Context: an optimization exercise on an open-source flow, tuned for small area, a short achievable clock period and few clock cycles per item. The choices shown serve that exercise and are no tape-out recipe.
RTL that was checked went through simulation tests only; none was proved equivalent to the original.
Some runs may be left out. An edit can pass the tests and still lose a function that they never use.
For runs 5 and 6, only the layout was checked, not whether the RTL still works.

==> design/flow/config.mk <==
export PLATFORM = sky130hd
export DESIGN_NAME = reorder
export DESIGN_NICKNAME = reorder
export VERILOG_FILES = /design/flow/design.v
export SDC_FILE = /design/flow/constraint.sdc
export NUM_CORES = 4
export LEC_CHECK = 0
export CAP_MARGIN = 20
export CORE_MARGIN = 2
export CORE_UTILIZATION = 40
export PLACE_DENSITY = 0.6
export SLEW_MARGIN = 20
==> design/flow/constraint.sdc <==
create_clock -name core_clock -period 4.0 [get_ports {clk}]
set_input_delay 0.8000 -clock core_clock [delete_from_list [all_inputs] [get_ports {clk}]]
set_output_delay 0.8000 -clock core_clock [all_outputs]
set_load 0.01 [all_outputs]
==> design/flow/design.v <==
`timescale 1ns / 1ps
`default_nettype none
module rom_scalefac_width(
    input wire         clk,
    input wire         enable,
    input wire  [1:0]  mode,
    input wire  [1:0]  freq,
    input wire  [4:0]  ch_width,
    output reg  [7:0]  data
    );
    always @(posedge clk) begin
        if (enable) begin
            case ({mode, freq, ch_width})
                9'd0: data <= 8'h04;
                9'd1: data <= 8'h04;
                9'd2: data <= 8'h04;
                9'd3: data <= 8'h04;
                9'd4: data <= 8'h06;
                9'd5: data <= 8'h08;
                9'd6: data <= 8'h0a;
                9'd7: data <= 8'h0c;
                9'd8: data <= 8'h0e;
                9'd9: data <= 8'h12;
                9'd10: data <= 8'h16;
                9'd11: data <= 8'h1e;
                9'd12: data <= 8'h38;
                9'd32: data <= 8'h04;
                9'd33: data <= 8'h04;
                9'd34: data <= 8'h04;
                9'd35: data <= 8'h04;
                9'd36: data <= 8'h06;
                9'd37: data <= 8'h06;
                9'd38: data <= 8'h0a;
                9'd39: data <= 8'h0c;
                9'd40: data <= 8'h0e;
                9'd41: data <= 8'h10;
                9'd42: data <= 8'h14;
                9'd43: data <= 8'h1a;
                9'd44: data <= 8'h42;
                9'd64: data <= 8'h04;
                9'd65: data <= 8'h04;
                9'd66: data <= 8'h04;
                9'd67: data <= 8'h04;
                9'd68: data <= 8'h06;
                9'd69: data <= 8'h08;
                9'd70: data <= 8'h0c;
                9'd71: data <= 8'h10;
                9'd72: data <= 8'h14;
                9'd73: data <= 8'h1a;
                9'd74: data <= 8'h22;
                9'd75: data <= 8'h2a;
                9'd76: data <= 8'h0c;
                9'd128: data <= 8'h04;
                9'd129: data <= 8'h04;
                9'd130: data <= 8'h04;
                9'd131: data <= 8'h04;
                9'd132: data <= 8'h04;
                9'd133: data <= 8'h04;
                9'd134: data <= 8'h06;
                9'd135: data <= 8'h06;
                9'd136: data <= 8'h04;
                9'd137: data <= 8'h06;
                9'd138: data <= 8'h08;
                9'd139: data <= 8'h0a;
                9'd140: data <= 8'h0c;
                9'd141: data <= 8'h0e;
                9'd142: data <= 8'h12;
                9'd143: data <= 8'h16;
                9'd144: data <= 8'h1e;
                9'd145: data <= 8'h38;
                9'd160: data <= 8'h04;
                9'd161: data <= 8'h04;
                9'd162: data <= 8'h04;
                9'd163: data <= 8'h04;
                9'd164: data <= 8'h04;
                9'd165: data <= 8'h04;
                9'd166: data <= 8'h06;
                9'd167: data <= 8'h06;
                9'd168: data <= 8'h04;
                9'd169: data <= 8'h06;
                9'd170: data <= 8'h06;
                9'd171: data <= 8'h0a;
                9'd172: data <= 8'h0c;
                9'd173: data <= 8'h0e;
                9'd174: data <= 8'h10;
                9'd175: data <= 8'h14;
                9'd176: data <= 8'h1a;
                9'd177: data <= 8'h42;
                9'd192: data <= 8'h04;
                9'd193: data <= 8'h04;
                9'd194: data <= 8'h04;
                9'd195: data <= 8'h04;
                9'd196: data <= 8'h04;
                9'd197: data <= 8'h04;
                9'd198: data <= 8'h06;
                9'd199: data <= 8'h06;
                9'd200: data <= 8'h04;
                9'd201: data <= 8'h06;
                9'd202: data <= 8'h08;
                9'd203: data <= 8'h0c;
                9'd204: data <= 8'h10;
                9'd205: data <= 8'h14;
                9'd206: data <= 8'h1a;
                9'd207: data <= 8'h22;
                9'd208: data <= 8'h2a;
                9'd209: data <= 8'h0c;
                9'd256: data <= 8'h04;
                9'd257: data <= 8'h04;
                9'd258: data <= 8'h04;
                9'd259: data <= 8'h04;
                9'd260: data <= 8'h04;
                9'd261: data <= 8'h04;
                9'd262: data <= 8'h06;
                9'd263: data <= 8'h06;
                9'd264: data <= 8'h08;
                9'd265: data <= 8'h08;
                9'd266: data <= 8'h0a;
                9'd267: data <= 8'h0c;
                9'd268: data <= 8'h10;
                9'd269: data <= 8'h14;
                9'd270: data <= 8'h18;
                9'd271: data <= 8'h1c;
                9'd272: data <= 8'h22;
                9'd273: data <= 8'h2a;
                9'd274: data <= 8'h32;
                9'd275: data <= 8'h36;
                9'd276: data <= 8'h4c;
                9'd277: data <= 8'h9e;
                9'd288: data <= 8'h04;
                9'd289: data <= 8'h04;
                9'd290: data <= 8'h04;
                9'd291: data <= 8'h04;
                9'd292: data <= 8'h04;
                9'd293: data <= 8'h04;
                9'd294: data <= 8'h06;
                9'd295: data <= 8'h06;
                9'd296: data <= 8'h06;
                9'd297: data <= 8'h08;
                9'd298: data <= 8'h0a;
                9'd299: data <= 8'h0c;
                9'd300: data <= 8'h10;
                9'd301: data <= 8'h12;
                9'd302: data <= 8'h16;
                9'd303: data <= 8'h1c;
                9'd304: data <= 8'h22;
                9'd305: data <= 8'h28;
                9'd306: data <= 8'h2e;
                9'd307: data <= 8'h36;
                9'd308: data <= 8'h36;
                9'd309: data <= 8'hc0;
                9'd320: data <= 8'h04;
                9'd321: data <= 8'h04;
                9'd322: data <= 8'h04;
                9'd323: data <= 8'h04;
                9'd324: data <= 8'h04;
                9'd325: data <= 8'h04;
                9'd326: data <= 8'h06;
                9'd327: data <= 8'h06;
                9'd328: data <= 8'h08;
                9'd329: data <= 8'h0a;
                9'd330: data <= 8'h0c;
                9'd331: data <= 8'h10;
                9'd332: data <= 8'h14;
                9'd333: data <= 8'h18;
                9'd334: data <= 8'h1e;
                9'd335: data <= 8'h26;
                9'd336: data <= 8'h2e;
                9'd337: data <= 8'h38;
                9'd338: data <= 8'h44;
                9'd339: data <= 8'h54;
                9'd340: data <= 8'h66;
                9'd341: data <= 8'h1a;
                default: data <= 8'h00;
            endcase
        end
    end
endmodule
`timescale 1ns / 1ps
`default_nettype none
module reorder_channel (
    input  wire clk,
    input  wire rst,	 
	 output reg   [9:0] granule_read_addr,
	 input  wire [17:0] granule_read_data, 
	 output reg         granule_write_enable,
	 output reg   [9:0] granule_write_addr, 
	 output reg  [17:0] granule_write_data, 
	 input  wire  [1:0] header_sampling_frequency,
	 input  wire  [1:0] sideinfo_block_type,
	 input  wire        sideinfo_window_switching_flag,
	 input  wire        sideinfo_mixed_block_flag,	 
    input  wire        channel_ready,
    output reg         channel_done
    );
	localparam
		STATE_IDLE = 0,
		STATE_COPY_PREPARE1 = 1,
		STATE_COPY_PREPARE2 = 2,
		STATE_COPY = 3,
		STATE_REORDER_START = 4,
		STATE_MIDDLE_LOOP_INIT = 5,
		STATE_INNER_LOOP_INIT = 6,
		STATE_INNER_LOOP_BODY1 = 7,
		STATE_INNER_LOOP_BODY2 = 8,
		STATE_INNER_LOOP_BODY3 = 9,
		STATE_MIDDLE_LOOP_INCR = 10,
		STATE_OUTER_LOOP_INCR = 11,
		STATE_DONE = 12;
	localparam
		MODE_SHORT = 0,
		MODE_MIXED = 1,
		MODE_LONG = 2;
	reg [3:0] state;              
	reg [9:0] read_index;         
	reg [9:0] write_index;        
	reg [9:0] scale;              
	reg [4:0] cb;                 
	reg [4:0] cb_stop;            
	reg [9:0] base;               
	reg [1:0] offset;             
	reg [9:0] dest;               
	reg [1:0] mode;               
	wire [7:0] scalefac_width;
	always @(*) begin
		if (sideinfo_window_switching_flag && sideinfo_block_type == 2) begin
			if (sideinfo_mixed_block_flag)
				mode = MODE_MIXED;
			else
				mode = MODE_SHORT;
		end else begin
			mode = MODE_LONG;
		end
	end
	rom_scalefac_width scalefac_inst  (
		clk,
		1'b1,
		mode,
		header_sampling_frequency,
		cb,
		scalefac_width
	);
	always @(posedge clk) begin
		if(rst) begin
			state <= STATE_IDLE;
			channel_done <= 0;
			granule_read_addr <= 0;
			granule_write_enable <= 0;
		end
		else begin
			channel_done <= 0;
			granule_write_enable <= 0;
			case(state)
				STATE_IDLE: begin
					if(channel_ready) begin
						state <= STATE_COPY_PREPARE1;
						read_index <= 0;
						write_index <= 0;
					end
				end
				STATE_COPY_PREPARE1: begin
					granule_read_addr <= read_index;
					state             <= STATE_COPY_PREPARE2;
				end
				STATE_COPY_PREPARE2: begin
					granule_read_addr <= read_index+1;
					read_index        <= read_index+1;
					state             <= STATE_COPY;
				end
				STATE_COPY: begin
					granule_write_enable   <= 1;
					granule_write_addr     <= write_index;
					granule_write_data     <= granule_read_data;
					granule_read_addr      <= read_index+1;
					read_index             <= read_index+1;
					write_index            <= write_index+1;
					if(write_index == 575) begin
						if (mode == MODE_LONG)
							state <= STATE_DONE;
						else
							state <= STATE_REORDER_START;	
					end	
				end
				STATE_REORDER_START: begin
					if (mode == MODE_SHORT) begin
						scale <= 0;
						cb_stop <= 13;
						cb <= 0;
						state <= STATE_MIDDLE_LOOP_INIT;
					end else begin	 
						scale <= 36;
						cb_stop <= 18;
						cb <= 8;
						state <= STATE_MIDDLE_LOOP_INIT;
					end
				end
				STATE_MIDDLE_LOOP_INIT: begin
					base <= scale;
					offset <= 0;
					state <= STATE_INNER_LOOP_INIT;
				end
				STATE_INNER_LOOP_INIT: begin
					read_index <= 0;
					write_index <= 0;
					dest <= base + {8'd0, offset};
					state <= STATE_INNER_LOOP_BODY1;
				end
				STATE_INNER_LOOP_BODY1: begin
					granule_read_addr <= scale;
					scale <= scale + 1;
					read_index <= read_index + 1;
					state <= STATE_INNER_LOOP_BODY2;
				end
				STATE_INNER_LOOP_BODY2: begin
					granule_read_addr <= scale;
					scale <= scale + 1;
					read_index <= read_index + 1;
					state <= STATE_INNER_LOOP_BODY3;
				end
				STATE_INNER_LOOP_BODY3: begin
					granule_read_addr <= scale;
					if (read_index < scalefac_width) begin
						scale <= scale + 1;
						read_index <= read_index + 1;
					end
					granule_write_enable   <= 1;
					granule_write_addr     <= dest;
					granule_write_data     <= granule_read_data;
					dest <= dest + 3;
					write_index <= write_index + 1;
					if (write_index + 1 < scalefac_width)
						state <= STATE_INNER_LOOP_BODY3;
					else
						state <= STATE_MIDDLE_LOOP_INCR;
				end
				STATE_MIDDLE_LOOP_INCR: begin
					offset <= offset + 1;
					if (offset + 1 < 3)
						state <= STATE_INNER_LOOP_INIT;
					else
						state <= STATE_OUTER_LOOP_INCR;
				end
				STATE_OUTER_LOOP_INCR: begin
					cb <= cb + 1;
					if (cb + 1 < cb_stop)
						state <= STATE_MIDDLE_LOOP_INIT;
					else
						state <= STATE_DONE;
				end
				STATE_DONE: begin
					channel_done <= 1;
					state <= STATE_IDLE;	
				end
				default: begin
					state <= STATE_IDLE;					
				end
			endcase
		end
	end
endmodule
`timescale 1ns / 1ps
`default_nettype none
module reorder(
    input  wire clk,
    input  wire rst,	 
	 output wire  [9:0] granule_ch0_read_addr,
	 input  wire [17:0] granule_ch0_read_data,
	 output wire        granule_ch0_write_enable,
	 output wire  [9:0] granule_ch0_write_addr, 
	 output wire [17:0] granule_ch0_write_data,	 
	 output wire  [9:0] granule_ch1_read_addr,
	 input  wire [17:0] granule_ch1_read_data,
	 output wire        granule_ch1_write_enable,
	 output wire  [9:0] granule_ch1_write_addr, 
	 output wire [17:0] granule_ch1_write_data,  
	 input  wire  [1:0] header_sampling_frequency,
	 input  wire  [1:0] sideinfo_ch0_block_type,
	 input  wire        sideinfo_ch0_window_switching_flag,
	 input  wire        sideinfo_ch0_mixed_block_flag,	 
	 input  wire  [1:0] sideinfo_ch1_block_type,
	 input  wire        sideinfo_ch1_window_switching_flag,
	 input  wire        sideinfo_ch1_mixed_block_flag,	 
    input  wire        stage_ready,
    output wire        stage_done
    );
	reg [1:0] state_done;
	wire done_ch0, done_ch1;
	reorder_channel channel0 (
		.clk(clk),
		.rst(rst),	 
		.granule_read_addr(granule_ch0_read_addr),
		.granule_read_data(granule_ch0_read_data),	 
		.granule_write_enable(granule_ch0_write_enable),
		.granule_write_addr(granule_ch0_write_addr), 
		.granule_write_data(granule_ch0_write_data),
		.header_sampling_frequency(header_sampling_frequency),
	   .sideinfo_block_type(sideinfo_ch0_block_type),
		.sideinfo_window_switching_flag(sideinfo_ch0_window_switching_flag),
		.sideinfo_mixed_block_flag(sideinfo_ch0_mixed_block_flag),	
		.channel_ready(stage_ready),
		.channel_done(done_ch0)
	);
	reorder_channel channel1 (
		.clk(clk),
		.rst(rst),	 
		.granule_read_addr(granule_ch1_read_addr),
		.granule_read_data(granule_ch1_read_data),	 
		.granule_write_enable(granule_ch1_write_enable),
		.granule_write_addr(granule_ch1_write_addr), 
		.granule_write_data(granule_ch1_write_data),	
		.header_sampling_frequency(header_sampling_frequency),
	   .sideinfo_block_type(sideinfo_ch1_block_type),
		.sideinfo_window_switching_flag(sideinfo_ch1_window_switching_flag),
		.sideinfo_mixed_block_flag(sideinfo_ch1_mixed_block_flag),	
		.channel_ready(stage_ready),
		.channel_done(done_ch1)
	);
	always @(posedge clk) begin
		if (rst) begin
			state_done <= 0;
		end else begin
			if (state_done == 2'b11)
				state_done <= 2'b00;
			else begin
				if (done_ch0)
					state_done[0] <= 1;
				if (done_ch1)
					state_done[1] <= 1;
			end
		end
	end
	assign stage_done = state_done == 2'b11;
endmodule
==> design/flow/run.sh <==
#!/bin/bash
# synth_recipe.tcl (not shown) runs the flow's synth.tcl, then flattens the netlist and writes it again
# the make line also repeats each setting of config.mk as NAME=value (left out here)
make -C /OpenROAD-flow-scripts/flow DESIGN_CONFIG=/design/flow/config.mk WORK_HOME=/design/flow/orfs CLKGATE_MAP_FILE= SYNTH_SCRIPT=/design/flow/synth_recipe.tcl finish
==> summary.txt, run 1 <==
Critical path
  – Reg-to-Reg Start: channel1.write_index[3]
  – WP depth: 9
  – Crit. End Element: flip-flop
  – CP arrival: 3.22 ns
  – Most common cell on crit path: nand2_1
  – CP Capture Point: channel1.state[0]
  – Slowest CP cell: or4_1
  – Critical Path Source Type: flip-flop
  – Worst Path Required: 4.45 ns
  – Critical Path Start: channel1.write_index[3]
  – FF-to-FF End: channel1.state[0]
  – Bufs and invs on worst path: 0
  – Crit Path Class: flip-flop to flip-flop

Synth
  – Dominant register cell in the synthesized netlist: edfxtp_1
  – Syn. warnings: 3
  – XOR/XNOR share of the synthesized area: 5.52%
  – Synth Area in Simple Gates: 18.7%
  – Sequential-to-total area share from yosys stat: 45.3%
  – Post-Syn Nets: 1,558
  – Main area contributors after synthesis: edfxtp_1, dfxtp_1, ha_1, nand2_1, nor2_1
  – Post-synth ARST share: 0%
  – Adder-Cell Fraction of Synth Area: 6.90%
  – Area share of the largest cell type after synthesis: 38.3%
  – Synth Instances: 1,435
  – Synth area leader: edfxtp_1

Timing
  – RSZ-0062 raised after global routing: no
  – Slew Viols, Final: 0
  – Worst Tran Pin Value: 0.971 ns
  – Setup TNS: 0 ns
  – Fmax: 361 MHz
  – Setup Viol. Count Final: 0

Placement
  – Port bufs: 127
  – Dpl hpwl: 25,500 um

Worst hold path
  – Hold path startpoint: channel1.channel_done
  – Worst hold path type: flip-flop to flip-flop
  – Hold EP: state_done[1]

Final layout
  – Fin nets: 1,656
  – Area Growth Syn to Fin: 18.5%
  – Largest registers: channel0.granule_write_data x18, channel1.granule_write_data x18
  – Number of diodes: 0

Floorplanning
  – Die Ht: 189 um
  – Starting Density: 40.7%
  – Die Width: 189 um

Route
  – Met1 wire length: 15,300 um
  – DRC viols: 0
  – Metal3 WL: 2100 um
  – Drt pass-1 iters: 6
  – WL/cell: 17.7 um

Clock network
  – Clk sinks: 222
  – Cts bufs inserted: 27
  – CTS Buffer Depth: 3
  – H-tree depth reported by CTS: 1
  – # resized after CTS: 0

Outcome
  – Status: timing/DRC/antenna clean

Global routing
  – Vias in the first global route: 10,959
  – Antenna violations before repair: 0
  – Global-route wire length before repair: 57,800 um
  – Grt ovf: 0
Testbench counts for the RTL of run 1, summed over its fixed seeds: cycles 124,108, granules 128.
run 1: through the flow:
step	util (%)	instance area (sq um)	worst slack (ns)	hold WS [ns]
global placement	45.5	15300	1.10	0.444
floorplan	-	13600	1.17	0.437
finish	48.2	16200	1.23	0.456
CTS	48.2	16200	1.24	0.462
detailed placement	45.5	15300	1.02	0.454
global route	48.2	16200	1.01	0.487
run 1: cells in the mapped netlist (all sizes together), types with 7 or more instances:
| master | number |
|---|---|
| edfxtp | 174 |
| nand2 | 153 |
| nor2 | 143 |
| a21oi | 92 |
| o21ai | 85 |
| ha | 72 |
| inv | 69 |
| nand3 | 52 |
| dfxtp | 48 |
| buf | 47 |
| xor2 | 46 |
| nor2b | 42 |
| xnor2 | 40 |
| clkbuf | 31 |
| nor3 | 30 |
| nand2b | 20 |
| o22ai | 20 |
| o211ai | 19 |
| and3 | 16 |
| mux2i | 14 |
| a311oi | 12 |
| a31oi | 12 |
| a211oi | 11 |
| a21o | 11 |
| a221oi | 11 |
| nand4 | 10 |
| a22oi | 9 |
| and2 | 8 |
| nand3b | 7 |
| nor4 | 7 |
run 1: cells by family (layout without fill, tap and decap cells):
| logic type | count (synthesis) | after routing |
|---|---|---|
| buf+inv | 148 | 266 |
| xor+xnor | 86 | 86 |
| compound gates | 362 | 362 |
| simple gates | 527 | 527 |
| flops | 222 | 222 |
| mux | 16 | 16 |
| fa+ha+maj | 74 | 74 |
run 1: metal layers:
metal  vias up  track usage [%]
met5         -                0
met4         0             6.73
met3       106             2.89
met2       443             33.4
met1      5384             25.6
li1       5461                -
run 1: worst min-delay path, cell delays in order, from the launching register on:
cell and delay (ns):
dfxtp_1 0.29, nor2_1 0.07, nor3_1 0.04
run 1: layout make-up:
cell class,count,area (sq um)
clock buffers,34,722
clock inverters,15,186
multi-input cells,1065,6830
repair buffers,147,1420
flip-flops and latches,222,6190
fillers,3146,17400
inverters,70,263
well taps,448,561
### The metal 3 layer, run 1

(3 px per um)
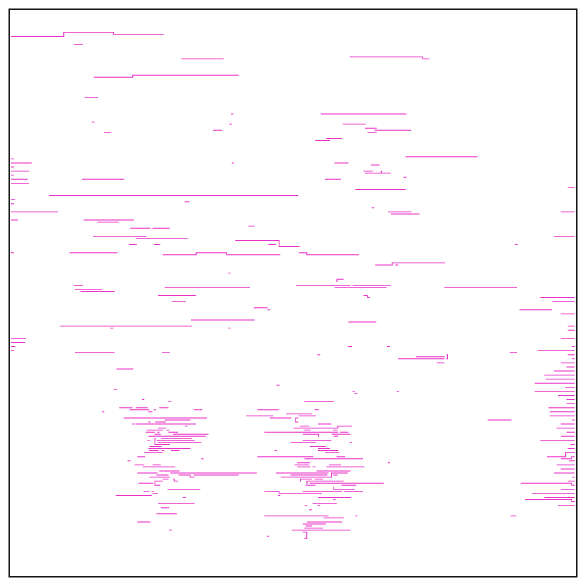
197 nets have wire on it. The layer carries 2,100 um of wire. The wires run mostly horizontal. The layer holds 5.9% of the routed length. The longest straight run is 82.8 um.
Via Count: 11,394
met3 usage: 2.89%
WL final: 35,500 um

### Logic cells by family, run 1

(4 px per um)
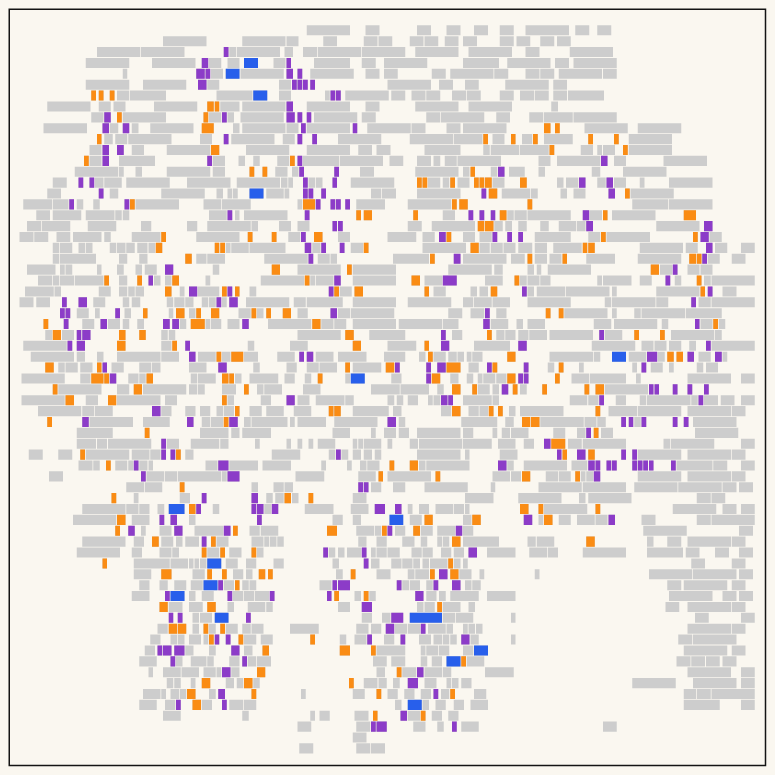
Purple marks nand cells, cells 245, most used nand2_1, where spread over the die. Blue marks mux cells, cells 16, most used mux2i_1. Orange marks nor cells, cells 230, most used nor2_1.

### Cells coloured by class, run 1

(2 px per um)
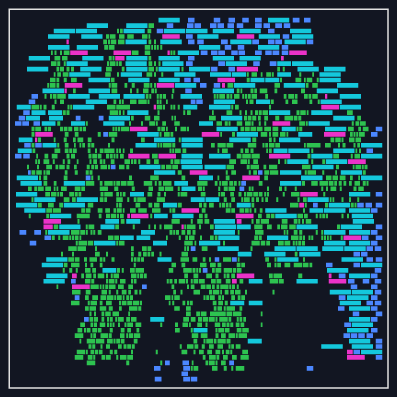
Green marks combinational and other logic, cells 1,135, share of their area 45%. Magenta marks clock drivers and dummy loads, cells 49, share of their area 5.8%. Blue marks remaining buffers and delay cells, cells 147, share of their area 9.1%. Cyan marks sequential cells, cells 222, share of their area 40%.

### Sizing map, run 1

(2 px per um)
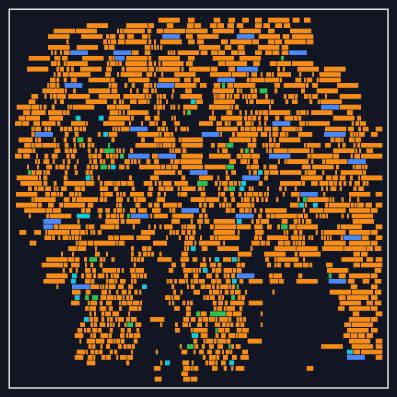
Green marks _2 cells, cells 30. Blue marks _6 and larger, cells 33. Cyan marks _3 and _4 cells, cells 27. Orange marks _0 and _1 cells, cells 1,463.

--- run 2 (changed files replaced; the others as in run 1) ---
==> design/flow/design.v <==
`timescale 1ns / 1ps
`default_nettype none
module reorder(
    input  wire clk,
    input  wire rst,
    output wire  [9:0] granule_ch0_read_addr,
    input  wire [17:0] granule_ch0_read_data,
    output wire        granule_ch0_write_enable,
    output wire  [9:0] granule_ch0_write_addr,
    output wire [17:0] granule_ch0_write_data,
    output wire  [9:0] granule_ch1_read_addr,
    input  wire [17:0] granule_ch1_read_data,
    output wire        granule_ch1_write_enable,
    output wire  [9:0] granule_ch1_write_addr,
    output wire [17:0] granule_ch1_write_data,
    input  wire  [1:0] header_sampling_frequency,
    input  wire  [1:0] sideinfo_ch0_block_type,
    input  wire        sideinfo_ch0_window_switching_flag,
    input  wire        sideinfo_ch0_mixed_block_flag,
    input  wire  [1:0] sideinfo_ch1_block_type,
    input  wire        sideinfo_ch1_window_switching_flag,
    input  wire        sideinfo_ch1_mixed_block_flag,
    input  wire        stage_ready,
    output wire        stage_done
    );
	reg [9:0] idx;       
	reg [9:0] src;       
	reg [1:0] win;       
	reg [3:0] band;      
	reg [6:0] width;     
	reg       act;       
	reg       busy;      
	reg       done;
	reg [9:0] waddr;     
	reg       perm0, perm1;    
	wire last = (idx == 10'd575);
	wire adv  = stage_ready | act;
	wire run  = adv & ~last & ~rst;
	wire [9:0] idx_inc = idx + 10'd1;
	wire       win2 = win[1];
	wire       band_end = win2 & (src == idx);
	reg [6:0] next_width;
	always @(*) begin
		case ({header_sampling_frequency, band})
			{2'd0, 4'd0}, {2'd0, 4'd1}, {2'd0, 4'd2}: next_width = 7'd4;
			{2'd0, 4'd3}: next_width = 7'd6;
			{2'd0, 4'd4}: next_width = 7'd8;
			{2'd0, 4'd5}: next_width = 7'd10;
			{2'd0, 4'd6}: next_width = 7'd12;
			{2'd0, 4'd7}: next_width = 7'd14;
			{2'd0, 4'd8}: next_width = 7'd18;
			{2'd0, 4'd9}: next_width = 7'd22;
			{2'd0, 4'd10}: next_width = 7'd30;
			{2'd0, 4'd11}: next_width = 7'd56;
			{2'd1, 4'd0}, {2'd1, 4'd1}, {2'd1, 4'd2}: next_width = 7'd4;
			{2'd1, 4'd3}: next_width = 7'd6;
			{2'd1, 4'd4}: next_width = 7'd6;
			{2'd1, 4'd5}: next_width = 7'd10;
			{2'd1, 4'd6}: next_width = 7'd12;
			{2'd1, 4'd7}: next_width = 7'd14;
			{2'd1, 4'd8}: next_width = 7'd16;
			{2'd1, 4'd9}: next_width = 7'd20;
			{2'd1, 4'd10}: next_width = 7'd26;
			{2'd1, 4'd11}: next_width = 7'd66;
			{2'd2, 4'd0}, {2'd2, 4'd1}, {2'd2, 4'd2}: next_width = 7'd4;
			{2'd2, 4'd3}: next_width = 7'd6;
			{2'd2, 4'd4}: next_width = 7'd8;
			{2'd2, 4'd5}: next_width = 7'd12;
			{2'd2, 4'd6}: next_width = 7'd16;
			{2'd2, 4'd7}: next_width = 7'd20;
			{2'd2, 4'd8}: next_width = 7'd26;
			{2'd2, 4'd9}: next_width = 7'd34;
			{2'd2, 4'd10}: next_width = 7'd42;
			{2'd2, 4'd11}: next_width = 7'd12;
			default: next_width = 7'd4;
		endcase
	end
	wire [9:0] step = win2 ? 10'd1 - {2'd0, width, 1'b0} : {3'd0, width};
	wire [9:0] src_next = band_end ? idx_inc : src + step;
	wire [3:0] band_next = band + {3'd0, band_end};
	wire short0 = sideinfo_ch0_window_switching_flag & (sideinfo_ch0_block_type == 2'd2);
	wire short1 = sideinfo_ch1_window_switching_flag & (sideinfo_ch1_block_type == 2'd2);
	wire ge3 = (band_next >= 4'd3);
	always @(posedge clk) begin
		waddr <= idx;
		busy  <= ~rst & adv;
		act   <= run;
		done  <= ~rst & act & last;
		perm0 <= short0 & (~sideinfo_ch0_mixed_block_flag | ge3);
		perm1 <= short1 & (~sideinfo_ch1_mixed_block_flag | ge3);
		if (run) begin
			idx   <= idx_inc;
			src   <= src_next;
			win   <= win2 ? 2'd0 : win + 2'd1;
			band  <= band_next;
			if (band_end)
				width <= next_width;
		end else begin
			idx   <= 10'd0;
			src   <= 10'd0;
			win   <= 2'd0;
			band  <= 4'd0;
			width <= 7'd4;
		end
	end
	assign granule_ch0_read_addr = perm0 ? src : idx;
	assign granule_ch1_read_addr = perm1 ? src : idx;
	assign granule_ch0_write_enable = busy;
	assign granule_ch1_write_enable = busy;
	assign granule_ch0_write_addr = waddr;
	assign granule_ch1_write_addr = waddr;
	assign granule_ch0_write_data = granule_ch0_read_data;
	assign granule_ch1_write_data = granule_ch1_read_data;
	assign stage_done = done;
endmodule
==> design/flow/config.mk <==
export PLATFORM = sky130hd
export DESIGN_NAME = reorder
export DESIGN_NICKNAME = reorder
export VERILOG_FILES = /design/flow/design.v
export SDC_FILE = /design/flow/constraint.sdc
export NUM_CORES = 4
export LEC_CHECK = 0
export ABC_CLOCK_PERIOD_IN_PS = 1700
export CAP_MARGIN = 20
export CORE_MARGIN = 2
export CORE_UTILIZATION = 40
export PLACE_DENSITY = 0.6
export SETUP_SLACK_MARGIN = 2.3
export SLEW_MARGIN = 20
### The metal 3 layer, run 2

(6 px per um)
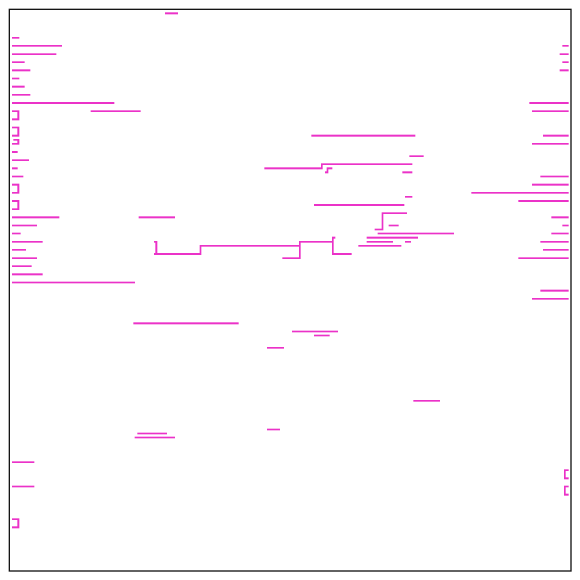
The layer holds 4.9% of the routed length. The wires run mostly horizontal.

### Cells coloured by class, run 2

(4 px per um)
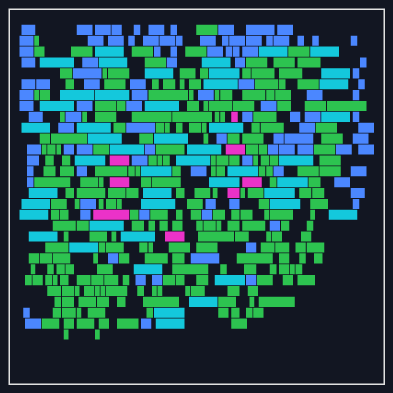
Magenta marks clock drivers and dummy loads, cells 8, share of their area 2.4%. Blue marks remaining buffers and delay cells, cells 106, share of their area 22%. Green marks combinational and other logic, cells 250, share of their area 52%. Cyan marks sequential cells, cells 47, share of their area 23%.
Core Region: 0.00773 sq mm
Post-Route Utilization: 59.2%
Final Cell Area: 0.00457 sq mm
sequential cell area share: 22.2%
row cnt: 32

### Congestion heat map, run 2

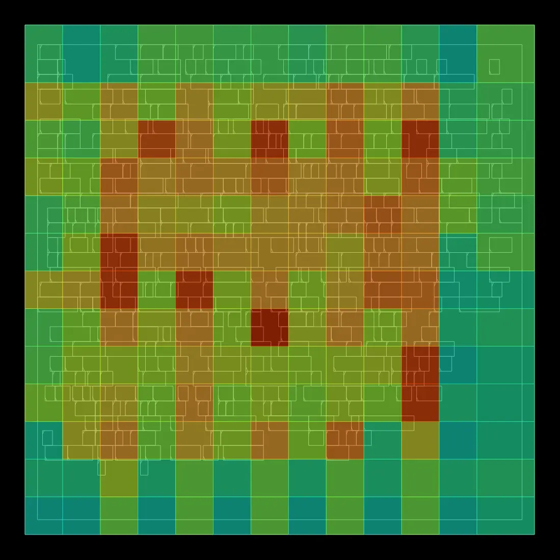
most used routing layer: met2
met2 Use GR: 31.8%
WL/cell: 17.4 um

==> run 2 against run 1 <==
Count of clock-buffer cells in the layout decreased by 28; cell count decreased by 74%; largest cell class unchanged; hold slack got worse by 0.043 ns; core utilization increased by 11 points; worst setup slack improved by 0.41 ns; routed wire length decreased by 75%; flip-flop and latch count decreased by 175; critical path depth increased by 1; non-clock buffer count decreased by 41.
==> summary.txt, run 2 <==
Critical path
  – R2R depth: 10
  – R2R Setup Slk: 1.64 ns
  – CP arrival: 2.56 ns
  – Worst Path Required: 4.20 ns
  – Reg-to-Reg Start: width[1]
  – FF-to-FF End: src[8]
  – Slowest CP cell: dfxtp_4
  – Bufs and invs on worst path: 2
  – Worst-path cell chain: inv_4 > ha_4 > xnor2_1 > mux2_4 > ha_4 > buf_4 > a311o_1 > o31ai_2 > xor2_1 > o21ai_1
  – Most common cell on crit path: ha_4
  – Crit Path Class: flip-flop to flip-flop
  – Delay-heaviest family, CP: compound AO/OA/AOI/OAI gates
  – CP max stage delay: 0.39 ns
  – Critical Path Source Type: flip-flop
  – Top fanout value on the critical path: 4
  – Crit. End Element: flip-flop

Final layout
  – Number of diodes: 0
  – FILL cells: 632
  – Fin nets: 478
  – Commonest non-fill, non-tap cells in the layout: buf_6, nor2_1, buf_4
  – Largest registers: idx x10, src x10, waddr x10
  – Final std cells w/o fill: 513
  – Area Growth Syn to Fin: 43.2%
  – Most common cell after layout, fill and taps aside: buf_6
  – Layout cells sized above 1: 53.0%

Synth
  – Post-synth ARST share: 0%
  – Unique masters post-synth: 55
  – Post-Syn Nets: 425
  – Main area contributors after synthesis: dfxtp_1, buf_4, mux2_2, ha_1, xnor2_1
  – Avg Cell Area, Syn: 8.95 sq um
  – Area share of the largest cell type after synthesis: 29.5%
  – Synth area leader: dfxtp_1
  – Sequential-to-total area share from yosys stat: 29.5%
  – Dominant register cell in the synthesized netlist: dfxtp_1
  – Post-synth top cells: buf_4, dfxtp_1, nor2_1
  – Syn. warnings: 1
  – EDFF count, synth: 0
  – Synth Instances: 357
  – Register bit total from synthesis: 47
  – Mapped Area: 0.00319 sq mm

Route
  – Via density: 5.32
  – Initial DRC Count: 95
  – WL final: 8910 um
  – Via Count: 2,730
  – DRC viols: 0
  – Routed Antenna Nets: 0
  – Drt pass-1 iters: 5

Floorplanning
  – I/O pin count: 128
  – Die Area: 0.00872 sq mm
  – Starting Density: 41.3%
  – Die Ht: 93.4 um
  – Die Width: 93.4 um

Worst hold path
  – Worst hold path type: flip-flop to flip-flop
  – Worst Hold Path Cells: 1
  – Hold EP: win[0]
  – Hold path startpoint: win[0]

Outcome
  – Status: timing/DRC/antenna clean

Clock network
  – CTS Buffer Depth: 2
  – Reg clk slew, reported paths: 0.09 ns
  – Clock latency on the worst-skew pair: 0.30 ns
  – CTS root buffer: clkbuf_8
  – Clk sinks: 47
  – Cts bufs inserted: 5
  – H-tree depth reported by CTS: 2
  – CTS tree: done

Global routing
  – Antenna violations before repair: 0
  – Largest net degree at the start of global routing: 16
  – Gr usage total: 19.1%
  – Grt ovf: 0
  – Vias in the first global route: 2,602
  – Global-route wire length before repair: 13,100 um

Timing
  – WHS: 0.413 ns
  – Setup TNS: 0 ns
  – Slew HR: 76.3%
  – Final Hold Fails: 0
  – Fmax: 424 MHz
  – Slew Viols, Final: 0
  – Worst Tran Pin Value: 0.355 ns
  – Worst Skew: 0.00550 ns
  – Tcrit/Tclk final: 59.0%
  – RSZ-0062 raised after global routing: yes
  – Final worst path period need: 2.36 ns
  – Setup Viol. Count Final: 0

Placement
  – Port bufs: 55
  – Dpl hpwl: 5550 um
  – Cells after DPL: 452
  – Placed cell areas: 0.00357 sq mm
  – GPL Wtd Cong: 0.834

Job
  – Max_cap viols: 0
Testbench counts for the RTL of run 2, summed over its fixed seeds: cycles 73,728, granules 128.
## run 2: changes by cell type after synthesis, moves of 44 or more
cell      delta
edfxtp_1   -174
nand2_1    -136
a21oi_1     -81
ha_1        -54
buf_4       +45
nand3_1     -44
nor2_1     -111
o21ai_0     -75
inv_1       -56
## run 2: what timing repair did
item                                   in CTS  in global routing
setup endpoints to repair                  76                 74
gates cloned                                2                  0
buffers inserted                           30                 21
endpoints found under the hold margin       0                  0
pin swaps                                  15                 32
gates resized for setup                   215                104
hold buffers                                0                  0
## run 2: through the flow
stage / setup slack (ns)
final: 1.64
after global routing: 1.53
after CTS: 1.65
after detailed placement: 1.32
after global placement: 1.38
after floorplan: 1.78
## run 2: kinds of logic (layout without fill, tap and decap cells)
group           Yosys count  after routing  synth area share, %
simple gates            102            104                 16.7
buf+inv                  74            126                 15.0
compound gates           56             56                 11.9
flops                    47             47                 29.5
xor+xnor                 31             31                 9.56
mux                      28             28                 9.71
fa+ha+maj                19             19                 7.68
## run 2: worst max path at each step
| stage | start | end | cells after the start |
|---|---|---|---|
| 4_1_cts | width[2] | src[8] | 11 |
| 6_report | width[1] | src[8] | 10 |
| 5_1_grt | width[1] | src[8] | 11 |
| 3_3_place_gp | stage_ready | src[9] | 8 |
| 3_5_place_dp | stage_ready | src[8] | 8 |
| 2_1_floorplan | width[1] | src[8] | 11 |
## run 2: layer usage
layer | part of all wire [%] | vias up | track usage [%]
met5 | 0 | - | 0
met4 | 0.76 | 0 | 4.04
met3 | 4.9 | 14 | 3.46
met2 | 50 | 90 | 31.8
met1 | 44 | 1323 | 26.0
li1 | - | 1303 | -
## run 2: layout make-up
class | instances | area (sq um) | share of cell area, %
clock inverter | 2 | 13.8 | 0.301
inverter | 12 | 62.6 | 1.37
tap | 102 | 128 | 2.79
sequential | 47 | 1020 | 22.2
multi-input combinational | 238 | 2270 | 49.6
timing repair buffer | 106 | 990 | 21.6
clock buffer | 6 | 93.8 | 2.05
--- run 3 (diff from run 2) ---
--- a/design/flow/config.mk
+++ b/design/flow/config.mk
@@ -12,3 +12,2 @@
 export PLACE_DENSITY = 0.6
-export SETUP_SLACK_MARGIN = 2.3
 export SLEW_MARGIN = 20
### Register map, names as in the netlist, run 3

(4 px per um)
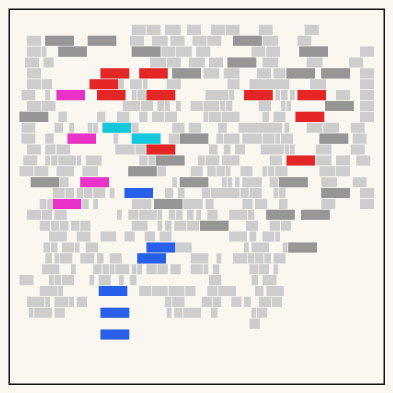
Magenta marks band, sequential cells 4, where west. Cyan marks win, sequential cells 2. Red marks idx, sequential cells 10. Blue marks width, sequential cells 6.
Another 25 sequential cells are not coloured.
Post-Route Utilization: 46.0%
register area: 941 sq um
sequential cell area share: 26.5%

### The metal 3 layer, run 3

(6 px per um)
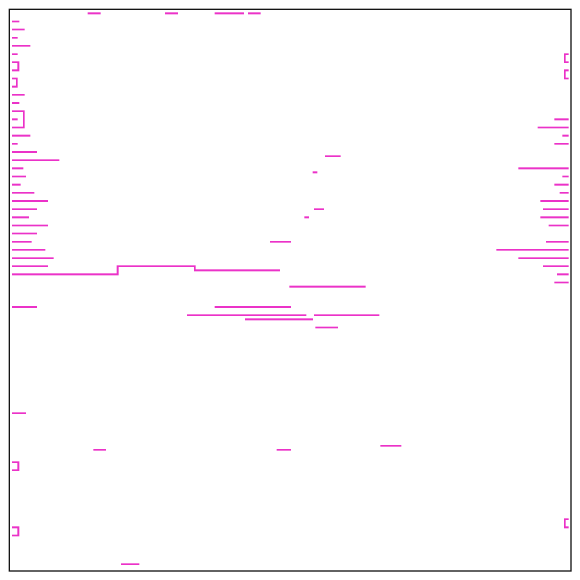
The layer holds 4.6% of the routed length. The longest straight run is 19.5 um. The layer carries 320 um of wire. 63 nets have wire on it.
met3 usage: 3.79%
Via Count: 2,398

### Congestion heat map, run 3

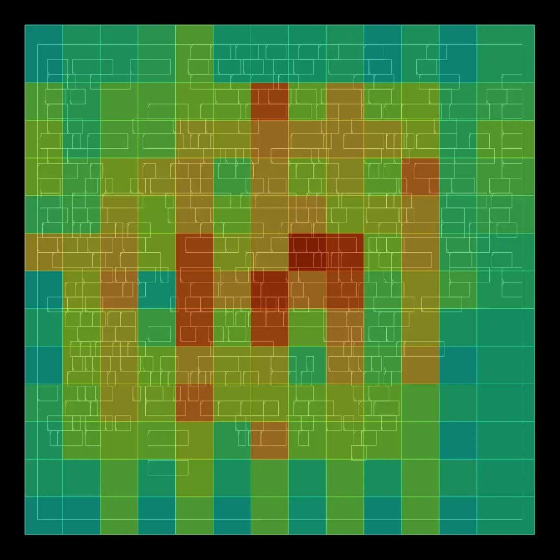
met2 Use GR: 28.5%
met1 Resource Use GR: 20.0%
WL/cell: 15.2 um

==> run 3 against run 2 <==
Global-route usage decreased by 2.9 points; critical path type unchanged; count of clock-buffer cells in the layout fell by 1; design area fell by 22%; flip-flop and latch count did not move; cell count down 10%; area after synthesis unchanged; worst setup slack worse by 0.35 ns.
==> summary.txt, run 3 <==
Final layout
  – Most common cell after layout, fill and taps aside: clkdlybuf4s50_1
  – Number of diodes: 0
  – Fin nets: 425
  – Largest registers: idx x10, src x10, waddr x10
  – Area Growth Syn to Fin: 11.2%

Timing
  – Final Worst Setup Slack: 1.29 ns
  – Slew HR: 49.9%
  – Setup TNS: 0 ns
  – Worst Tran Pin Value: 0.749 ns
  – Setup Viol. Count Final: 0
  – Tcrit/Tclk final: 67.8%
  – Slew Viols, Final: 0
  – Worst Skew: 0.00774 ns

Synth
  – Post-Syn Nets: 425
  – Synth area leader: dfxtp_1
  – Main area contributors after synthesis: dfxtp_1, buf_4, mux2_2, ha_1, xnor2_1
  – Mapped Area: 0.00319 sq mm
  – Post-synth top cells: buf_4, dfxtp_1, nor2_1
  – Unique masters post-synth: 55
  – Sequential-to-total area share from yosys stat: 29.5%
  – Dominant register cell in the synthesized netlist: dfxtp_1
  – Synth Instances: 357
  – Area share of the largest cell type after synthesis: 29.5%
  – Register bit total from synthesis: 47

Critical path
  – Critical Path Source Type: flip-flop
  – Worst-path cell chain: inv_1 > ha_1 > xnor2_1 > mux2_2 > ha_1 > a21oi_1 > nor2b_1 > a311o_1 > o31ai_1 > xor2_1 > o21ai_1
  – Top fanout value on the critical path: 5
  – Bufs and invs on worst path: 1
  – Slowest CP cell: dfxtp_1
  – Crit Path Class: flip-flop to flip-flop
  – CP arrival: 2.90 ns
  – CP max stage delay: 0.40 ns
  – Worst Path Required: 4.19 ns
  – R2R depth: 11
  – Most common cell on crit path: ha_1
  – Delay-heaviest family, CP: compound AO/OA/AOI/OAI gates
  – WP depth: 11

Global routing
  – Vias in the first global route: 2,340
  – Gr usage total: 16.3%
  – Antenna violations before repair: 0
  – Grt ovf: 0
  – Global-route wire length before repair: 11,300 um

Clock network
  – Post-CTS Setup Bufs: 0
  – Reg clk slew, reported paths: 0.10 ns
  – Clk sinks: 47
  – CTS Buffer Depth: 2
  – Clock latency on the worst-skew pair: 0.30 ns
  – Cts bufs inserted: 5
  – CTS root buffer: clkbuf_8
  – # resized after CTS: 0
  – H-tree depth reported by CTS: 2
  – CTS Hold Bufs: 0

Worst hold path
  – Hold path startpoint: win[0]
  – Worst hold path type: flip-flop to flip-flop
  – Worst Hold Path Cells: 1
  – Hold EP: win[0]

Route
  – Drt pass-1 iters: 4
  – Routed Antenna Nets: 0
  – WL final: 6980 um
  – Initial DRC Count: 61
  – DRC viols: 0
  – Via density: 5.21

Floorplanning
  – Die Width: 93.4 um
  – Die Area: 0.00872 sq mm
  – Starting Density: 41.3%
  – Row cnt: 32
  – Die Ht: 93.4 um
  – I/O pin count: 128
  – Core Region: 0.00773 sq mm

Placement
  – Port bufs: 55
  – Pre-CTS setup slack: 1.30 ns
  – GPL Wtd Cong: 0.843
  – Dpl hpwl: 5430 um

Outcome
  – Status: timing/DRC/antenna clean
-- run 3: cell types whose count changed in the layout (fill, tap and decap cells not counted), moves of 8 or more --
cell	delta
buf_4	-25
buf_6	-41
clkbuf_2	-22
clkdlybuf4s50_1	+46
dfxtp_1	+27
dfxtp_2	-10
dfxtp_4	-17
ha_1	+8
mux2_2	+21
mux2_4	-22
xnor2_1	+10
-- run 3: worst max path at each step --
stage	startpoint	to	slack, ns
finish	width[1]	src[8]	1.29
global route	width[1]	src[8]	1.13
CTS	width[1]	src[8]	1.29
detailed placement	stage_ready	src[9]	1.30
global placement	width[1]	src[8]	1.30
floorplan	win[1]	src[8]	1.56
-- run 3: per-stage QoR --
| step | hold WS [ns] | util [%] | cells |
|---|---|---|---|
| floorplan | 0.326 | - | 357 |
| global placement | 0.396 | 44.5 | 452 |
| detailed placement | 0.409 | 44.5 | 452 |
| CTS | 0.424 | 46.0 | 460 |
| global route | 0.437 | 46.0 | 460 |
| finish | 0.421 | 46.0 | 460 |
-- run 3: logic make-up after synthesis --
group | after synthesis | share of synthesized area (%)
AND/OR/NAND/NOR | 102 | 16.7
adder cells (fa/ha/maj) | 19 | 7.68
multiplexers | 28 | 9.71
flip-flops | 47 | 29.5
XOR/XNOR | 31 | 9.56
AO/OA/AOI/OAI | 56 | 11.9
buffers and inverters | 74 | 15.0
-- run 3: final cells by class --
class	count	area, sq um
fill	744	4180
multi-input combinational	236	1770
sequential	47	941
timing repair buffer	55	551
tap	102	128
clock buffer	5	68.8
clock inverter	3	46.3
inverter	12	45.0
-- run 3: layer usage --
metal | track usage [%] | vias to the layer above | wire, um
met5 | 0 | - | 0
met4 | 4.17 | 0 | 116
met3 | 3.79 | 12 | 320
met2 | 28.5 | 73 | 3380
met1 | 20.0 | 1125 | 3160
li1 | - | 1188 | -
--- run 4 (diff from run 3) ---
--- a/design/flow/config.mk
+++ b/design/flow/config.mk
@@ -7,3 +7,2 @@
 export LEC_CHECK = 0
-export ABC_CLOCK_PERIOD_IN_PS = 1700
 export CAP_MARGIN = 20
### Cells coloured by class, run 4

(4 px per um)
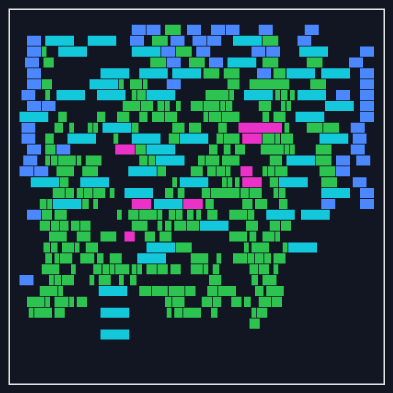
Blue marks remaining buffers and delay cells, cells 55, share of their area 16%. Magenta marks clock drivers and dummy loads, cells 8, share of their area 3.4%. Green marks combinational and other logic, cells 248, share of their area 53%. Cyan marks sequential cells, cells 47, share of their area 27%.

### Sizing map, run 4

(4 px per um)
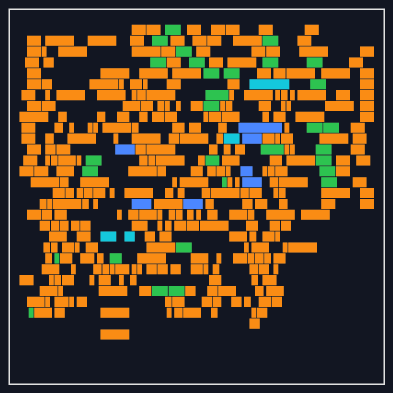
Cyan marks _3 and _4 cells, cells 4. Blue marks _6 and larger, cells 7. Orange marks _0 and _1 cells, cells 317. Green marks _2 cells, cells 30.
Non-CTS buffers: 55
Area Growth Syn to Fin: 11.2%
Final Cell Area: 0.00355 sq mm
Final Worst Setup Slack: 1.29 ns

==> run 4 against run 3 <==
Largest cell class unchanged; clock skew did not move; design area stayed put; still clean on timing, DRC and antenna; flip-flop and latch count is the same.
==> summary.txt, run 4 <==
Synth
  – Mapped Area: 0.00319 sq mm
  – Dominant register cell in the synthesized netlist: dfxtp_1
  – Synth area leader: dfxtp_1
  – Synth Instances: 357
  – Sequential-to-total area share from yosys stat: 29.5%
  – Avg Cell Area, Syn: 8.95 sq um
  – Area share of the largest cell type after synthesis: 29.5%
  – Main area contributors after synthesis: dfxtp_1, buf_4, mux2_2, ha_1, xnor2_1
  – EDFF count, synth: 0
  – Unique masters post-synth: 55
  – Post-synth ARST share: 0%
  – Syn. warnings: 1
  – Register bit total from synthesis: 47

Critical path
  – Top fanout value on the critical path: 5
  – Slowest CP cell: dfxtp_1
  – Worst-path cell chain: inv_1 > ha_1 > xnor2_1 > mux2_2 > ha_1 > a21oi_1 > nor2b_1 > a311o_1 > o31ai_1 > xor2_1 > o21ai_1
  – CP arrival: 2.90 ns
  – CP max stage delay: 0.40 ns
  – R2R Setup Slk: 1.29 ns
  – Delay-heaviest family, CP: compound AO/OA/AOI/OAI gates
  – Crit. End Element: flip-flop
  – Worst Path Required: 4.19 ns
  – Most common cell on crit path: ha_1

Final layout
  – Commonest non-fill, non-tap cells in the layout: clkdlybuf4s50_1, dfxtp_1, nor2_1
  – Layout cells sized above 1: 11.5%
  – Number of diodes: 0
  – Most common cell after layout, fill and taps aside: clkdlybuf4s50_1
  – Fin nets: 425

Clock network
  – Clk sinks: 47
  – CTS Hold Bufs: 0
  – H-tree depth reported by CTS: 2
  – CTS tree: done
  – CTS Buffer Depth: 2
  – CTS root buffer: clkbuf_8

Timing
  – RSZ-0062 raised after global routing: no
  – Final Hold Fails: 0
  – Worst Skew: 0.00774 ns
  – Fmax: 369 MHz
  – Worst Tran Pin Value: 0.749 ns
  – Setup Viol. Count Final: 0

Placement
  – Port bufs: 55
  – Dpl hpwl: 5430 um
  – GPL Wtd Cong: 0.843
  – Pre-CTS setup slack: 1.30 ns

Worst hold path
  – Worst hold path type: flip-flop to flip-flop

Route
  – Routed Antenna Nets: 0
  – WL final: 6980 um
  – Drt pass-1 iters: 4
  – WL/cell: 15.2 um
  – Initial DRC Count: 61
  – Via density: 5.21

Global routing
  – Grt ovf: 0
  – Vias in the first global route: 2,340
  – Largest net degree at the start of global routing: 21
  – Global-route wire length before repair: 11,300 um

Floorplanning
  – Row cnt: 32
  – Die Area: 0.00872 sq mm
  – Starting Density: 41.3%

Outcome
  – Status: timing/DRC/antenna clean
run 4: layout make-up:
class	instances	area (sq um)
clock inverter	3	46.3
inverter	12	45.0
multi-input combinational	236	1770
tap	102	128
fill	744	4180
clock buffer	5	68.8
timing repair buffer	55	551
sequential	47	941
run 4: worst reg2reg max path: cells and delay by family (launching register included):
| kind | cells | cell delay [ns] |
|---|---|---|
| AOI/OAI and AO/OA | 4 | 0.89 |
| xor gates and xnor gates | 2 | 0.35 |
| adders and majority gates | 2 | 0.57 |
| buffers and inverters | 1 | 0.08 |
| DFF | 1 | 0.40 |
| muxes | 1 | 0.28 |
| and+or+nand+nor | 1 | 0.06 |
run 4: cell families (layout without fill, tap and decap cells):
| logic type | after synthesis | in the layout | synth area share (%) |
|---|---|---|---|
| xor gates and xnor gates | 31 | 31 | 9.56 |
| AOI/OAI and AO/OA | 56 | 56 | 11.9 |
| DFF | 47 | 47 | 29.5 |
| muxes | 28 | 28 | 9.71 |
| and+or+nand+nor | 102 | 102 | 16.7 |
| adders and majority gates | 19 | 19 | 7.68 |
| buffers and inverters | 74 | 75 | 15.0 |
run 4: path summary, 6_finish.rpt:
kind	from	to	cells after the start
setup / recovery	width[1]	src[8]	11
setup reg to reg	width[1]	src[8]	11
hold reg to reg	win[0]	win[0]	1
hold / removal	win[0]	win[0]	1
run 4: through the flow:
stage          instance area, sq um  utilization, %  std cells
2_1_floorplan                  3190               -        357
5_1_grt                        3550            46.0        460
3_5_place_dp                   3440            44.5        452
4_1_cts                        3550            46.0        460
6_report                       3550            46.0        460
3_3_place_gp                   3440            44.5        452
run 4: per-layer routing:
layer	track usage, %	routed length [um]	share of wire [%]	up-vias
met2	28.5	3380	48	73
met4	4.17	116	1.7	0
met1	20.0	3160	45	1125
met3	3.79	320	4.6	12
met5	0	0	0	-
li1	-	-	-	1188
==> run 5: a larger rewrite; changed files in full <==
removed: design/flow/run.sh
==> design/flow/design.v <==
`timescale 1ns / 1ps
`default_nettype none
module reorder(
    input  wire clk,
    input  wire rst,
    output wire  [9:0] granule_ch0_read_addr,
    input  wire [17:0] granule_ch0_read_data,
    output wire        granule_ch0_write_enable,
    output wire  [9:0] granule_ch0_write_addr,
    output wire [17:0] granule_ch0_write_data,
    output wire  [9:0] granule_ch1_read_addr,
    input  wire [17:0] granule_ch1_read_data,
    output wire        granule_ch1_write_enable,
    output wire  [9:0] granule_ch1_write_addr,
    output wire [17:0] granule_ch1_write_data,
    input  wire  [1:0] header_sampling_frequency,
    input  wire  [1:0] sideinfo_ch0_block_type,
    input  wire        sideinfo_ch0_window_switching_flag,
    input  wire        sideinfo_ch0_mixed_block_flag,
    input  wire  [1:0] sideinfo_ch1_block_type,
    input  wire        sideinfo_ch1_window_switching_flag,
    input  wire        sideinfo_ch1_mixed_block_flag,
    input  wire        stage_ready,
    output wire        stage_done
    );
	reg [9:0] idx;       
	reg [9:0] src;       
	reg [1:0] win;       
	reg [3:0] band;      
	reg [5:0] hm1;       
	wire [6:0] wm1 = {hm1, 1'b1};
	reg       act;       
	reg       busy;      
	reg       done;
	reg [9:0] waddr;     
	reg       perm0, perm1;    
	wire last = (idx == 10'd575);
	wire adv  = stage_ready | act;
	wire run  = adv & ~last & ~rst;
	wire [9:0] idx_inc = idx + 10'd1;
	wire       win2 = win[1];
	wire       band_end = win2 & (src == idx);
	reg [5:0] next_hm1;
	always @(*) begin
		case ({header_sampling_frequency, band})
			{2'd0, 4'd0}, {2'd0, 4'd1}, {2'd0, 4'd2}: next_hm1 = 6'd1;
			{2'd0, 4'd3}: next_hm1 = 6'd2;
			{2'd0, 4'd4}: next_hm1 = 6'd3;
			{2'd0, 4'd5}: next_hm1 = 6'd4;
			{2'd0, 4'd6}: next_hm1 = 6'd5;
			{2'd0, 4'd7}: next_hm1 = 6'd6;
			{2'd0, 4'd8}: next_hm1 = 6'd8;
			{2'd0, 4'd9}: next_hm1 = 6'd10;
			{2'd0, 4'd10}: next_hm1 = 6'd14;
			{2'd0, 4'd11}: next_hm1 = 6'd27;
			{2'd1, 4'd0}, {2'd1, 4'd1}, {2'd1, 4'd2}: next_hm1 = 6'd1;
			{2'd1, 4'd3}: next_hm1 = 6'd2;
			{2'd1, 4'd4}: next_hm1 = 6'd2;
			{2'd1, 4'd5}: next_hm1 = 6'd4;
			{2'd1, 4'd6}: next_hm1 = 6'd5;
			{2'd1, 4'd7}: next_hm1 = 6'd6;
			{2'd1, 4'd8}: next_hm1 = 6'd7;
			{2'd1, 4'd9}: next_hm1 = 6'd9;
			{2'd1, 4'd10}: next_hm1 = 6'd12;
			{2'd1, 4'd11}: next_hm1 = 6'd32;
			{2'd2, 4'd0}, {2'd2, 4'd1}, {2'd2, 4'd2}: next_hm1 = 6'd1;
			{2'd2, 4'd3}: next_hm1 = 6'd2;
			{2'd2, 4'd4}: next_hm1 = 6'd3;
			{2'd2, 4'd5}: next_hm1 = 6'd5;
			{2'd2, 4'd6}: next_hm1 = 6'd7;
			{2'd2, 4'd7}: next_hm1 = 6'd9;
			{2'd2, 4'd8}: next_hm1 = 6'd12;
			{2'd2, 4'd9}: next_hm1 = 6'd16;
			{2'd2, 4'd10}: next_hm1 = 6'd20;
			{2'd2, 4'd11}: next_hm1 = 6'd5;
			default: next_hm1 = 6'd1;
		endcase
	end
	wire [9:0] step = win2 ? {2'b11, ~wm1, 1'b1} : {3'd0, wm1};
	wire [9:0] src_next = band_end ? idx_inc : src + step + {9'd0, ~win2};
	wire [3:0] band_next = band + {3'd0, band_end};
	wire short0 = sideinfo_ch0_window_switching_flag & (sideinfo_ch0_block_type == 2'd2);
	wire short1 = sideinfo_ch1_window_switching_flag & (sideinfo_ch1_block_type == 2'd2);
	wire ge3 = (band_next >= 4'd3);
	always @(posedge clk) begin
		waddr <= idx;
		busy  <= ~rst & adv;
		act   <= run;
		done  <= ~rst & act & last;
		perm0 <= short0 & (~sideinfo_ch0_mixed_block_flag | ge3);
		perm1 <= short1 & (~sideinfo_ch1_mixed_block_flag | ge3);
		if (run) begin
			idx   <= idx_inc;
			src   <= src_next;
			win   <= win2 ? 2'd0 : win + 2'd1;
			band  <= band_next;
			if (band_end)
				hm1 <= next_hm1;
		end else begin
			idx   <= 10'd0;
			src   <= 10'd0;
			win   <= 2'd0;
			band  <= 4'd0;
			hm1 <= 6'd1;
		end
	end
	assign granule_ch0_read_addr = perm0 ? src : idx;
	assign granule_ch1_read_addr = perm1 ? src : idx;
	assign granule_ch0_write_enable = busy;
	assign granule_ch1_write_enable = busy;
	assign granule_ch0_write_addr = waddr;
	assign granule_ch1_write_addr = waddr;
	assign granule_ch0_write_data = granule_ch0_read_data;
	assign granule_ch1_write_data = granule_ch1_read_data;
	assign stage_done = done;
endmodule
==> design/flow/flow/run.sh <==
#!/bin/bash
# Standard layout, with the smallest buffer on the ports.
set -euo pipefail
export BUFFER_PORTS_ARGS="-buffer_cell sky130_fd_sc_hd__buf_1"
bash standard.sh > standard.log 2>&1
==> design/flow/standard.sh <==
#!/bin/bash
# synth_recipe.tcl (not shown) runs the flow's synth.tcl, then flattens the netlist and writes it again
# the make line also repeats each setting of config.mk as NAME=value (left out here)
make -C /OpenROAD-flow-scripts/flow DESIGN_CONFIG=/design/flow/config.mk WORK_HOME=/design/flow/orfs CLKGATE_MAP_FILE= SYNTH_SCRIPT=/design/flow/synth_recipe.tcl "${@:-finish}"
### The metal 3 layer, run 5

(6 px per um)
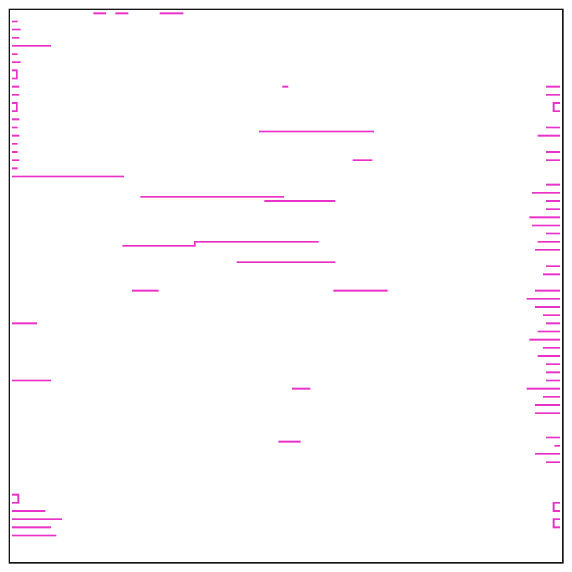
The wires run mostly horizontal. The layer holds 5.2% of the routed length. The layer carries 335 um of wire. The longest straight run is 23.7 um.
WL final: 6450 um
Via Count: 2,361
met3 usage: 3.04%

### Register map, names as in the netlist, run 5

(4 px per um)
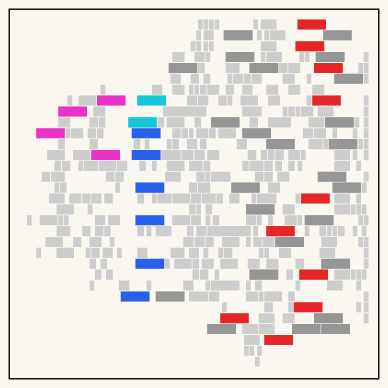
Magenta marks band, sequential cells 4. Red marks idx, sequential cells 10. Cyan marks win, sequential cells 2. Blue marks hm1, sequential cells 6.

### Sizing map, run 5

(4 px per um)
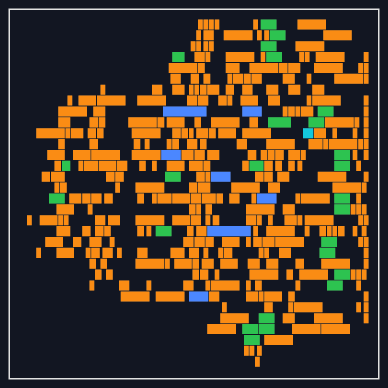
Blue marks _6 and larger, cells 7. Green marks _2 cells, cells 25. Cyan marks _3 and _4 cells, cells 1. Orange marks _0 and _1 cells, cells 325.
Non-CTS buffers: 56
Area Growth Syn to Fin: 1.78%

==> run 5 against run 4 <==
Fmax decreased by 7.3%; global-route usage fell by 0.78 points; routed wire length down 7.5%; register-to-register slack got worse by 0.21 ns; synthesized cell count stayed put; area after synthesis shrank 3.0%; via count down 1.5%; design area down 11%; count of clock-buffer cells in the layout up 1; highest routed layer unchanged.
==> summary.txt, run 5 <==
Clock network
  – Cts bufs inserted: 5
  – # resized after CTS: 0
  – CTS root buffer: clkbuf_8
  – CTS Hold Bufs: 0
  – H-tree depth reported by CTS: 2

Synth
  – Register bit total from synthesis: 47
  – Synth Area in Simple Gates: 16.6%
  – Mapped Area: 0.00310 sq mm
  – Main area contributors after synthesis: dfxtp_1, buf_4, ha_1, mux2_2, xnor2_1
  – Synth area leader: dfxtp_1
  – Post-synth ARST share: 0%
  – Unique masters post-synth: 46
  – Sequential-to-total area share from yosys stat: 30.4%
  – EDFF count, synth: 0
  – Synth Instances: 357
  – Adder-Cell Fraction of Synth Area: 7.92%
  – Mux cell area share after synthesis: 9.21%
  – Avg Cell Area, Syn: 8.68 sq um
  – Synth Area in Compound Gates: 13.7%

Critical path
  – Top fanout value on the critical path: 15
  – Reg-to-Reg Start: win[1]
  – Crit. End Element: flip-flop
  – Crit Path Class: flip-flop to flip-flop
  – Critical Path Start: win[1]
  – R2R depth: 6

Timing
  – Setup Viol. Count Final: 0
  – Worst Skew: 0.00588 ns
  – Setup TNS: 0 ns
  – Fmax: 342 MHz

Final layout
  – FILL cells: 787
  – Largest registers: idx x10, src x10, waddr x10
  – Number of diodes: 0
  – Most common cell after layout, fill and taps aside: buf_1
  – Layout cells sized above 1: 9.22%
  – Register area: 941 sq um

Worst hold path
  – Hold path startpoint: win[0]
  – Worst hold path type: flip-flop to flip-flop
  – Worst Hold Path Cells: 1

Route
  – DRC viols: 0
  – Drt pass-1 iters: 4

Floorplanning
  – Die Ht: 92.0 um
  – I/O pin count: 128

Global routing
  – Largest net degree at the start of global routing: 26
  – Grt ovf: 0

Placement
  – Dpl hpwl: 4780 um

Outcome
  – Status: timing/DRC/antenna clean

Job
  – Max_cap viols: 0
run 5: cell count changes in the layout (fill, tap and decap cells not counted), moves of 4 or more:
cell,before,now
buf_1,0,55
clkdlybuf4s50_1,55,0
a211oi_1,6,12
o21ai_1,6,0
a21oi_1,11,16
and3_1,7,2
nor3_1,7,12
xor2_1,10,5
o21ai_0,5,9
run 5: kinds of logic after synthesis:
group           count (synthesis)
fa+ha+maj                      19
xor+xnor                       25
buf+inv                        73
simple gates                  104
compound gates                 63
flops                          47
mux                            26
run 5: critical path, cell delays in order, from the launching register on:
cell and delay [ns]:
dfxtp_1 0.72, mux2_2 0.41, ha_1 0.23, a2111oi_0 0.83, a211oi_1 0.18, nor4b_1 0.32
a211oi_1 0.08
run 5: final timing paths:
path | to | slack [ns]
min | win[0] | 0.42
max reg2reg | src[9] | 1.07
max | src[9] | 1.07
min reg2reg | win[0] | 0.42
run 5: layout make-up:
type                    count  area share [%]
clock inverters             2            1.90
inverters                  10            1.19
clock buffers               6            2.30
well taps                 102            4.05
flip-flops and latches     47            29.8
multi-input cells         237            53.9
repair buffers             56            6.79
run 5: per-stage QoR:
step,util (%),hold WS (ns),setup slack (ns),instances
3_3_place_gp,39.7,0.398,1.23,452
6_report,41.4,0.416,1.07,460
3_5_place_dp,39.7,0.410,1.11,452
5_1_grt,41.4,0.433,0.801,460
2_1_floorplan,-,0.326,1.45,357
4_1_cts,41.4,0.423,1.11,460
run 5: layer usage:
layer	routed length [um]	share of wire [%]	vias up	global-route usage, %
met3	335	5.2	14	3.04
met5	0	0	-	0
li1	-	-	1187	-
met1	3000	46	1085	20.2
met4	97	1.5	0	5.22
met2	3030	47	75	25.7
--- run 6 (diff from run 5) ---
--- a/design/flow/design.v
+++ b/design/flow/design.v
@@ -39,3 +39,6 @@
 	wire run  = adv & ~last & ~rst;
-	wire [9:0] idx_inc = idx + 10'd1;
+	wire [9:0] idx_inc;
+	wire [9:0] src_sum;
+	prefix_add10 inc_i (.a(idx), .b(10'd0), .ci(1'b1), .s(idx_inc));
+	prefix_add10 add_s (.a(src), .b(step), .ci(~win2), .s(src_sum));
 	wire       win2 = win[1];
@@ -79,3 +82,3 @@
 	wire [9:0] step = win2 ? {2'b11, ~wm1, 1'b1} : {3'd0, wm1};
-	wire [9:0] src_next = band_end ? idx_inc : src + step + {9'd0, ~win2};
+	wire [9:0] src_next = band_end ? idx_inc : src_sum;
 	wire [3:0] band_next = band + {3'd0, band_end};
@@ -116 +119,29 @@
 endmodule
+module prefix_add10(
+    input  wire [9:0] a,
+    input  wire [9:0] b,
+    input  wire       ci,
+    output wire [9:0] s
+    );
+	wire [9:0] p = a ^ b;
+	wire [9:0] g = a & b;
+	reg  [9:0] G, P, Gn, Pn;
+	integer i, l;
+	always @(*) begin
+		G = g;
+		P = p;
+		G[0] = g[0] | (p[0] & ci);
+		for (l = 1; l < 16; l = l * 2) begin
+			Gn = G;
+			Pn = P;
+			for (i = 0; i < 10; i = i + 1)
+				if ((i / l) % 2 == 1) begin
+					Gn[i] = G[i] | (P[i] & G[(i / l) * l - 1]);
+					Pn[i] = P[i] & P[(i / l) * l - 1];
+				end
+			G = Gn;
+			P = Pn;
+		end
+	end
+	assign s = p ^ {G[8:0], ci};
+endmodule
==> design/flow/flow/run.sh (replaced) <==
#!/bin/bash
# Standard layout, with two changes: the smallest buffer on the ports,
# and adders left to ABC (no full/half-adder cells) for faster carries.
set -euo pipefail
export BUFFER_PORTS_ARGS="-buffer_cell sky130_fd_sc_hd__buf_1"
export ADDER_MAP_FILE=
bash standard.sh > standard.log 2>&1
### Cells coloured by class, run 6

(4 px per um)
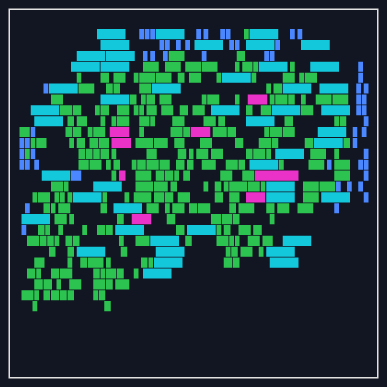
Magenta marks clock drivers and dummy loads, cells 8, share of their area 4.0%. Green marks combinational and other logic, cells 256, share of their area 57%. Cyan marks sequential cells, cells 47, share of their area 32%. Blue marks remaining buffers and delay cells, cells 56, share of their area 7.3%.

### The metal 3 layer, run 6

(6 px per um)
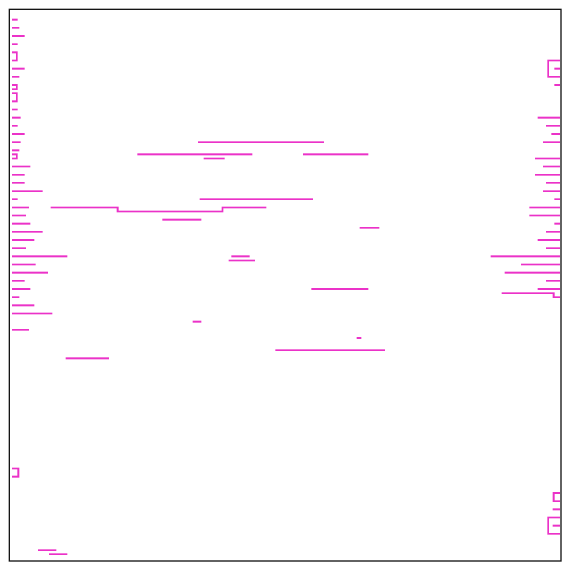
64 nets have wire on it. The longest straight run is 20.7 um. The layer carries 362 um of wire. The layer holds 5.4% of the routed length. The wires run mostly horizontal.
WL final: 6770 um
Via Count: 2,450
met3 usage: 3.53%

### Congestion heat map, run 6

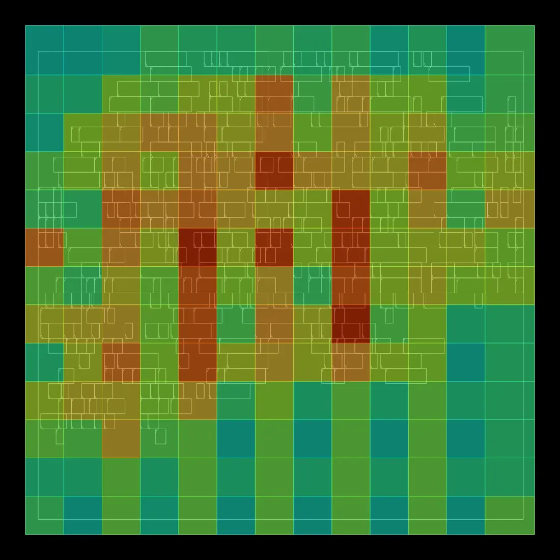
WL/cell: 14.5 um
Post-Route Utilization: 41.5%
met1 Resource Use GR: 23.4%
met2 Use GR: 24.3%
gr usage total: 16.4%

==> run 6 against run 5 <==
Die area decreased by 0.62%; still clean on timing, DRC and antenna; hold slack improved by 0.0068 ns; area after synthesis decreased by 0.65%; highest routed layer unchanged; flip-flop and latch count unchanged; fmax increased by 9.3%; clock skew about the same; worst setup slack improved by 0.25 ns.
==> summary.txt, run 6 <==
Placement
  – Cells after DPL: 458
  – Port bufs: 55
  – Placed cell areas: 0.00294 sq mm
  – Pre-CTS setup slack: 1.37 ns
  – GPL Wtd Cong: 0.791

Synth
  – Syn. warnings: 2
  – Unique masters post-synth: 54
  – Sequential-to-total area share from yosys stat: 30.6%
  – Synth Area in Simple Gates: 18.0%
  – Synth Instances: 377
  – Area share of the largest cell type after synthesis: 30.6%
  – Adder-Cell Fraction of Synth Area: 0.325%
  – Register bit total from synthesis: 47
  – Avg Cell Area, Syn: 8.16 sq um
  – Mapped Area: 0.00308 sq mm
  – Post-synth ARST share: 0%
  – Post-Syn Nets: 426
  – Synth area leader: dfxtp_1
  – Synth Area in Compound Gates: 16.4%
  – Count leader, synth: buf_4
  – Main area contributors after synthesis: dfxtp_1, buf_4, xnor2_1, mux2_2, nor2_1
  – Largest family of logic cells by synthesized area: simple AND/OR/NAND/NOR gates
  – Post-synth top cells: buf_4, dfxtp_1, nor2_1
  – EDFF count, synth: 0
  – Mux cell area share after synthesis: 7.24%
  – Dominant register cell in the synthesized netlist: dfxtp_1

Timing
  – Setup Viol. Count Final: 0
  – Final Worst Setup Slack: 1.32 ns
  – RSZ-0062 raised after global routing: no
  – Slew Viols, Final: 0
  – Worst Skew: 0.00577 ns
  – Slew HR: 45.2%
  – Final worst path period need: 2.68 ns
  – Setup TNS: 0 ns
  – Fmax: 373 MHz
  – Tcrit/Tclk final: 66.9%
  – Worst Tran Pin Value: 0.821 ns
  – Final Hold Fails: 0

Floorplanning
  – Starting Density: 41.8%
  – Die Ht: 91.7 um
  – Die Width: 91.7 um
  – Row cnt: 31
  – I/O pin count: 128
  – Core Region: 0.00737 sq mm

Critical path
  – CP arrival: 2.88 ns
  – Slowest CP cell: dfxtp_1
  – R2R depth: 7
  – Reg-to-Reg Start: win[1]
  – R2R Setup Slk: 1.32 ns
  – Crit Path Class: flip-flop to flip-flop
  – Critical Path Start: win[1]
  – CP Capture Point: src[7]
  – Most common cell on crit path: o31a_1
  – Top fanout value on the critical path: 26
  – CP max stage delay: 0.86 ns
  – FF-to-FF End: src[7]
  – Worst-path cell chain: o21ai_0 > o211ai_1 > a31oi_1 > o31ai_2 > a21oi_1 > o31a_1 > o31a_1
  – Worst Path Required: 4.20 ns
  – Critical Path Source Type: flip-flop

Worst hold path
  – Worst hold path type: flip-flop to flip-flop
  – Hold path startpoint: win[0]

Route
  – Routed Antenna Nets: 0
  – DRC viols: 0
  – Via density: 5.26
  – Initial DRC Count: 85
  – Drt pass-1 iters: 4

Final layout
  – Largest registers: idx x10, src x10, waddr x10
  – Layout cells sized above 1: 10.6%
  – Area Growth Syn to Fin: -0.650%
  – FILL cells: 768
  – Commonest non-fill, non-tap cells in the layout: buf_1, dfxtp_1, nor2_1
  – Most common cell after layout, fill and taps aside: buf_1
  – Final Cell Area: 0.00306 sq mm

Clock network
  – Clk sinks: 47
  – Clock latency on the worst-skew pair: 0.31 ns
  – Post-CTS Setup Bufs: 0
  – Reg clk slew, reported paths: 0.09 ns
  – CTS Hold Bufs: 0
  – Cts bufs inserted: 5
  – H-tree depth reported by CTS: 2
  – CTS tree: done
  – CTS root buffer: clkbuf_8

Outcome
  – Status: timing/DRC/antenna clean

Global routing
  – Grt ovf: 0
  – Antenna violations before repair: 0

Job
  – Max_cap viols: 0
## run 6: cell count changes after synthesis, sizes merged, moves of 3 or more
cell    previous run  this run
o21ai              9        15
buf               52        55
xor2               5        10
a21o               6         0
or3                1         4
ha                18         0
a211oi            12         7
clkbuf            11        19
mux2i              6         2
nor2b              8         3
o22ai              2         5
a21oi             16        21
nand2             16        28
xnor2             20        28
## run 6: per-layer routing
layer | routed length (um) | vias up | track usage (%)
met4 | 159 | 0 | 6.09
met1 | 3380 | 1135 | 23.4
met3 | 362 | 25 | 3.53
met2 | 2870 | 70 | 24.3
li1 | - | 1220 | -
met5 | 0 | - | 0
## run 6: cell type report
cell class                 count  area, sq um  share of cell area (%)
multi-input combinational    246         1620                    53.1
sequential                    47          941                    30.8
tap                           99          124                    4.05
clock inverter                 2         35.0                    1.15
timing repair buffer          56          214                    7.00
clock buffer                   6         82.6                    2.70
inverter                      10         37.5                    1.23
## run 6: cells by family (layout without fill, tap and decap cells)
| logic type | count (synthesis) | after routing |
|---|---|---|
| xor gates and xnor gates | 38 | 38 |
| and+or+nand+nor | 113 | 113 |
| buffers and inverters | 84 | 74 |
| AOI/OAI and AO/OA | 74 | 74 |
| DFF | 47 | 47 |
| muxes | 20 | 20 |
| adders and majority gates | 1 | 1 |
## run 6: worst min path at each step
stage,cells past startpoint,endpoint
floorplan,0,waddr[0]
detailed placement,1,win[0]
CTS,1,win[0]
global route,1,win[0]
global placement,0,waddr[4]
finish,1,win[0]
## run 6: worst max-delay path, delay by kind of cell, from the launching register on
kind | cells | cell delay [ns]
AO/OA/AOI/OAI | 7 | 1.70
flip-flops | 1 | 0.86
## run 6: through the flow
stage / util [%] / hold WS (ns)
floorplan: - / 0.329
global placement: 39.9 / 0.412
detailed placement: 39.9 / 0.411
CTS: 41.5 / 0.423
global route: 41.5 / 0.433
finish: 41.5 / 0.423
--- run 7 (diff from run 6) ---
--- a/design/flow/design.v
+++ b/design/flow/design.v
@@ -30,3 +30,2 @@
 	reg [5:0] hm1;       
-	wire [6:0] wm1 = {hm1, 1'b1};
 	reg       act;       
@@ -36,5 +35,8 @@
 	reg       perm0, perm1;    
-	wire last = (idx == 10'd575);
-	wire adv  = stage_ready | act;
-	wire run  = adv & ~last & ~rst;
+	wire [6:0] wm1  = {hm1, 1'b1};
+	wire       last = (idx == 10'd575);
+	wire       run  = act & ~last;    
+	wire       win2 = win[1];
+	wire       band_end = win2 & (src == idx);
+	wire [9:0] step = win2 ? {2'b11, ~wm1, 1'b1} : {3'd0, wm1};
 	wire [9:0] idx_inc;
@@ -43,4 +45,2 @@
 	prefix_add10 add_s (.a(src), .b(step), .ci(~win2), .s(src_sum));
-	wire       win2 = win[1];
-	wire       band_end = win2 & (src == idx);
 	reg [5:0] next_hm1;
@@ -81,4 +81,3 @@
 	end
-	wire [9:0] step = win2 ? {2'b11, ~wm1, 1'b1} : {3'd0, wm1};
-	wire [9:0] src_next = band_end ? idx_inc : src_sum;
+	wire [9:0] src_next  = band_end ? idx_inc : src_sum;
 	wire [3:0] band_next = band + {3'd0, band_end};
@@ -86,7 +85,7 @@
 	wire short1 = sideinfo_ch1_window_switching_flag & (sideinfo_ch1_block_type == 2'd2);
-	wire ge3 = (band_next >= 4'd3);
+	wire ge3 = run & (band_next >= 4'd3);
 	always @(posedge clk) begin
 		waddr <= idx;
-		busy  <= ~rst & adv;
-		act   <= run;
+		act   <= ~rst & (stage_ready | run);
+		busy  <= ~rst & (stage_ready | act);
 		done  <= ~rst & act & last;
@@ -102,7 +101,7 @@
 		end else begin
-			idx   <= 10'd0;
-			src   <= 10'd0;
-			win   <= 2'd0;
+			idx   <= {9'd0, stage_ready};
+			src   <= {7'd0, stage_ready, 2'd0};
+			win   <= {1'b0, stage_ready};
 			band  <= 4'd0;
-			hm1 <= 6'd1;
+			hm1   <= 6'd1;
 		end
--- a/design/flow/config.mk
+++ b/design/flow/config.mk
@@ -11,2 +11,3 @@
 export PLACE_DENSITY = 0.6
+export SETUP_SLACK_MARGIN = 1.7
 export SLEW_MARGIN = 20
### Register map, names as in the netlist, run 7

(4 px per um)
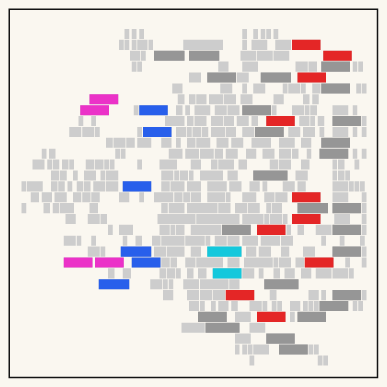
Red marks idx, sequential cells 10. Cyan marks win, sequential cells 2. Magenta marks band, sequential cells 4. Blue marks hm1, sequential cells 6.
Another 25 sequential cells are not coloured.
Post-Route Utilization: 46.6%
register area: 963 sq um
sequential cell area share: 28.2%

### The metal 3 layer, run 7

(6 px per um)
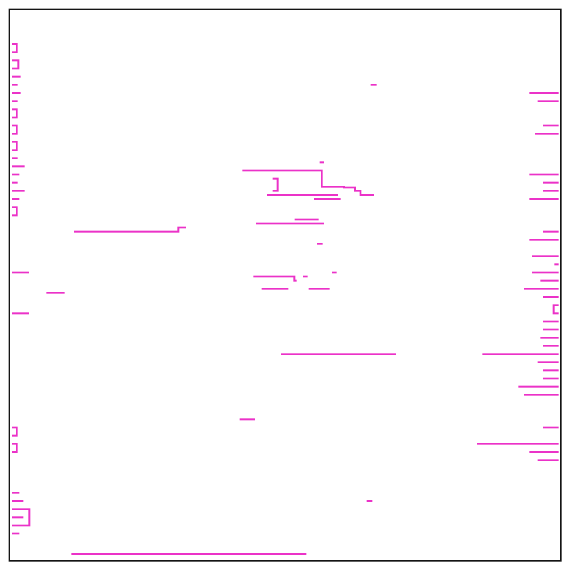
The wires run mostly horizontal. 64 nets have wire on it.

### Cells coloured by class, run 7

(4 px per um)
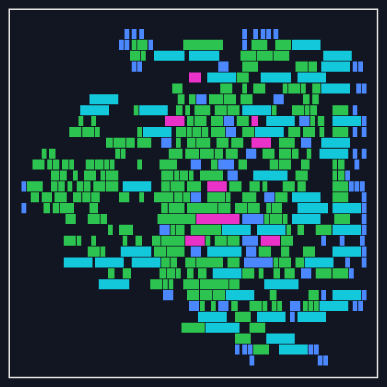
Cyan marks sequential cells, cells 47, share of their area 29%. Magenta marks clock drivers and dummy loads, cells 8, share of their area 3.4%. Blue marks remaining buffers and delay cells, cells 80, share of their area 13%. Green marks combinational and other logic, cells 243, share of their area 55%.

==> run 7 against run 6 <==
Core utilization is 5.2 points higher; sequential share of layout area is 2.6 points lower; fmax increased by 14%; die area about the same; hold slack better by 0.0055 ns; critical endpoint unchanged; synthesized cell count is 3.4% lower; count of clock-buffer cells in the layout decreased by 1; critical path type unchanged; register-to-register slack improved by 0.33 ns.
==> summary.txt, run 7 <==
Outcome
  – Status: timing/DRC/antenna clean

Synth
  – Unique masters post-synth: 52
  – Post-synth ARST share: 0%
  – XOR/XNOR share of the synthesized area: 11.4%
  – Syn. warnings: 2
  – Count leader, synth: buf_4
  – Avg Cell Area, Syn: 8.45 sq um
  – Mapped Area: 0.00308 sq mm
  – Adder-Cell Fraction of Synth Area: 1.30%

Placement
  – Placed cell areas: 0.00295 sq mm
  – GPL Wtd Cong: 0.835
  – Dpl hpwl: 4380 um
  – Port bufs: 55

Critical path
  – Delay-heaviest family, CP: compound AO/OA/AOI/OAI gates
  – Crit Path Class: flip-flop to flip-flop
  – FF-to-FF End: src[7]
  – Slowest CP cell: dfxtp_4
  – Worst-path cell chain: buf_12 > clkinvlp_4 > o21ai_4 > a31oi_4 > o31ai_4 > buf_6 > a21oi_1 > a2111oi_4 > xor2_1 > o22a_1
  – R2R Setup Slk: 1.66 ns
  – Worst Path Required: 4.20 ns

Final layout
  – Final Cell Area: 0.00342 sq mm
  – Number of diodes: 0
  – Largest registers: idx x10, src x10, waddr x10
  – Layout cells sized above 1: 22.0%
  – Area Growth Syn to Fin: 11.2%

Floorplanning
  – Core Region: 0.00733 sq mm
  – Die Ht: 91.7 um

Global routing
  – Global-route wire length before repair: 9980 um
  – Met1 Resource Use GR: 19.5%
  – Grt ovf: 0

Clock network
  – CTS Hold Bufs: 0
  – CTS root buffer: clkbuf_8

Route
  – Via Count: 2,464
  – Routed Antenna Nets: 0

Timing
  – Setup Viol. Count Final: 0
  – Slew Viols, Final: 0
  – Slew HR: 64.3%
  – Tcrit/Tclk final: 58.6%
  – Final worst path period need: 2.34 ns
  – Fmax: 427 MHz

Worst hold path
  – Hold EP: waddr[5]
Testbench counts for the RTL of run 7, summed over its fixed seeds: cycles 73,728, granules 128.
==> run 7: final cells by class <==
type / instances / area [sq um] / area share, %
multi-input cells: 236 / 1770 / 51.7
repair buffers: 80 / 422 / 12.3
inverters: 7 / 30.0 / 0.878
flip-flops and latches: 47 / 963 / 28.2
well taps: 99 / 124 / 3.62
clock inverters: 3 / 43.8 / 1.28
clock buffers: 5 / 68.8 / 2.01
==> run 7: logic make-up (layout without fill, tap and decap cells) <==
logic type               count (synthesis)  after routing
multiplexers                            25             25
AO/OA/AOI/OAI                           66             66
AND/OR/NAND/NOR                        101            101
adder cells (fa/ha/maj)                  4              4
XOR/XNOR                                40             40
buffers and inverters                   81             95
flip-flops                              47             47
==> run 7: repair_timing <==
action | CTS | global route
endpoints found under the setup margin | 25 | 15
pin swaps | 2 | 6
setup buffers | 5 | 18
gates resized for setup | 12 | 34
hold endpoints to repair | 0 | 0
==> run 7: how the worst max path moves through the flow <==
stage	depth (start not counted)	endpoint	startpoint	slack (ns)
after detailed placement	8	src[7]	win[1]	1.06
after global routing	10	src[7]	win[1]	1.58
after global placement	8	src[7]	win[1]	1.16
after CTS	2	granule_ch0_read_addr[6]	perm0	1.70
after floorplan	9	src[7]	src[2]	1.85
final	10	src[7]	win[1]	1.66
==> run 7: per-stage QoR <==
step	hold WS, ns	cells	setup slack, ns
final	0.428	477	1.66
after floorplan	0.329	364	1.85
after CTS	0.425	459	1.70
after detailed placement	0.409	446	1.06
after global placement	0.397	446	1.16
after global routing	0.449	477	1.58
==> run 7: metal layers <==
layer  wire length (um)  vias to the layer above
met5                  0                        -
met4                172                        0
met3                331                       15
met2               3070                       75
met1               3030                     1137
li1                   -                     1237
--- run 8 (diff from run 7) ---
--- a/design/flow/config.mk
+++ b/design/flow/config.mk
@@ -11,3 +11,3 @@
 export PLACE_DENSITY = 0.6
-export SETUP_SLACK_MARGIN = 1.7
+export SETUP_SLACK_MARGIN = 2.0
 export SLEW_MARGIN = 20
### Congestion heat map, run 8

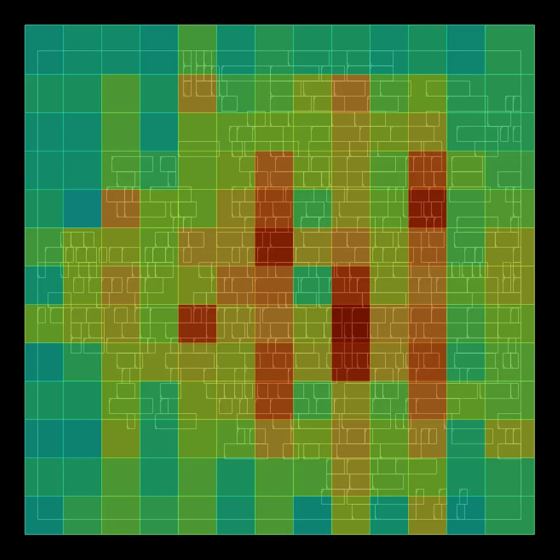
gr usage total: 16.6%
met2 Use GR: 27.4%

### Register map, names as in the netlist, run 8

(4 px per um)
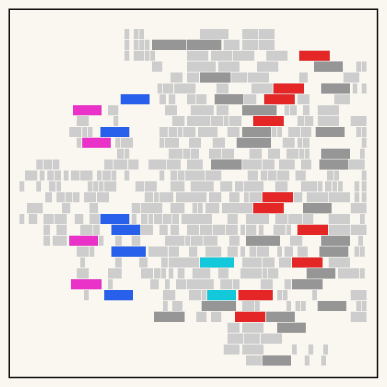
Blue marks hm1, sequential cells 6. Cyan marks win, sequential cells 2. Red marks idx, sequential cells 10. Magenta marks band, sequential cells 4, where west.
Another 25 sequential cells are not coloured.

### Sizing map, run 8

(4 px per um)
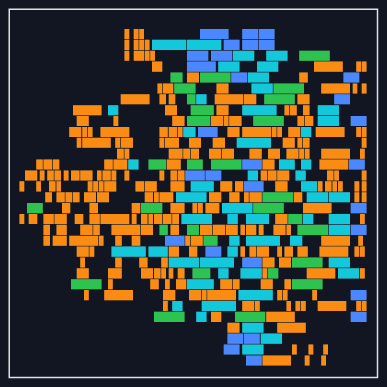
Blue marks _6 and larger, cells 30. Green marks _2 cells, cells 29. Cyan marks _3 and _4 cells, cells 53. Orange marks _0 and _1 cells, cells 261.
Area Growth Syn to Fin: 17.5%
Final Worst Setup Slack: 1.71 ns
Non-CTS buffers: 74
Final Cell Area: 0.00361 sq mm

==> run 8 against run 7 <==
Hold slack worse by 0.019 ns; register-to-register slack better by 0.05 ns; cell count fell by 1.0%; die area did not move; synthesized cell count unchanged; routed wire length is 9.5% higher; via count grew 1.0%; critical endpoint is now src[8]; highest routed layer unchanged.
==> summary.txt, run 8 <==
Clock network
  – CTS Hold Bufs: 0
  – Reg clk slew, reported paths: 0.09 ns
  – H-tree depth reported by CTS: 2
  – CTS root buffer: clkbuf_8
  – Cts bufs inserted: 5
  – CTS Buffer Depth: 2
  – Clock latency on the worst-skew pair: 0.30 ns
  – Clk sinks: 47

Final layout
  – Fin nets: 421
  – Layout cells sized above 1: 30.0%
  – FILL cells: 682
  – Largest registers: idx x10, src x10, waddr x10
  – Final std cells w/o fill: 472
  – Most common cell after layout, fill and taps aside: buf_1

Synth
  – Unique masters post-synth: 52
  – Count leader, synth: buf_4
  – Avg Cell Area, Syn: 8.45 sq um
  – Main area contributors after synthesis: dfxtp_1, buf_4, xnor2_1, mux2_2, nor2_1
  – Dominant register cell in the synthesized netlist: dfxtp_1
  – Syn. warnings: 2
  – Synth area leader: dfxtp_1
  – Synth Instances: 364
  – Register bit total from synthesis: 47
  – Post-synth ARST share: 0%
  – Post-synth top cells: buf_4, dfxtp_1, nor2_1
  – Post-Syn Nets: 413
  – EDFF count, synth: 0
  – Sequential-to-total area share from yosys stat: 30.6%
  – Mapped Area: 0.00308 sq mm

Timing
  – Tcrit/Tclk final: 57.2%
  – RSZ-0062 raised after global routing: yes
  – Slew Viols, Final: 0
  – Slew HR: 66.7%
  – Worst Tran Pin Value: 0.493 ns
  – Final Hold Fails: 0
  – Setup Viol. Count Final: 0
  – Worst Skew: 0.00719 ns

Route
  – WL final: 7230 um
  – Routed Antenna Nets: 0
  – WL/cell: 15.3 um
  – Via density: 5.27
  – Initial DRC Count: 150
  – Via Count: 2,489
  – Drt pass-1 iters: 5

Critical path
  – Top fanout value on the critical path: 8
  – Crit Path Class: flip-flop to flip-flop
  – CP arrival: 2.49 ns

Placement
  – Dpl hpwl: 4540 um
  – Port bufs: 55
  – Cells after DPL: 445

Outcome
  – Status: timing/DRC/antenna clean

Floorplanning
  – Core Region: 0.00733 sq mm
  – Die Ht: 91.7 um
  – Die Width: 91.7 um
  – Die Area: 0.00841 sq mm
  – I/O pin count: 128

Global routing
  – Vias in the first global route: 2,176
  – Global-route wire length before repair: 11,100 um
  – Antenna violations before repair: 0
  – Grt ovf: 0

Job
  – Max_cap viols: 0
## run 8: cell count changes in the layout (fill, tap and decap cells not counted), sizes merged
cell / before / now
buf: 80 / 74
bufinv: 1 / 0
clkbuf: 5 / 6
clkinv: 2 / 1
inv: 6 / 7
nand2: 24 / 25
## run 8: area by class of cell
class                   count  area, sq um  share of cell area, %
repair buffers             74          532                   14.7
well taps                  99          124                   3.43
inverters                   7         26.3                  0.727
multi-input cells         237         1840                   50.9
flip-flops and latches     47          992                   27.5
clock buffers               6         82.6                   2.29
clock inverters             2         16.3                  0.450
## run 8: metrics by stage
stage | setup WS (ns) | area [sq um] | utilization (%) | hold WS (ns)
after CTS | 1.75 | 3350 | 45.7 | 0.412
after detailed placement | 1.40 | 2960 | 40.3 | 0.409
after global placement | 1.48 | 2960 | 40.3 | 0.402
final | 1.71 | 3610 | 49.3 | 0.410
after floorplan | 1.88 | 3090 | - | 0.329
after global routing | 1.62 | 3610 | 49.3 | 0.416
## run 8: cell families after synthesis
logic type | Yosys count | share of synthesized area (%)
simple gates | 101 | 15.9
buf+inv | 81 | 16.4
compound gates | 66 | 15.6
flops | 47 | 30.6
xor+xnor | 40 | 11.4
mux | 25 | 8.91
fa+ha+maj | 4 | 1.30
## run 8: routing by layer
metal / GRT usage [%] / up-vias / wire length [um]
li1: - / 1221 / -
met1: 21.4 / 1168 / 3290
met2: 27.4 / 84 / 3520
met3: 2.79 / 16 / 291
met4: 6.82 / 0 / 125
met5: 0 / - / 0
## run 8: critical path, cell delays in order (launching register included)
cell and delay (ns):
dfxtp_4 0.39, buf_6 0.11, nor3b_4 0.17, a211oi_2 0.05, buf_4 0.17, a31oi_4 0.19
o31ai_4 0.07, buf_6 0.15, a222oi_1 0.38, a2bb2oi_1 0.22, xnor2_1 0.09, a22o_1 0.19
## run 8: repair_timing
| item | in CTS | in global routing |
|---|---|---|
| cloned | 1 | 0 |
| resized for setup | 51 | 79 |
| endpoints found under the setup margin | 49 | 29 |
| buffers inserted | 14 | 4 |
| pin swaps | 11 | 13 |
## run 8: path summary, 6_finish.rpt
kind	start	end	slack, ns	cells past startpoint
worst max-delay path	win[1]	src[8]	1.71	11
worst min-delay path	idx[5]	waddr[5]	0.41	0
worst max register to register	win[1]	src[8]	1.71	11
worst min register to register	idx[5]	waddr[5]	0.41	0
--- run 9 (diff from run 8) ---
--- a/design/flow/config.mk
+++ b/design/flow/config.mk
@@ -7,2 +7,3 @@
 export LEC_CHECK = 0
+export ABC_AREA = 1
 export CAP_MARGIN = 20
@@ -11,3 +12,3 @@
 export PLACE_DENSITY = 0.6
-export SETUP_SLACK_MARGIN = 2.0
+export SETUP_SLACK_MARGIN = 0
 export SLEW_MARGIN = 20
### Register map, names as in the netlist, run 9

(4 px per um)
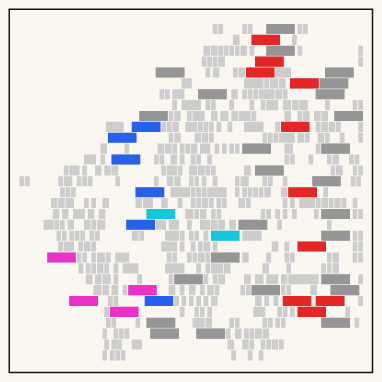
Cyan marks win, sequential cells 2. Blue marks hm1, sequential cells 6. Red marks idx, sequential cells 10. Magenta marks band, sequential cells 4, where south-west.

### Cells coloured by class, run 9

(4 px per um)
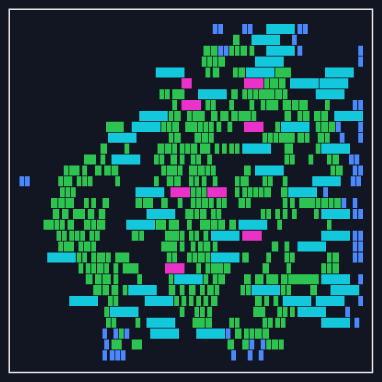
Green marks combinational and other logic, cells 348, share of their area 57%. Magenta marks clock drivers and dummy loads, cells 8, share of their area 3.6%. Blue marks remaining buffers and delay cells, cells 55, share of their area 7.1%. Cyan marks sequential cells, cells 47, share of their area 33%.

### Sizing map, run 9

(4 px per um)
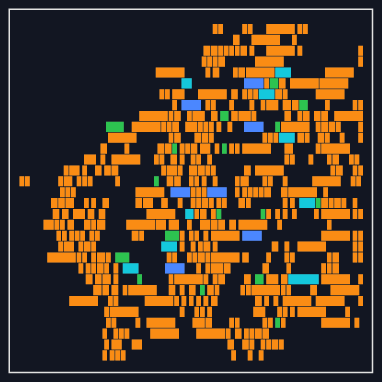
Blue marks _6 and larger, cells 7. Orange marks _0 and _1 cells, cells 425. Green marks _2 cells, cells 17. Cyan marks _3 and _4 cells, cells 9.
Non-CTS buffers: 55
Area Growth Syn to Fin: 0.879%
Final Worst Setup Slack: 1.79 ns

==> run 9 against run 8 <==
Synthesized cell count is 24% higher; non-clock buffer count is 19 lower; via count is 8.2% higher; worst setup slack better by 0.082 ns; core utilization is 7.7 points lower; design area is 17% lower; count of clock-buffer cells in the layout is 1 higher; global-route usage is 0.37 points higher.
==> summary.txt, run 9 <==
Outcome
  – Status: timing/DRC/antenna clean

Floorplanning
  – Row cnt: 31
  – I/O pin count: 128
  – Die Area: 0.00818 sq mm
  – Starting Density: 41.2%
  – Core Region: 0.00725 sq mm
  – Die Ht: 90.4 um
  – Die Width: 90.4 um

Global routing
  – Gr usage total: 17.0%
  – Grt ovf: 0
  – Global-route wire length before repair: 11,400 um
  – Vias in the first global route: 2,526
  – Largest net degree at the start of global routing: 26
  – Antenna violations before repair: 0

Clock network
  – Reg clk slew, reported paths: 0.09 ns
  – # resized after CTS: 0
  – Clk sinks: 47
  – Cts bufs inserted: 5
  – CTS Buffer Depth: 2
  – CTS root buffer: clkbuf_8
  – CTS tree: done
  – H-tree depth reported by CTS: 2
  – Post-CTS Setup Bufs: 0
  – CTS Hold Bufs: 0
  – Clock latency on the worst-skew pair: 0.30 ns

Critical path
  – Delay-heaviest family, CP: flip-flops
  – Worst Path Required: 3.20 ns
  – Bufs and invs on worst path: 1
  – Worst-path cell chain: nand2_1 > o21ai_0 > buf_1
  – CP arrival: 1.41 ns
  – CP max stage delay: 0.73 ns
  – Critical Path Source Type: flip-flop
  – Slowest CP cell: dfxtp_1
  – Crit. End Element: output port
  – Top fanout value on the critical path: 20
  – Crit Path Class: flip-flop to output port

Synth
  – Syn. warnings: 2
  – Register bit total from synthesis: 47
  – Main area contributors after synthesis: dfxtp_1, nand2_1, buf_4, inv_1, o21ai_0
  – Synth Instances: 452
  – Avg Cell Area, Syn: 6.61 sq um
  – EDFF count, synth: 0
  – Post-Syn Nets: 501
  – Mapped Area: 0.00299 sq mm
  – Post-synth ARST share: 0%
  – Synth area leader: dfxtp_1
  – Count leader, synth: nand2_1
  – Sequential-to-total area share from yosys stat: 31.5%
  – Dominant register cell in the synthesized netlist: dfxtp_1
  – Post-synth top cells: nand2_1, buf_4, dfxtp_1
  – Unique masters post-synth: 34
  – Area share of the largest cell type after synthesis: 31.5%

Timing
  – Setup Viol. Count Final: 0
  – Fmax: 453 MHz
  – RSZ-0062 raised after global routing: no
  – Tcrit/Tclk final: 55.2%
  – Final worst path period need: 2.21 ns
  – Worst Tran Pin Value: 0.634 ns
  – Setup TNS: 0 ns
  – Slew HR: 57.6%
  – Final Hold Fails: 0
  – Worst Skew: 0.00630 ns
  – WHS: 0.404 ns
  – Slew Viols, Final: 0

Placement
  – Port bufs: 55
  – Placed cell areas: 0.00291 sq mm
  – Pre-CTS setup slack: 1.92 ns
  – Cells after DPL: 549
  – Dpl hpwl: 5190 um
  – GPL Wtd Cong: 0.891

Final layout
  – Final std cells w/o fill: 557
  – Fin nets: 506
  – Commonest non-fill, non-tap cells in the layout: nand2_1, buf_1, dfxtp_1
  – Post-Route Utilization: 41.6%
  – Most common cell after layout, fill and taps aside: nand2_1
  – Number of diodes: 0
  – Largest registers: idx x10, src x10, waddr x10
  – Layout cells sized above 1: 7.21%
  – Final Cell Area: 0.00301 sq mm

Route
  – Routed Antenna Nets: 0
  – Initial DRC Count: 181
  – Via density: 4.83
  – Via Count: 2,693
  – Drt pass-1 iters: 4
  – WL final: 6730 um
  – WL/cell: 12.1 um
  – DRC viols: 0

Worst hold path
  – Worst hold path type: flip-flop to flip-flop

Job
  – Max_cap viols: 0
==> run 9: cell types whose count changed after synthesis, sizes merged, moves of 19 or more <==
cell and delta:
xnor2 -25, inv +50, o21ai +26, nand3 +22
nand2 +107, mux2 -19
==> run 9: layer usage <==
metal  vias to the layer above  track usage (%)  part of all wire [%]
met5                         -                0                     0
met2                        79             28.3                    45
met1                      1197             21.5                    48
li1                       1401                -                     -
met3                        16             4.01                   5.7
met4                         0             5.90                   2.0
==> run 9: cell type report <==
type	instances	area, sq um
clock buffer	7	96.3
clock inverter	1	7.51
fill	791	4240
inverter	57	216
multi-input combinational	291	1420
sequential	47	941
tap	99	124
timing repair buffer	55	206
==> run 9: final timing paths <==
check | start | endpoint | slack [ns] | cells past startpoint
worst max-delay path | perm0 | granule_ch0_read_addr[4] | 1.79 | 3
worst min register to register | idx[9] | waddr[9] | 0.40 | 0
worst max register to register | idx[0] | perm0 | 1.94 | 9
worst min-delay path | idx[9] | waddr[9] | 0.40 | 0
==> run 9: cell families (layout without fill, tap and decap cells) <==
kind of cell / after synthesis / count (layout) / synth area share, %
AND/OR/NAND/NOR: 209 / 209 / 31.5
flip-flops: 47 / 47 / 31.5
XOR/XNOR: 9 / 9 / 2.64
AO/OA/AOI/OAI: 73 / 73 / 13.5
buffers and inverters: 114 / 120 / 20.9
--- run 10 (diff from run 9) ---
--- a/design/flow/config.mk
+++ b/design/flow/config.mk
@@ -11,4 +11,6 @@
 export CORE_UTILIZATION = 40
+export CTS_CLUSTER_DIAMETER = 100
+export CTS_CLUSTER_SIZE = 50
 export PLACE_DENSITY = 0.6
-export SETUP_SLACK_MARGIN = 0
+export SETUP_SLACK_MARGIN = 1.8
 export SLEW_MARGIN = 20
### Cells coloured by class, run 10

(4 px per um)
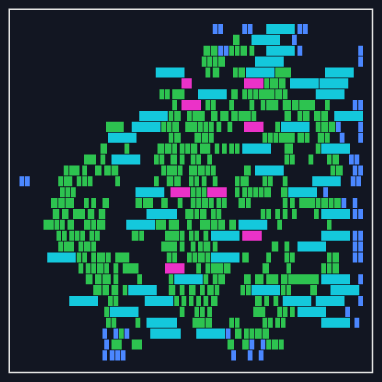
Magenta marks clock drivers and dummy loads, cells 8, share of their area 3.6%. Blue marks remaining buffers and delay cells, cells 55, share of their area 7.1%. Green marks combinational and other logic, cells 348, share of their area 57%. Cyan marks sequential cells, cells 47, share of their area 33%.

### Sizing map, run 10

(4 px per um)
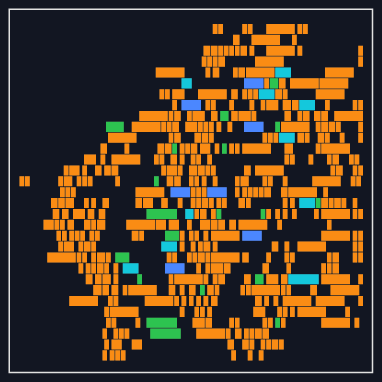
Blue marks _6 and larger, cells 7. Cyan marks _3 and _4 cells, cells 10. Orange marks _0 and _1 cells, cells 422. Green marks _2 cells, cells 19.

### The metal 3 layer, run 10

(6 px per um)
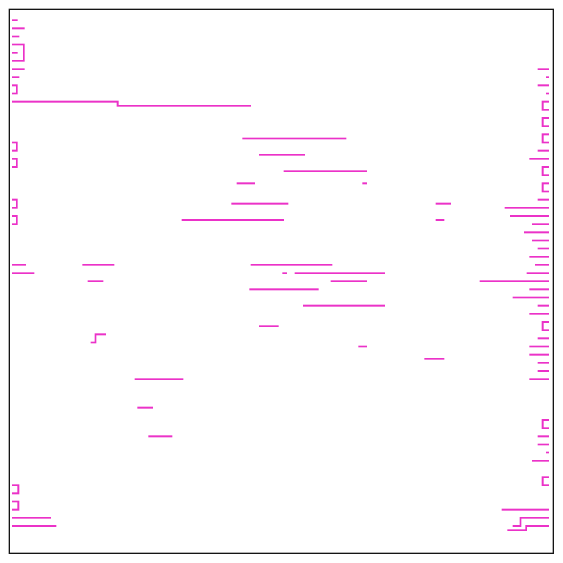
The layer carries 388 um of wire. 73 nets have wire on it. The wires run mostly horizontal. The layer holds 5.8% of the routed length. The longest straight run is 22.1 um.
Via Count: 2,697
met3 usage: 4.01%
WL final: 6730 um

==> run 10 against run 9 <==
Still clean; area after synthesis is the same; first-iteration DRC count stayed put; clock skew hardly changed; routed wire length is essentially flat; largest cell class unchanged.
==> summary.txt, run 10 <==
Critical path
  – R2R Setup Slk: 2.10 ns
  – Crit. End Element: output port
  – Worst Path Required: 3.20 ns
  – Critical Path Source Type: flip-flop
  – Crit Path Class: flip-flop to output port
  – R2R depth: 10
  – Top fanout value on the critical path: 8
  – Reg-to-Reg Start: idx[5]
  – CP arrival: 1.25 ns

Placement
  – Placed cell areas: 0.00291 sq mm
  – Port bufs: 55
  – Cells after DPL: 549
  – Dpl hpwl: 5190 um

Timing
  – Slew HR: 76.3%
  – Final worst path period need: 2.05 ns
  – Setup TNS: 0 ns
  – WHS: 0.404 ns
  – Setup Viol. Count Final: 0
  – Slew Viols, Final: 0
  – Fmax: 488 MHz
  – Final Hold Fails: 0
  – Worst Skew: 0.00630 ns

Worst hold path
  – Hold EP: waddr[9]
  – Worst Hold Path Cells: 0
  – Worst hold path type: flip-flop to flip-flop

Synth
  – Area share of the largest cell type after synthesis: 31.5%
  – Syn. warnings: 2
  – Post-Syn Nets: 501
  – Synth area leader: dfxtp_1
  – Mapped Area: 0.00299 sq mm
  – Register bit total from synthesis: 47
  – Unique masters post-synth: 34
  – Avg Cell Area, Syn: 6.61 sq um
  – Sequential-to-total area share from yosys stat: 31.5%
  – Post-synth top cells: nand2_1, buf_4, dfxtp_1
  – Count leader, synth: nand2_1
  – Post-synth ARST share: 0%
  – Main area contributors after synthesis: dfxtp_1, nand2_1, buf_4, inv_1, o21ai_0
  – Dominant register cell in the synthesized netlist: dfxtp_1
  – EDFF count, synth: 0

Clock network
  – H-tree depth reported by CTS: 2
  – CTS root buffer: clkbuf_8
  – Clk sinks: 47
  – Reg clk slew, reported paths: 0.09 ns
  – CTS Buffer Depth: 2
  – Clock latency on the worst-skew pair: 0.30 ns
  – Cts bufs inserted: 5
  – CTS Hold Bufs: 0
  – Post-CTS Setup Bufs: 0

Floorplanning
  – Die Ht: 90.4 um
  – Die Width: 90.4 um
  – I/O pin count: 128
  – Core Region: 0.00725 sq mm
  – Starting Density: 41.2%
  – Row cnt: 31

Final layout
  – Area Growth Syn to Fin: 1.17%
  – Fin nets: 506
  – Area of the multi-input gates: 0.00143 sq mm
  – Final std cells w/o fill: 557
  – Number of diodes: 0
  – Final Cell Area: 0.00302 sq mm
  – Layout cells sized above 1: 7.86%
  – FILL cells: 788
  – Register area: 945 sq um
  – Most common cell after layout, fill and taps aside: nand2_1
  – Largest registers: idx x10, src x10, waddr x10
  – Commonest non-fill, non-tap cells in the layout: nand2_1, buf_1, inv_1

Route
  – Routed Antenna Nets: 0
  – WL/cell: 12.1 um
  – Initial DRC Count: 181
  – Via density: 4.84

Global routing
  – Gr usage total: 17.0%
  – Vias in the first global route: 2,526
  – Largest net degree at the start of global routing: 26
  – Grt ovf: 0
  – Global-route wire length before repair: 11,400 um

Job
  – Max_cap viols: 0

Outcome
  – Status: timing/DRC/antenna clean
## run 10: changes by cell type in the layout (fill, tap and decap cells not counted)
cell / delta
nand2_4: +1
dfxtp_1: -3
dfxtp_2: +3
nand2_2: -1
## run 10: per-stage QoR
step                      util [%]  setup WS (ns)
after global routing          41.7           1.81
after floorplan                  -           2.28
after detailed placement      40.1           1.92
after CTS                     41.6           1.91
after global placement        40.1           1.89
final                         41.7           1.95
## run 10: worst max-delay path by stage
| stage | from | end | cells after the start |
|---|---|---|---|
| 5_1_grt | idx[0] | granule_ch1_read_addr[0] | 3 |
| 4_1_cts | idx[0] | perm0 | 9 |
| 3_3_place_gp | idx[0] | perm0 | 9 |
| 2_1_floorplan | granule_ch0_read_data[0] | granule_ch0_write_data[0] | 1 |
| 6_report | idx[7] | granule_ch1_read_addr[7] | 3 |
| 3_5_place_dp | idx[0] | perm0 | 9 |
## run 10: area by class of cell
cell class,instances,share of cell area [%]
inverter,57,7.16
timing repair buffer,55,6.83
clock buffer,7,3.19
tap,99,4.10
sequential,47,31.2
multi-input combinational,291,47.2
clock inverter,1,0.248
## run 10: kinds of logic after synthesis
group,share of synthesized area [%]
flip-flops,31.5
buffers and inverters,20.9
AO/OA/AOI/OAI,13.5
XOR/XNOR,2.64
AND/OR/NAND/NOR,31.5
## run 10: layer usage
layer / share of wire [%] / global-route usage [%] / vias up
li1: - / - / 1401
met1: 48 / 21.5 / 1201
met2: 44 / 28.3 / 79
met3: 5.8 / 4.01 / 16
met4: 2.0 / 5.90 / 0
met5: 0 / 0 / -
## run 10: critical path, stage by stage, from the launching register on
cell and delay [ns]:
dfxtp_1 0.51, inv_1 0.10, o21ai_0 0.16, buf_1 0.18
## run 10: repair_timing
item                                    CTS  global route
endpoints found under the setup margin   20             6
pin swaps                                 0             0
resized for setup                         2             2
endpoints found under the hold margin     0             0
--- run 11 (diff from run 10) ---
--- a/design/flow/config.mk
+++ b/design/flow/config.mk
@@ -11,2 +11,3 @@
 export CORE_UTILIZATION = 40
+export CTS_BUF_LIST = sky130_fd_sc_hd__clkbuf_16
 export CTS_CLUSTER_DIAMETER = 100
### Congestion heat map, run 11

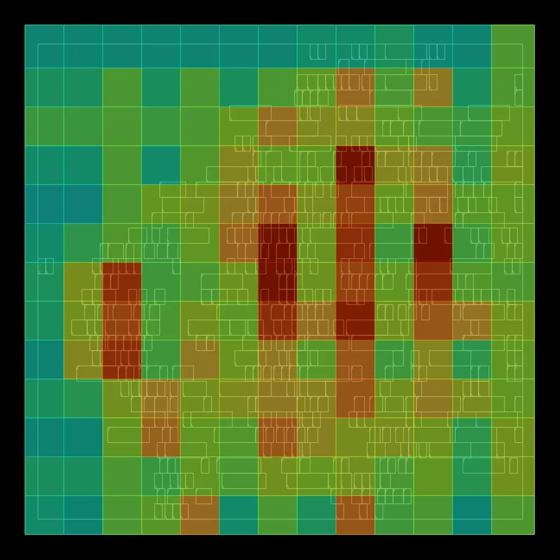
met2 Use GR: 28.4%
met1 Resource Use GR: 21.9%
gr usage total: 17.1%
WL/cell: 12.1 um

### Sizing map, run 11

(4 px per um)
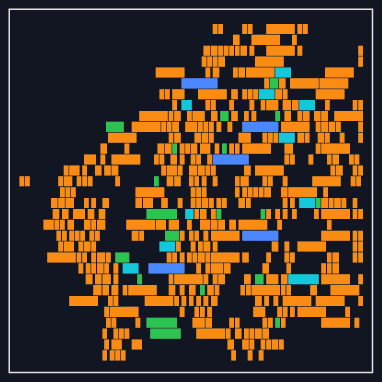
Cyan marks _3 and _4 cells, cells 10. Blue marks _6 and larger, cells 5. Orange marks _0 and _1 cells, cells 424. Green marks _2 cells, cells 19.
Area Growth Syn to Fin: 2.39%
Final Worst Setup Slack: 1.97 ns
Final Cell Area: 0.00306 sq mm

### Cells coloured by class, run 11

(4 px per um)
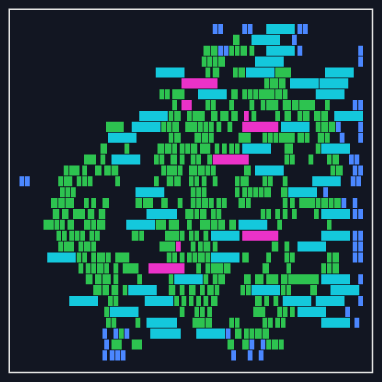
Blue marks remaining buffers and delay cells, cells 55, share of their area 7.0%. Green marks combinational and other logic, cells 348, share of their area 56%. Cyan marks sequential cells, cells 47, share of their area 32%. Magenta marks clock drivers and dummy loads, cells 8, share of their area 4.8%.
row cnt: 31
Post-Route Utilization: 42.2%

==> run 11 against run 10 <==
Highest routed layer unchanged; count of clock-buffer cells in the layout down 2; via count increased by 0.89%; fmax is 0.94% higher; design area grew 1.2%; synthesized cell count is the same; clock skew down 0.0035 ns; still clean on timing, DRC and antenna; sequential share of layout area down 0.37 points; non-clock buffer count is the same; critical endpoint unchanged; area after synthesis did not move.
==> summary.txt, run 11 <==
Synth
  – Post-synth top cells: nand2_1, buf_4, dfxtp_1
  – Post-Syn Nets: 501
  – Synth area leader: dfxtp_1
  – Mapped Area: 0.00299 sq mm
  – Count leader, synth: nand2_1
  – Syn. warnings: 2
  – Sequential-to-total area share from yosys stat: 31.5%
  – Post-synth ARST share: 0%
  – Register bit total from synthesis: 47

Timing
  – Setup Viol. Count Final: 0
  – Final worst path period need: 2.03 ns
  – Final Hold Fails: 0
  – Worst Skew: 0.00281 ns
  – Slew HR: 76.1%
  – Worst Tran Pin Value: 0.358 ns
  – RSZ-0062 raised after global routing: no
  – Tcrit/Tclk final: 50.7%

Critical path
  – Crit Path Class: flip-flop to output port
  – Top fanout value on the critical path: 8
  – Worst Path Required: 3.20 ns
  – Critical Path Start: idx[7]

Route
  – WL final: 6760 um
  – Routed Antenna Nets: 0
  – DRC viols: 0
  – Drt pass-1 iters: 4
  – Initial DRC Count: 195

Clock network
  – CTS tree: done
  – Reg clk slew, reported paths: 0.06 ns
  – Clock latency on the worst-skew pair: 0.28 ns
  – Cts bufs inserted: 5
  – Clk sinks: 47
  – CTS root buffer: clkbuf_16

Final layout
  – FILL cells: 790
  – Layout cells sized above 1: 7.42%
  – Number of diodes: 0

Global routing
  – Vias in the first global route: 2,523
  – Antenna violations before repair: 0
  – Largest net degree at the start of global routing: 26

Floorplanning
  – Die Ht: 90.4 um
  – I/O pin count: 128
  – Starting Density: 41.2%

Placement
  – Cells after DPL: 549

Worst hold path
  – Hold path startpoint: idx[9]
  – Worst hold path type: flip-flop to flip-flop

Job
  – Max_cap viols: 0

Outcome
  – Status: timing/DRC/antenna clean
==> run 11: worst paths after layout <==
kind                               to  slack, ns  depth (start not counted)
min                          waddr[9]       0.40                          0
max          granule_ch1_read_addr[7]       1.97                          3
min reg2reg                  waddr[9]       0.40                          0
max reg2reg                    src[6]       2.09                         10
==> run 11: kinds of logic after synthesis <==
| group | Yosys count | synth area share, % |
|---|---|---|
| xor+xnor | 9 | 2.64 |
| flops | 47 | 31.5 |
| compound gates | 73 | 13.5 |
| simple gates | 209 | 31.5 |
| buf+inv | 114 | 20.9 |
==> run 11: per-layer routing <==
layer	track usage, %	wire length [um]
met4	6.03	148
met1	21.9	3200
met2	28.4	3000
met5	0	0
met3	3.76	404
==> run 11: stage by stage <==
stage               utilization, %  worst slack (ns)  area, sq um
floorplan                        -              2.28         2990
global placement              40.1              1.89         2910
detailed placement            40.1              1.92         2910
CTS                           42.1              1.90         3050
global route                  42.2              1.84         3060
finish                        42.2              1.97         3060
==> run 11: timing repair <==
item,in CTS,in global routing
hold buffers,0,0
resized for setup,2,2
setup endpoints to repair,3,6
hold endpoints to repair,0,0
pin swaps,0,0
buffers inserted,0,0
==> run 11: area by class of cell <==
| cell class | count | area [sq um] | share of cell area, % |
|---|---|---|---|
| Timing Repair Buffer | 55 | 206 | 6.75 |
| Multi-Input combinational cell | 291 | 1430 | 46.7 |
| Clock inverter | 3 | 15.0 | 0.491 |
| Clock buffer | 5 | 125 | 4.09 |
| Sequential cell | 47 | 945 | 30.9 |
| Inverter | 57 | 216 | 7.08 |
| Tap cell | 99 | 124 | 4.05 |
==> run 11: critical path, cell delays in order (launching register included) <==
cell and delay (ns):
dfxtp_1 0.50, inv_1 0.10, o21ai_0 0.16, buf_1 0.18
--- run 12 (diff from run 11) ---
--- a/design/flow/config.mk
+++ b/design/flow/config.mk
@@ -11,5 +11,2 @@
 export CORE_UTILIZATION = 40
-export CTS_BUF_LIST = sky130_fd_sc_hd__clkbuf_16
-export CTS_CLUSTER_DIAMETER = 100
-export CTS_CLUSTER_SIZE = 50
 export PLACE_DENSITY = 0.6
### Congestion heat map, run 12

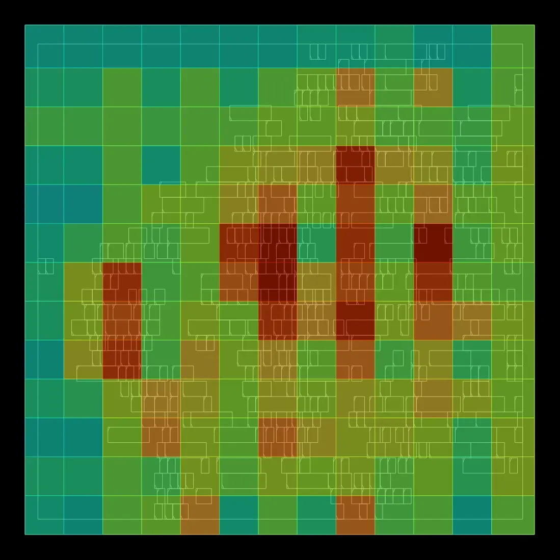
met2 Use GR: 28.3%
Post-Route Utilization: 41.7%
gr usage total: 17.0%
WL/cell: 12.1 um

### Register map, names as in the netlist, run 12

(4 px per um)
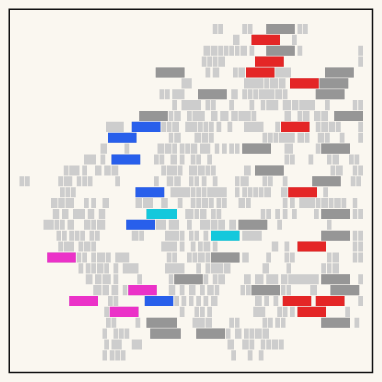
Cyan marks win, sequential cells 2. Blue marks hm1, sequential cells 6. Magenta marks band, sequential cells 4, where south-west. Red marks idx, sequential cells 10.
Another 25 sequential cells are not coloured.

==> run 12 against run 11 <==
Core utilization fell by 0.50 points; fmax fell by 0.93%; cell count did not move; critical path type unchanged; hold slack improved by 0.0014 ns; first-iteration DRC count fell by 7.2%; synthesized cell count did not move; critical path depth did not move.
==> summary.txt, run 12 <==
Final layout
  – FILL cells: 788
  – Largest registers: idx x10, src x10, waddr x10
  – Most common cell after layout, fill and taps aside: nand2_1
  – Fin nets: 506
  – Area Growth Syn to Fin: 1.17%
  – Commonest non-fill, non-tap cells in the layout: nand2_1, buf_1, inv_1

Global routing
  – Largest net degree at the start of global routing: 26
  – Antenna violations before repair: 0
  – Global-route wire length before repair: 11,400 um
  – Grt ovf: 0

Timing
  – Setup Viol. Count Final: 0
  – Slew Viols, Final: 0
  – Final worst path period need: 2.05 ns
  – Final Hold Fails: 0
  – RSZ-0062 raised after global routing: no
  – Worst Tran Pin Value: 0.355 ns

Synth
  – Syn. warnings: 2
  – Count leader, synth: nand2_1
  – Synth area leader: dfxtp_1
  – Dominant register cell in the synthesized netlist: dfxtp_1
  – Main area contributors after synthesis: dfxtp_1, nand2_1, buf_4, inv_1, o21ai_0
  – Area share of the largest cell type after synthesis: 31.5%
  – Avg Cell Area, Syn: 6.61 sq um
  – Unique masters post-synth: 34
  – EDFF count, synth: 0

Route
  – Via Count: 2,697
  – Met2 Routed Length: 2990 um
  – Highest metal used: met4
  – Met1 wire length: 3210 um
  – Routed Antenna Nets: 0
  – Metal3 WL: 387 um
  – Via density: 4.84
  – DRC viols: 0

Floorplanning
  – Die Area: 0.00818 sq mm
  – Row cnt: 31
  – I/O pin count: 128
  – Core Region: 0.00725 sq mm
  – Starting Density: 41.2%
  – Die Width: 90.4 um

Clock network
  – CTS Hold Bufs: 0
  – CTS root buffer: clkbuf_8
  – CTS Buffer Depth: 2
  – Clock latency on the worst-skew pair: 0.30 ns
  – Clk sinks: 47
  – H-tree depth reported by CTS: 2
  – Cts bufs inserted: 5
  – Reg clk slew, reported paths: 0.09 ns

Critical path
  – Crit. End Element: output port
  – Crit Path Class: flip-flop to output port
  – Top fanout value on the critical path: 8
  – Worst Path Required: 3.20 ns
  – CP arrival: 1.25 ns

Placement
  – Dpl hpwl: 5190 um
  – GPL Wtd Cong: 0.891
  – Port bufs: 55

Job
  – Max_cap viols: 0

Outcome
  – Status: timing/DRC/antenna clean

Worst hold path
  – Worst hold path type: flip-flop to flip-flop
[run 12: changes by cell type in the layout (fill, tap and decap cells not counted), sizes merged]
| cell | delta |
|---|---|
| clkbuf | +2 |
| clkinv | -2 |
[run 12: layer usage]
layer,GRT usage [%],vias up
met1,21.5,1201
met4,5.90,0
met2,28.3,79
met3,4.01,16
met5,0,-
li1,-,1401
[run 12: final cells by class]
| type | count | area (sq um) | area share (%) |
|---|---|---|---|
| multi-input combinational | 291 | 1430 | 47.2 |
| sequential | 47 | 945 | 31.2 |
| inverter | 57 | 216 | 7.16 |
| timing repair buffer | 55 | 206 | 6.83 |
| tap | 99 | 124 | 4.10 |
| clock buffer | 7 | 96.3 | 3.19 |
| clock inverter | 1 | 7.51 | 0.248 |
[run 12: cell families after synthesis]
kind of cell	after synthesis	share of synthesized area [%]
simple gates	209	31.5
buf+inv	114	20.9
compound gates	73	13.5
flops	47	31.5
xor+xnor	9	2.64
[run 12: critical path, stage by stage (launching register included)]
cell	delay [ns]
dfxtp_1	0.51
inv_1	0.10
o21ai_0	0.16
buf_1	0.18
[run 12: final timing paths]
check,slack (ns),endpoint,startpoint,depth (start not counted)
min,0.40,waddr[9],idx[9],0
min reg2reg,0.40,waddr[9],idx[9],0
max,1.95,granule_ch1_read_addr[7],idx[7],3
max reg2reg,2.10,src[6],idx[5],10
[run 12: per-stage QoR]
step	cell area [sq um]	hold slack, ns	worst slack, ns	instances
after global routing	3020	0.412	1.81	557
after global placement	2910	0.392	1.89	549
after floorplan	2990	0.374	2.28	452
after detailed placement	2910	0.396	1.92	549
final	3020	0.404	1.95	557
after CTS	3020	0.409	1.91	557
[run 12: repair_timing]
action                                  4_1_cts  5_1_grt
endpoints found under the setup margin       20        6
gates resized for setup                       2        2
pin swaps                                     0        0
setup buffers                                 0        0
--- run 13 (diff from run 12) ---
--- a/design/flow/design.v
+++ b/design/flow/design.v
@@ -30,2 +30,3 @@
 	reg [5:0] hm1;       
+	reg       go;        
 	reg       act;       
@@ -36,6 +37,4 @@
 	wire [6:0] wm1  = {hm1, 1'b1};
-	wire       last = (idx == 10'd575);
-	wire       run  = act & ~last;    
 	wire       win2 = win[1];
-	wire       band_end = win2 & (src == idx);
+	wire       band_end = win2 & (src[7:1] == idx[7:1]);
 	wire [9:0] step = win2 ? {2'b11, ~wm1, 1'b1} : {3'd0, wm1};
@@ -85,11 +84,12 @@
 	wire short1 = sideinfo_ch1_window_switching_flag & (sideinfo_ch1_block_type == 2'd2);
-	wire ge3 = run & (band_next >= 4'd3);
+	wire ge3 = go & (band_next >= 4'd3);
 	always @(posedge clk) begin
 		waddr <= idx;
-		act   <= ~rst & (stage_ready | run);
+		go    <= ~rst & (stage_ready | (go & (idx != 10'd574)));
+		act   <= ~rst & (stage_ready | go);
 		busy  <= ~rst & (stage_ready | act);
-		done  <= ~rst & act & last;
+		done  <= ~rst & act & ~go;
 		perm0 <= short0 & (~sideinfo_ch0_mixed_block_flag | ge3);
 		perm1 <= short1 & (~sideinfo_ch1_mixed_block_flag | ge3);
-		if (run) begin
+		if (go) begin
 			idx   <= idx_inc;
### Register map, names as in the netlist, run 13

(4 px per um)
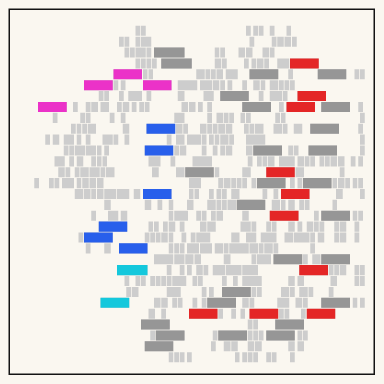
Blue marks hm1, sequential cells 6. Magenta marks band, sequential cells 4, where north-west. Cyan marks win, sequential cells 2. Red marks idx, sequential cells 10.
Another 26 sequential cells are not coloured.
register area: 965 sq um
sequential cell area share: 31.6%
Post-Route Utilization: 41.9%

### The metal 3 layer, run 13

(6 px per um)
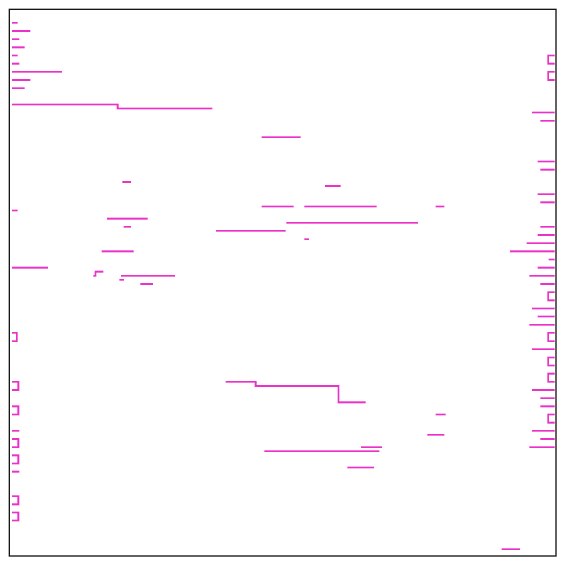
The layer holds 4.8% of the routed length. The layer carries 323 um of wire.

### Cells coloured by class, run 13

(4 px per um)
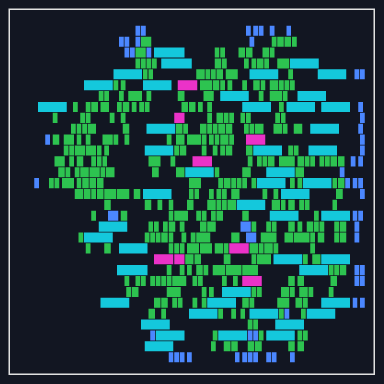
Green marks combinational and other logic, cells 344, share of their area 56%. Magenta marks clock drivers and dummy loads, cells 8, share of their area 3.3%. Blue marks remaining buffers and delay cells, cells 58, share of their area 7.8%. Cyan marks sequential cells, cells 48, share of their area 33%.
Final Cell Area: 0.00305 sq mm
Core Region: 0.00729 sq mm

==> run 13 against run 12 <==
Still clean; clock skew is 0.0056 ns higher; core utilization is 0.21 points higher; die area is 1.0% higher; worst setup slack better by 0.050 ns; cell count stayed put; design area is 1.0% higher; critical path type unchanged; highest routed layer unchanged.
==> summary.txt, run 13 <==
Route
  – Via density: 4.78
  – WL final: 6670 um
  – DRC viols: 0
  – Routed Antenna Nets: 0
  – Drt pass-1 iters: 4
  – Via Count: 2,662

Global routing
  – Grt ovf: 0
  – Antenna violations before repair: 0

Critical path
  – Critical Path Start: perm1
  – Crit. End Element: output port
  – Worst-path cell chain: nand2_1 > o21ai_0 > buf_1
  – Top fanout value on the critical path: 20
  – R2R depth: 4
  – CP max stage delay: 0.54 ns
  – Critical Path Source Type: flip-flop
  – Reg-to-Reg Start: go

Clock network
  – Reg clk slew, reported paths: 0.10 ns
  – CTS tree: done
  – H-tree depth reported by CTS: 2

Final layout
  – Layout cells sized above 1: 10.0%
  – Largest registers: idx x10, src x10, waddr x10
  – FILL cells: 782
  – Commonest non-fill, non-tap cells in the layout: nand2_1, inv_1, buf_1
  – Area of the multi-input gates: 0.00140 sq mm

Floorplanning
  – Die Ht: 90.9 um
  – I/O pin count: 128
  – Die Area: 0.00826 sq mm
  – Die Width: 90.9 um
  – Starting Density: 41.4%

Synth
  – Count leader, synth: nand2_1
  – Sequential-to-total area share from yosys stat: 31.8%
  – Register bit total from synthesis: 48
  – Post-Syn Nets: 499
  – Main area contributors after synthesis: dfxtp_1, nand2_1, buf_4, inv_1, o21ai_0
  – Synth area leader: dfxtp_1

Timing
  – Final Hold Fails: 0
  – Worst Tran Pin Value: 0.632 ns
  – Tcrit/Tclk final: 50.0%
  – Slew HR: 57.8%
  – RSZ-0062 raised after global routing: no
  – Slew Viols, Final: 0

Job
  – Max_cap viols: 0

Placement
  – Port bufs: 55
  – Placed cell areas: 0.00293 sq mm

Outcome
  – Status: timing/DRC/antenna clean
Testbench counts for the RTL of run 13, summed over its fixed seeds: cycles 73,728, granules 128.
-- run 13: changes by cell type after synthesis, moves of 3 or more --
cell | before | now
nand2_1 | 126 | 105
inv_1 | 46 | 59
nand2_2 | 3 | 13
nand3_1 | 27 | 17
nor2_1 | 27 | 36
inv_2 | 10 | 5
nand3_2 | 2 | 7
o21ai_1 | 7 | 2
nor3_1 | 6 | 2
and2_1 | 0 | 3
o21ai_0 | 32 | 35
-- run 13: worst max-delay path, delay by kind of cell, from the launching register on --
family,cells,cell delay [ns]
simple gates,1,0.09
flops,1,0.54
buf+inv,1,0.18
compound gates,1,0.09
-- run 13: worst min-delay path by stage --
stage / start / endpoint / slack (ns) / cells after the start
floorplan: idx[3] / waddr[3] / 0.35 / 0
global placement: idx[3] / waddr[3] / 0.35 / 0
detailed placement: idx[3] / waddr[3] / 0.36 / 0
CTS: idx[0] / waddr[0] / 0.36 / 0
global route: idx[0] / waddr[0] / 0.38 / 0
finish: idx[0] / waddr[0] / 0.36 / 0
-- run 13: logic make-up (layout without fill, tap and decap cells) --
logic type,after synthesis,count (layout),synth area share (%)
AOI/OAI and AO/OA,73,73,13.5
and+or+nand+nor,200,200,30.8
DFF,48,48,31.8
buffers and inverters,122,130,21.8
xor gates and xnor gates,7,7,2.03
-- run 13: through the flow --
stage / setup slack [ns] / std cells / hold WS (ns)
after CTS: 1.86 / 554 / 0.362
after global placement: 1.94 / 546 / 0.351
after floorplan: 2.28 / 450 / 0.350
after global routing: 1.84 / 557 / 0.379
after detailed placement: 1.86 / 546 / 0.359
final: 2.00 / 557 / 0.359
-- run 13: metal layers --
layer	up-vias	wire length (um)	track usage (%)
li1	1395	-	-
met1	1182	3130	20.3
met2	67	3080	26.4
met3	18	322	3.34
met4	0	143	6.06
met5	-	0	0
-- run 13: what timing repair did --
| item | in CTS | in global routing |
|---|---|---|
| setup buffers | 0 | 3 |
| endpoints found under the setup margin | 20 | 7 |
| pin swaps | 0 | 1 |
| gates resized for setup | 2 | 1 |
| gates cloned | 0 | 0 |
| hold buffers | 0 | 0 |
-- run 13: cell type report --
class / instances / share of cell area, %
multi-input combinational: 280 / 45.8
clock buffer: 6 / 2.70
clock inverter: 2 / 0.492
inverter: 64 / 7.87
timing repair buffer: 58 / 7.50
tap: 99 / 4.06
sequential: 48 / 31.6

[static timing again, ports no longer ideal]
The flow's constraints put no driver on any port. The routed layouts listed below were extracted and timed again, unchanged, in two steps. Step 1 sets driving cells, clkbuf_16 on the clock port and buf_2 on the other inputs (assumed; they add their load-dependent delay and slew). Step 2, shift: input delay + t, output delay - t, t = (earliest + latest rising clock arrival at the registers) / 2. This alone moves slack from input paths to output paths. Three values: ideal ports, drivers, drivers and shift; two values: the first two.
run	shift t [ns]	setup WS [ns]	worst data-port slew with drivers (ns)
run 1	0.572	1.230 / 1.230 / 0.970	0.04
run 2	0.324	1.639 / 1.639 / 1.639	0.08
run 3	0.322	1.289 / 1.287 / 1.254	0.07
run 4	0.322	1.289 / 1.287 / 1.254	0.07
run 5	0.331	1.075 / 1.075 / 1.075	0.07
run 6	0.332	1.323 / 1.323 / 1.323	0.08
run 7	0.331	1.656 / 1.656 / 1.656	0.07
run 8	0.333	1.710 / 1.710 / 1.710	0.07
run 9	0.326	1.793 / 1.762 / 1.943	0.07
run 10	0.326	1.951 / 1.920 / 2.096	0.07
run 11	0.315	1.970 / 1.938 / 2.094	0.07
run 12	0.326	1.951 / 1.920 / 2.096	0.07
run 13	0.332	2.002 / 1.973 / 2.091	0.07
After both steps every run listed still meets setup and hold. The setup slack of run 1, which loses most, moves by 0.000 ns with the drivers and by -0.260 ns with both steps.
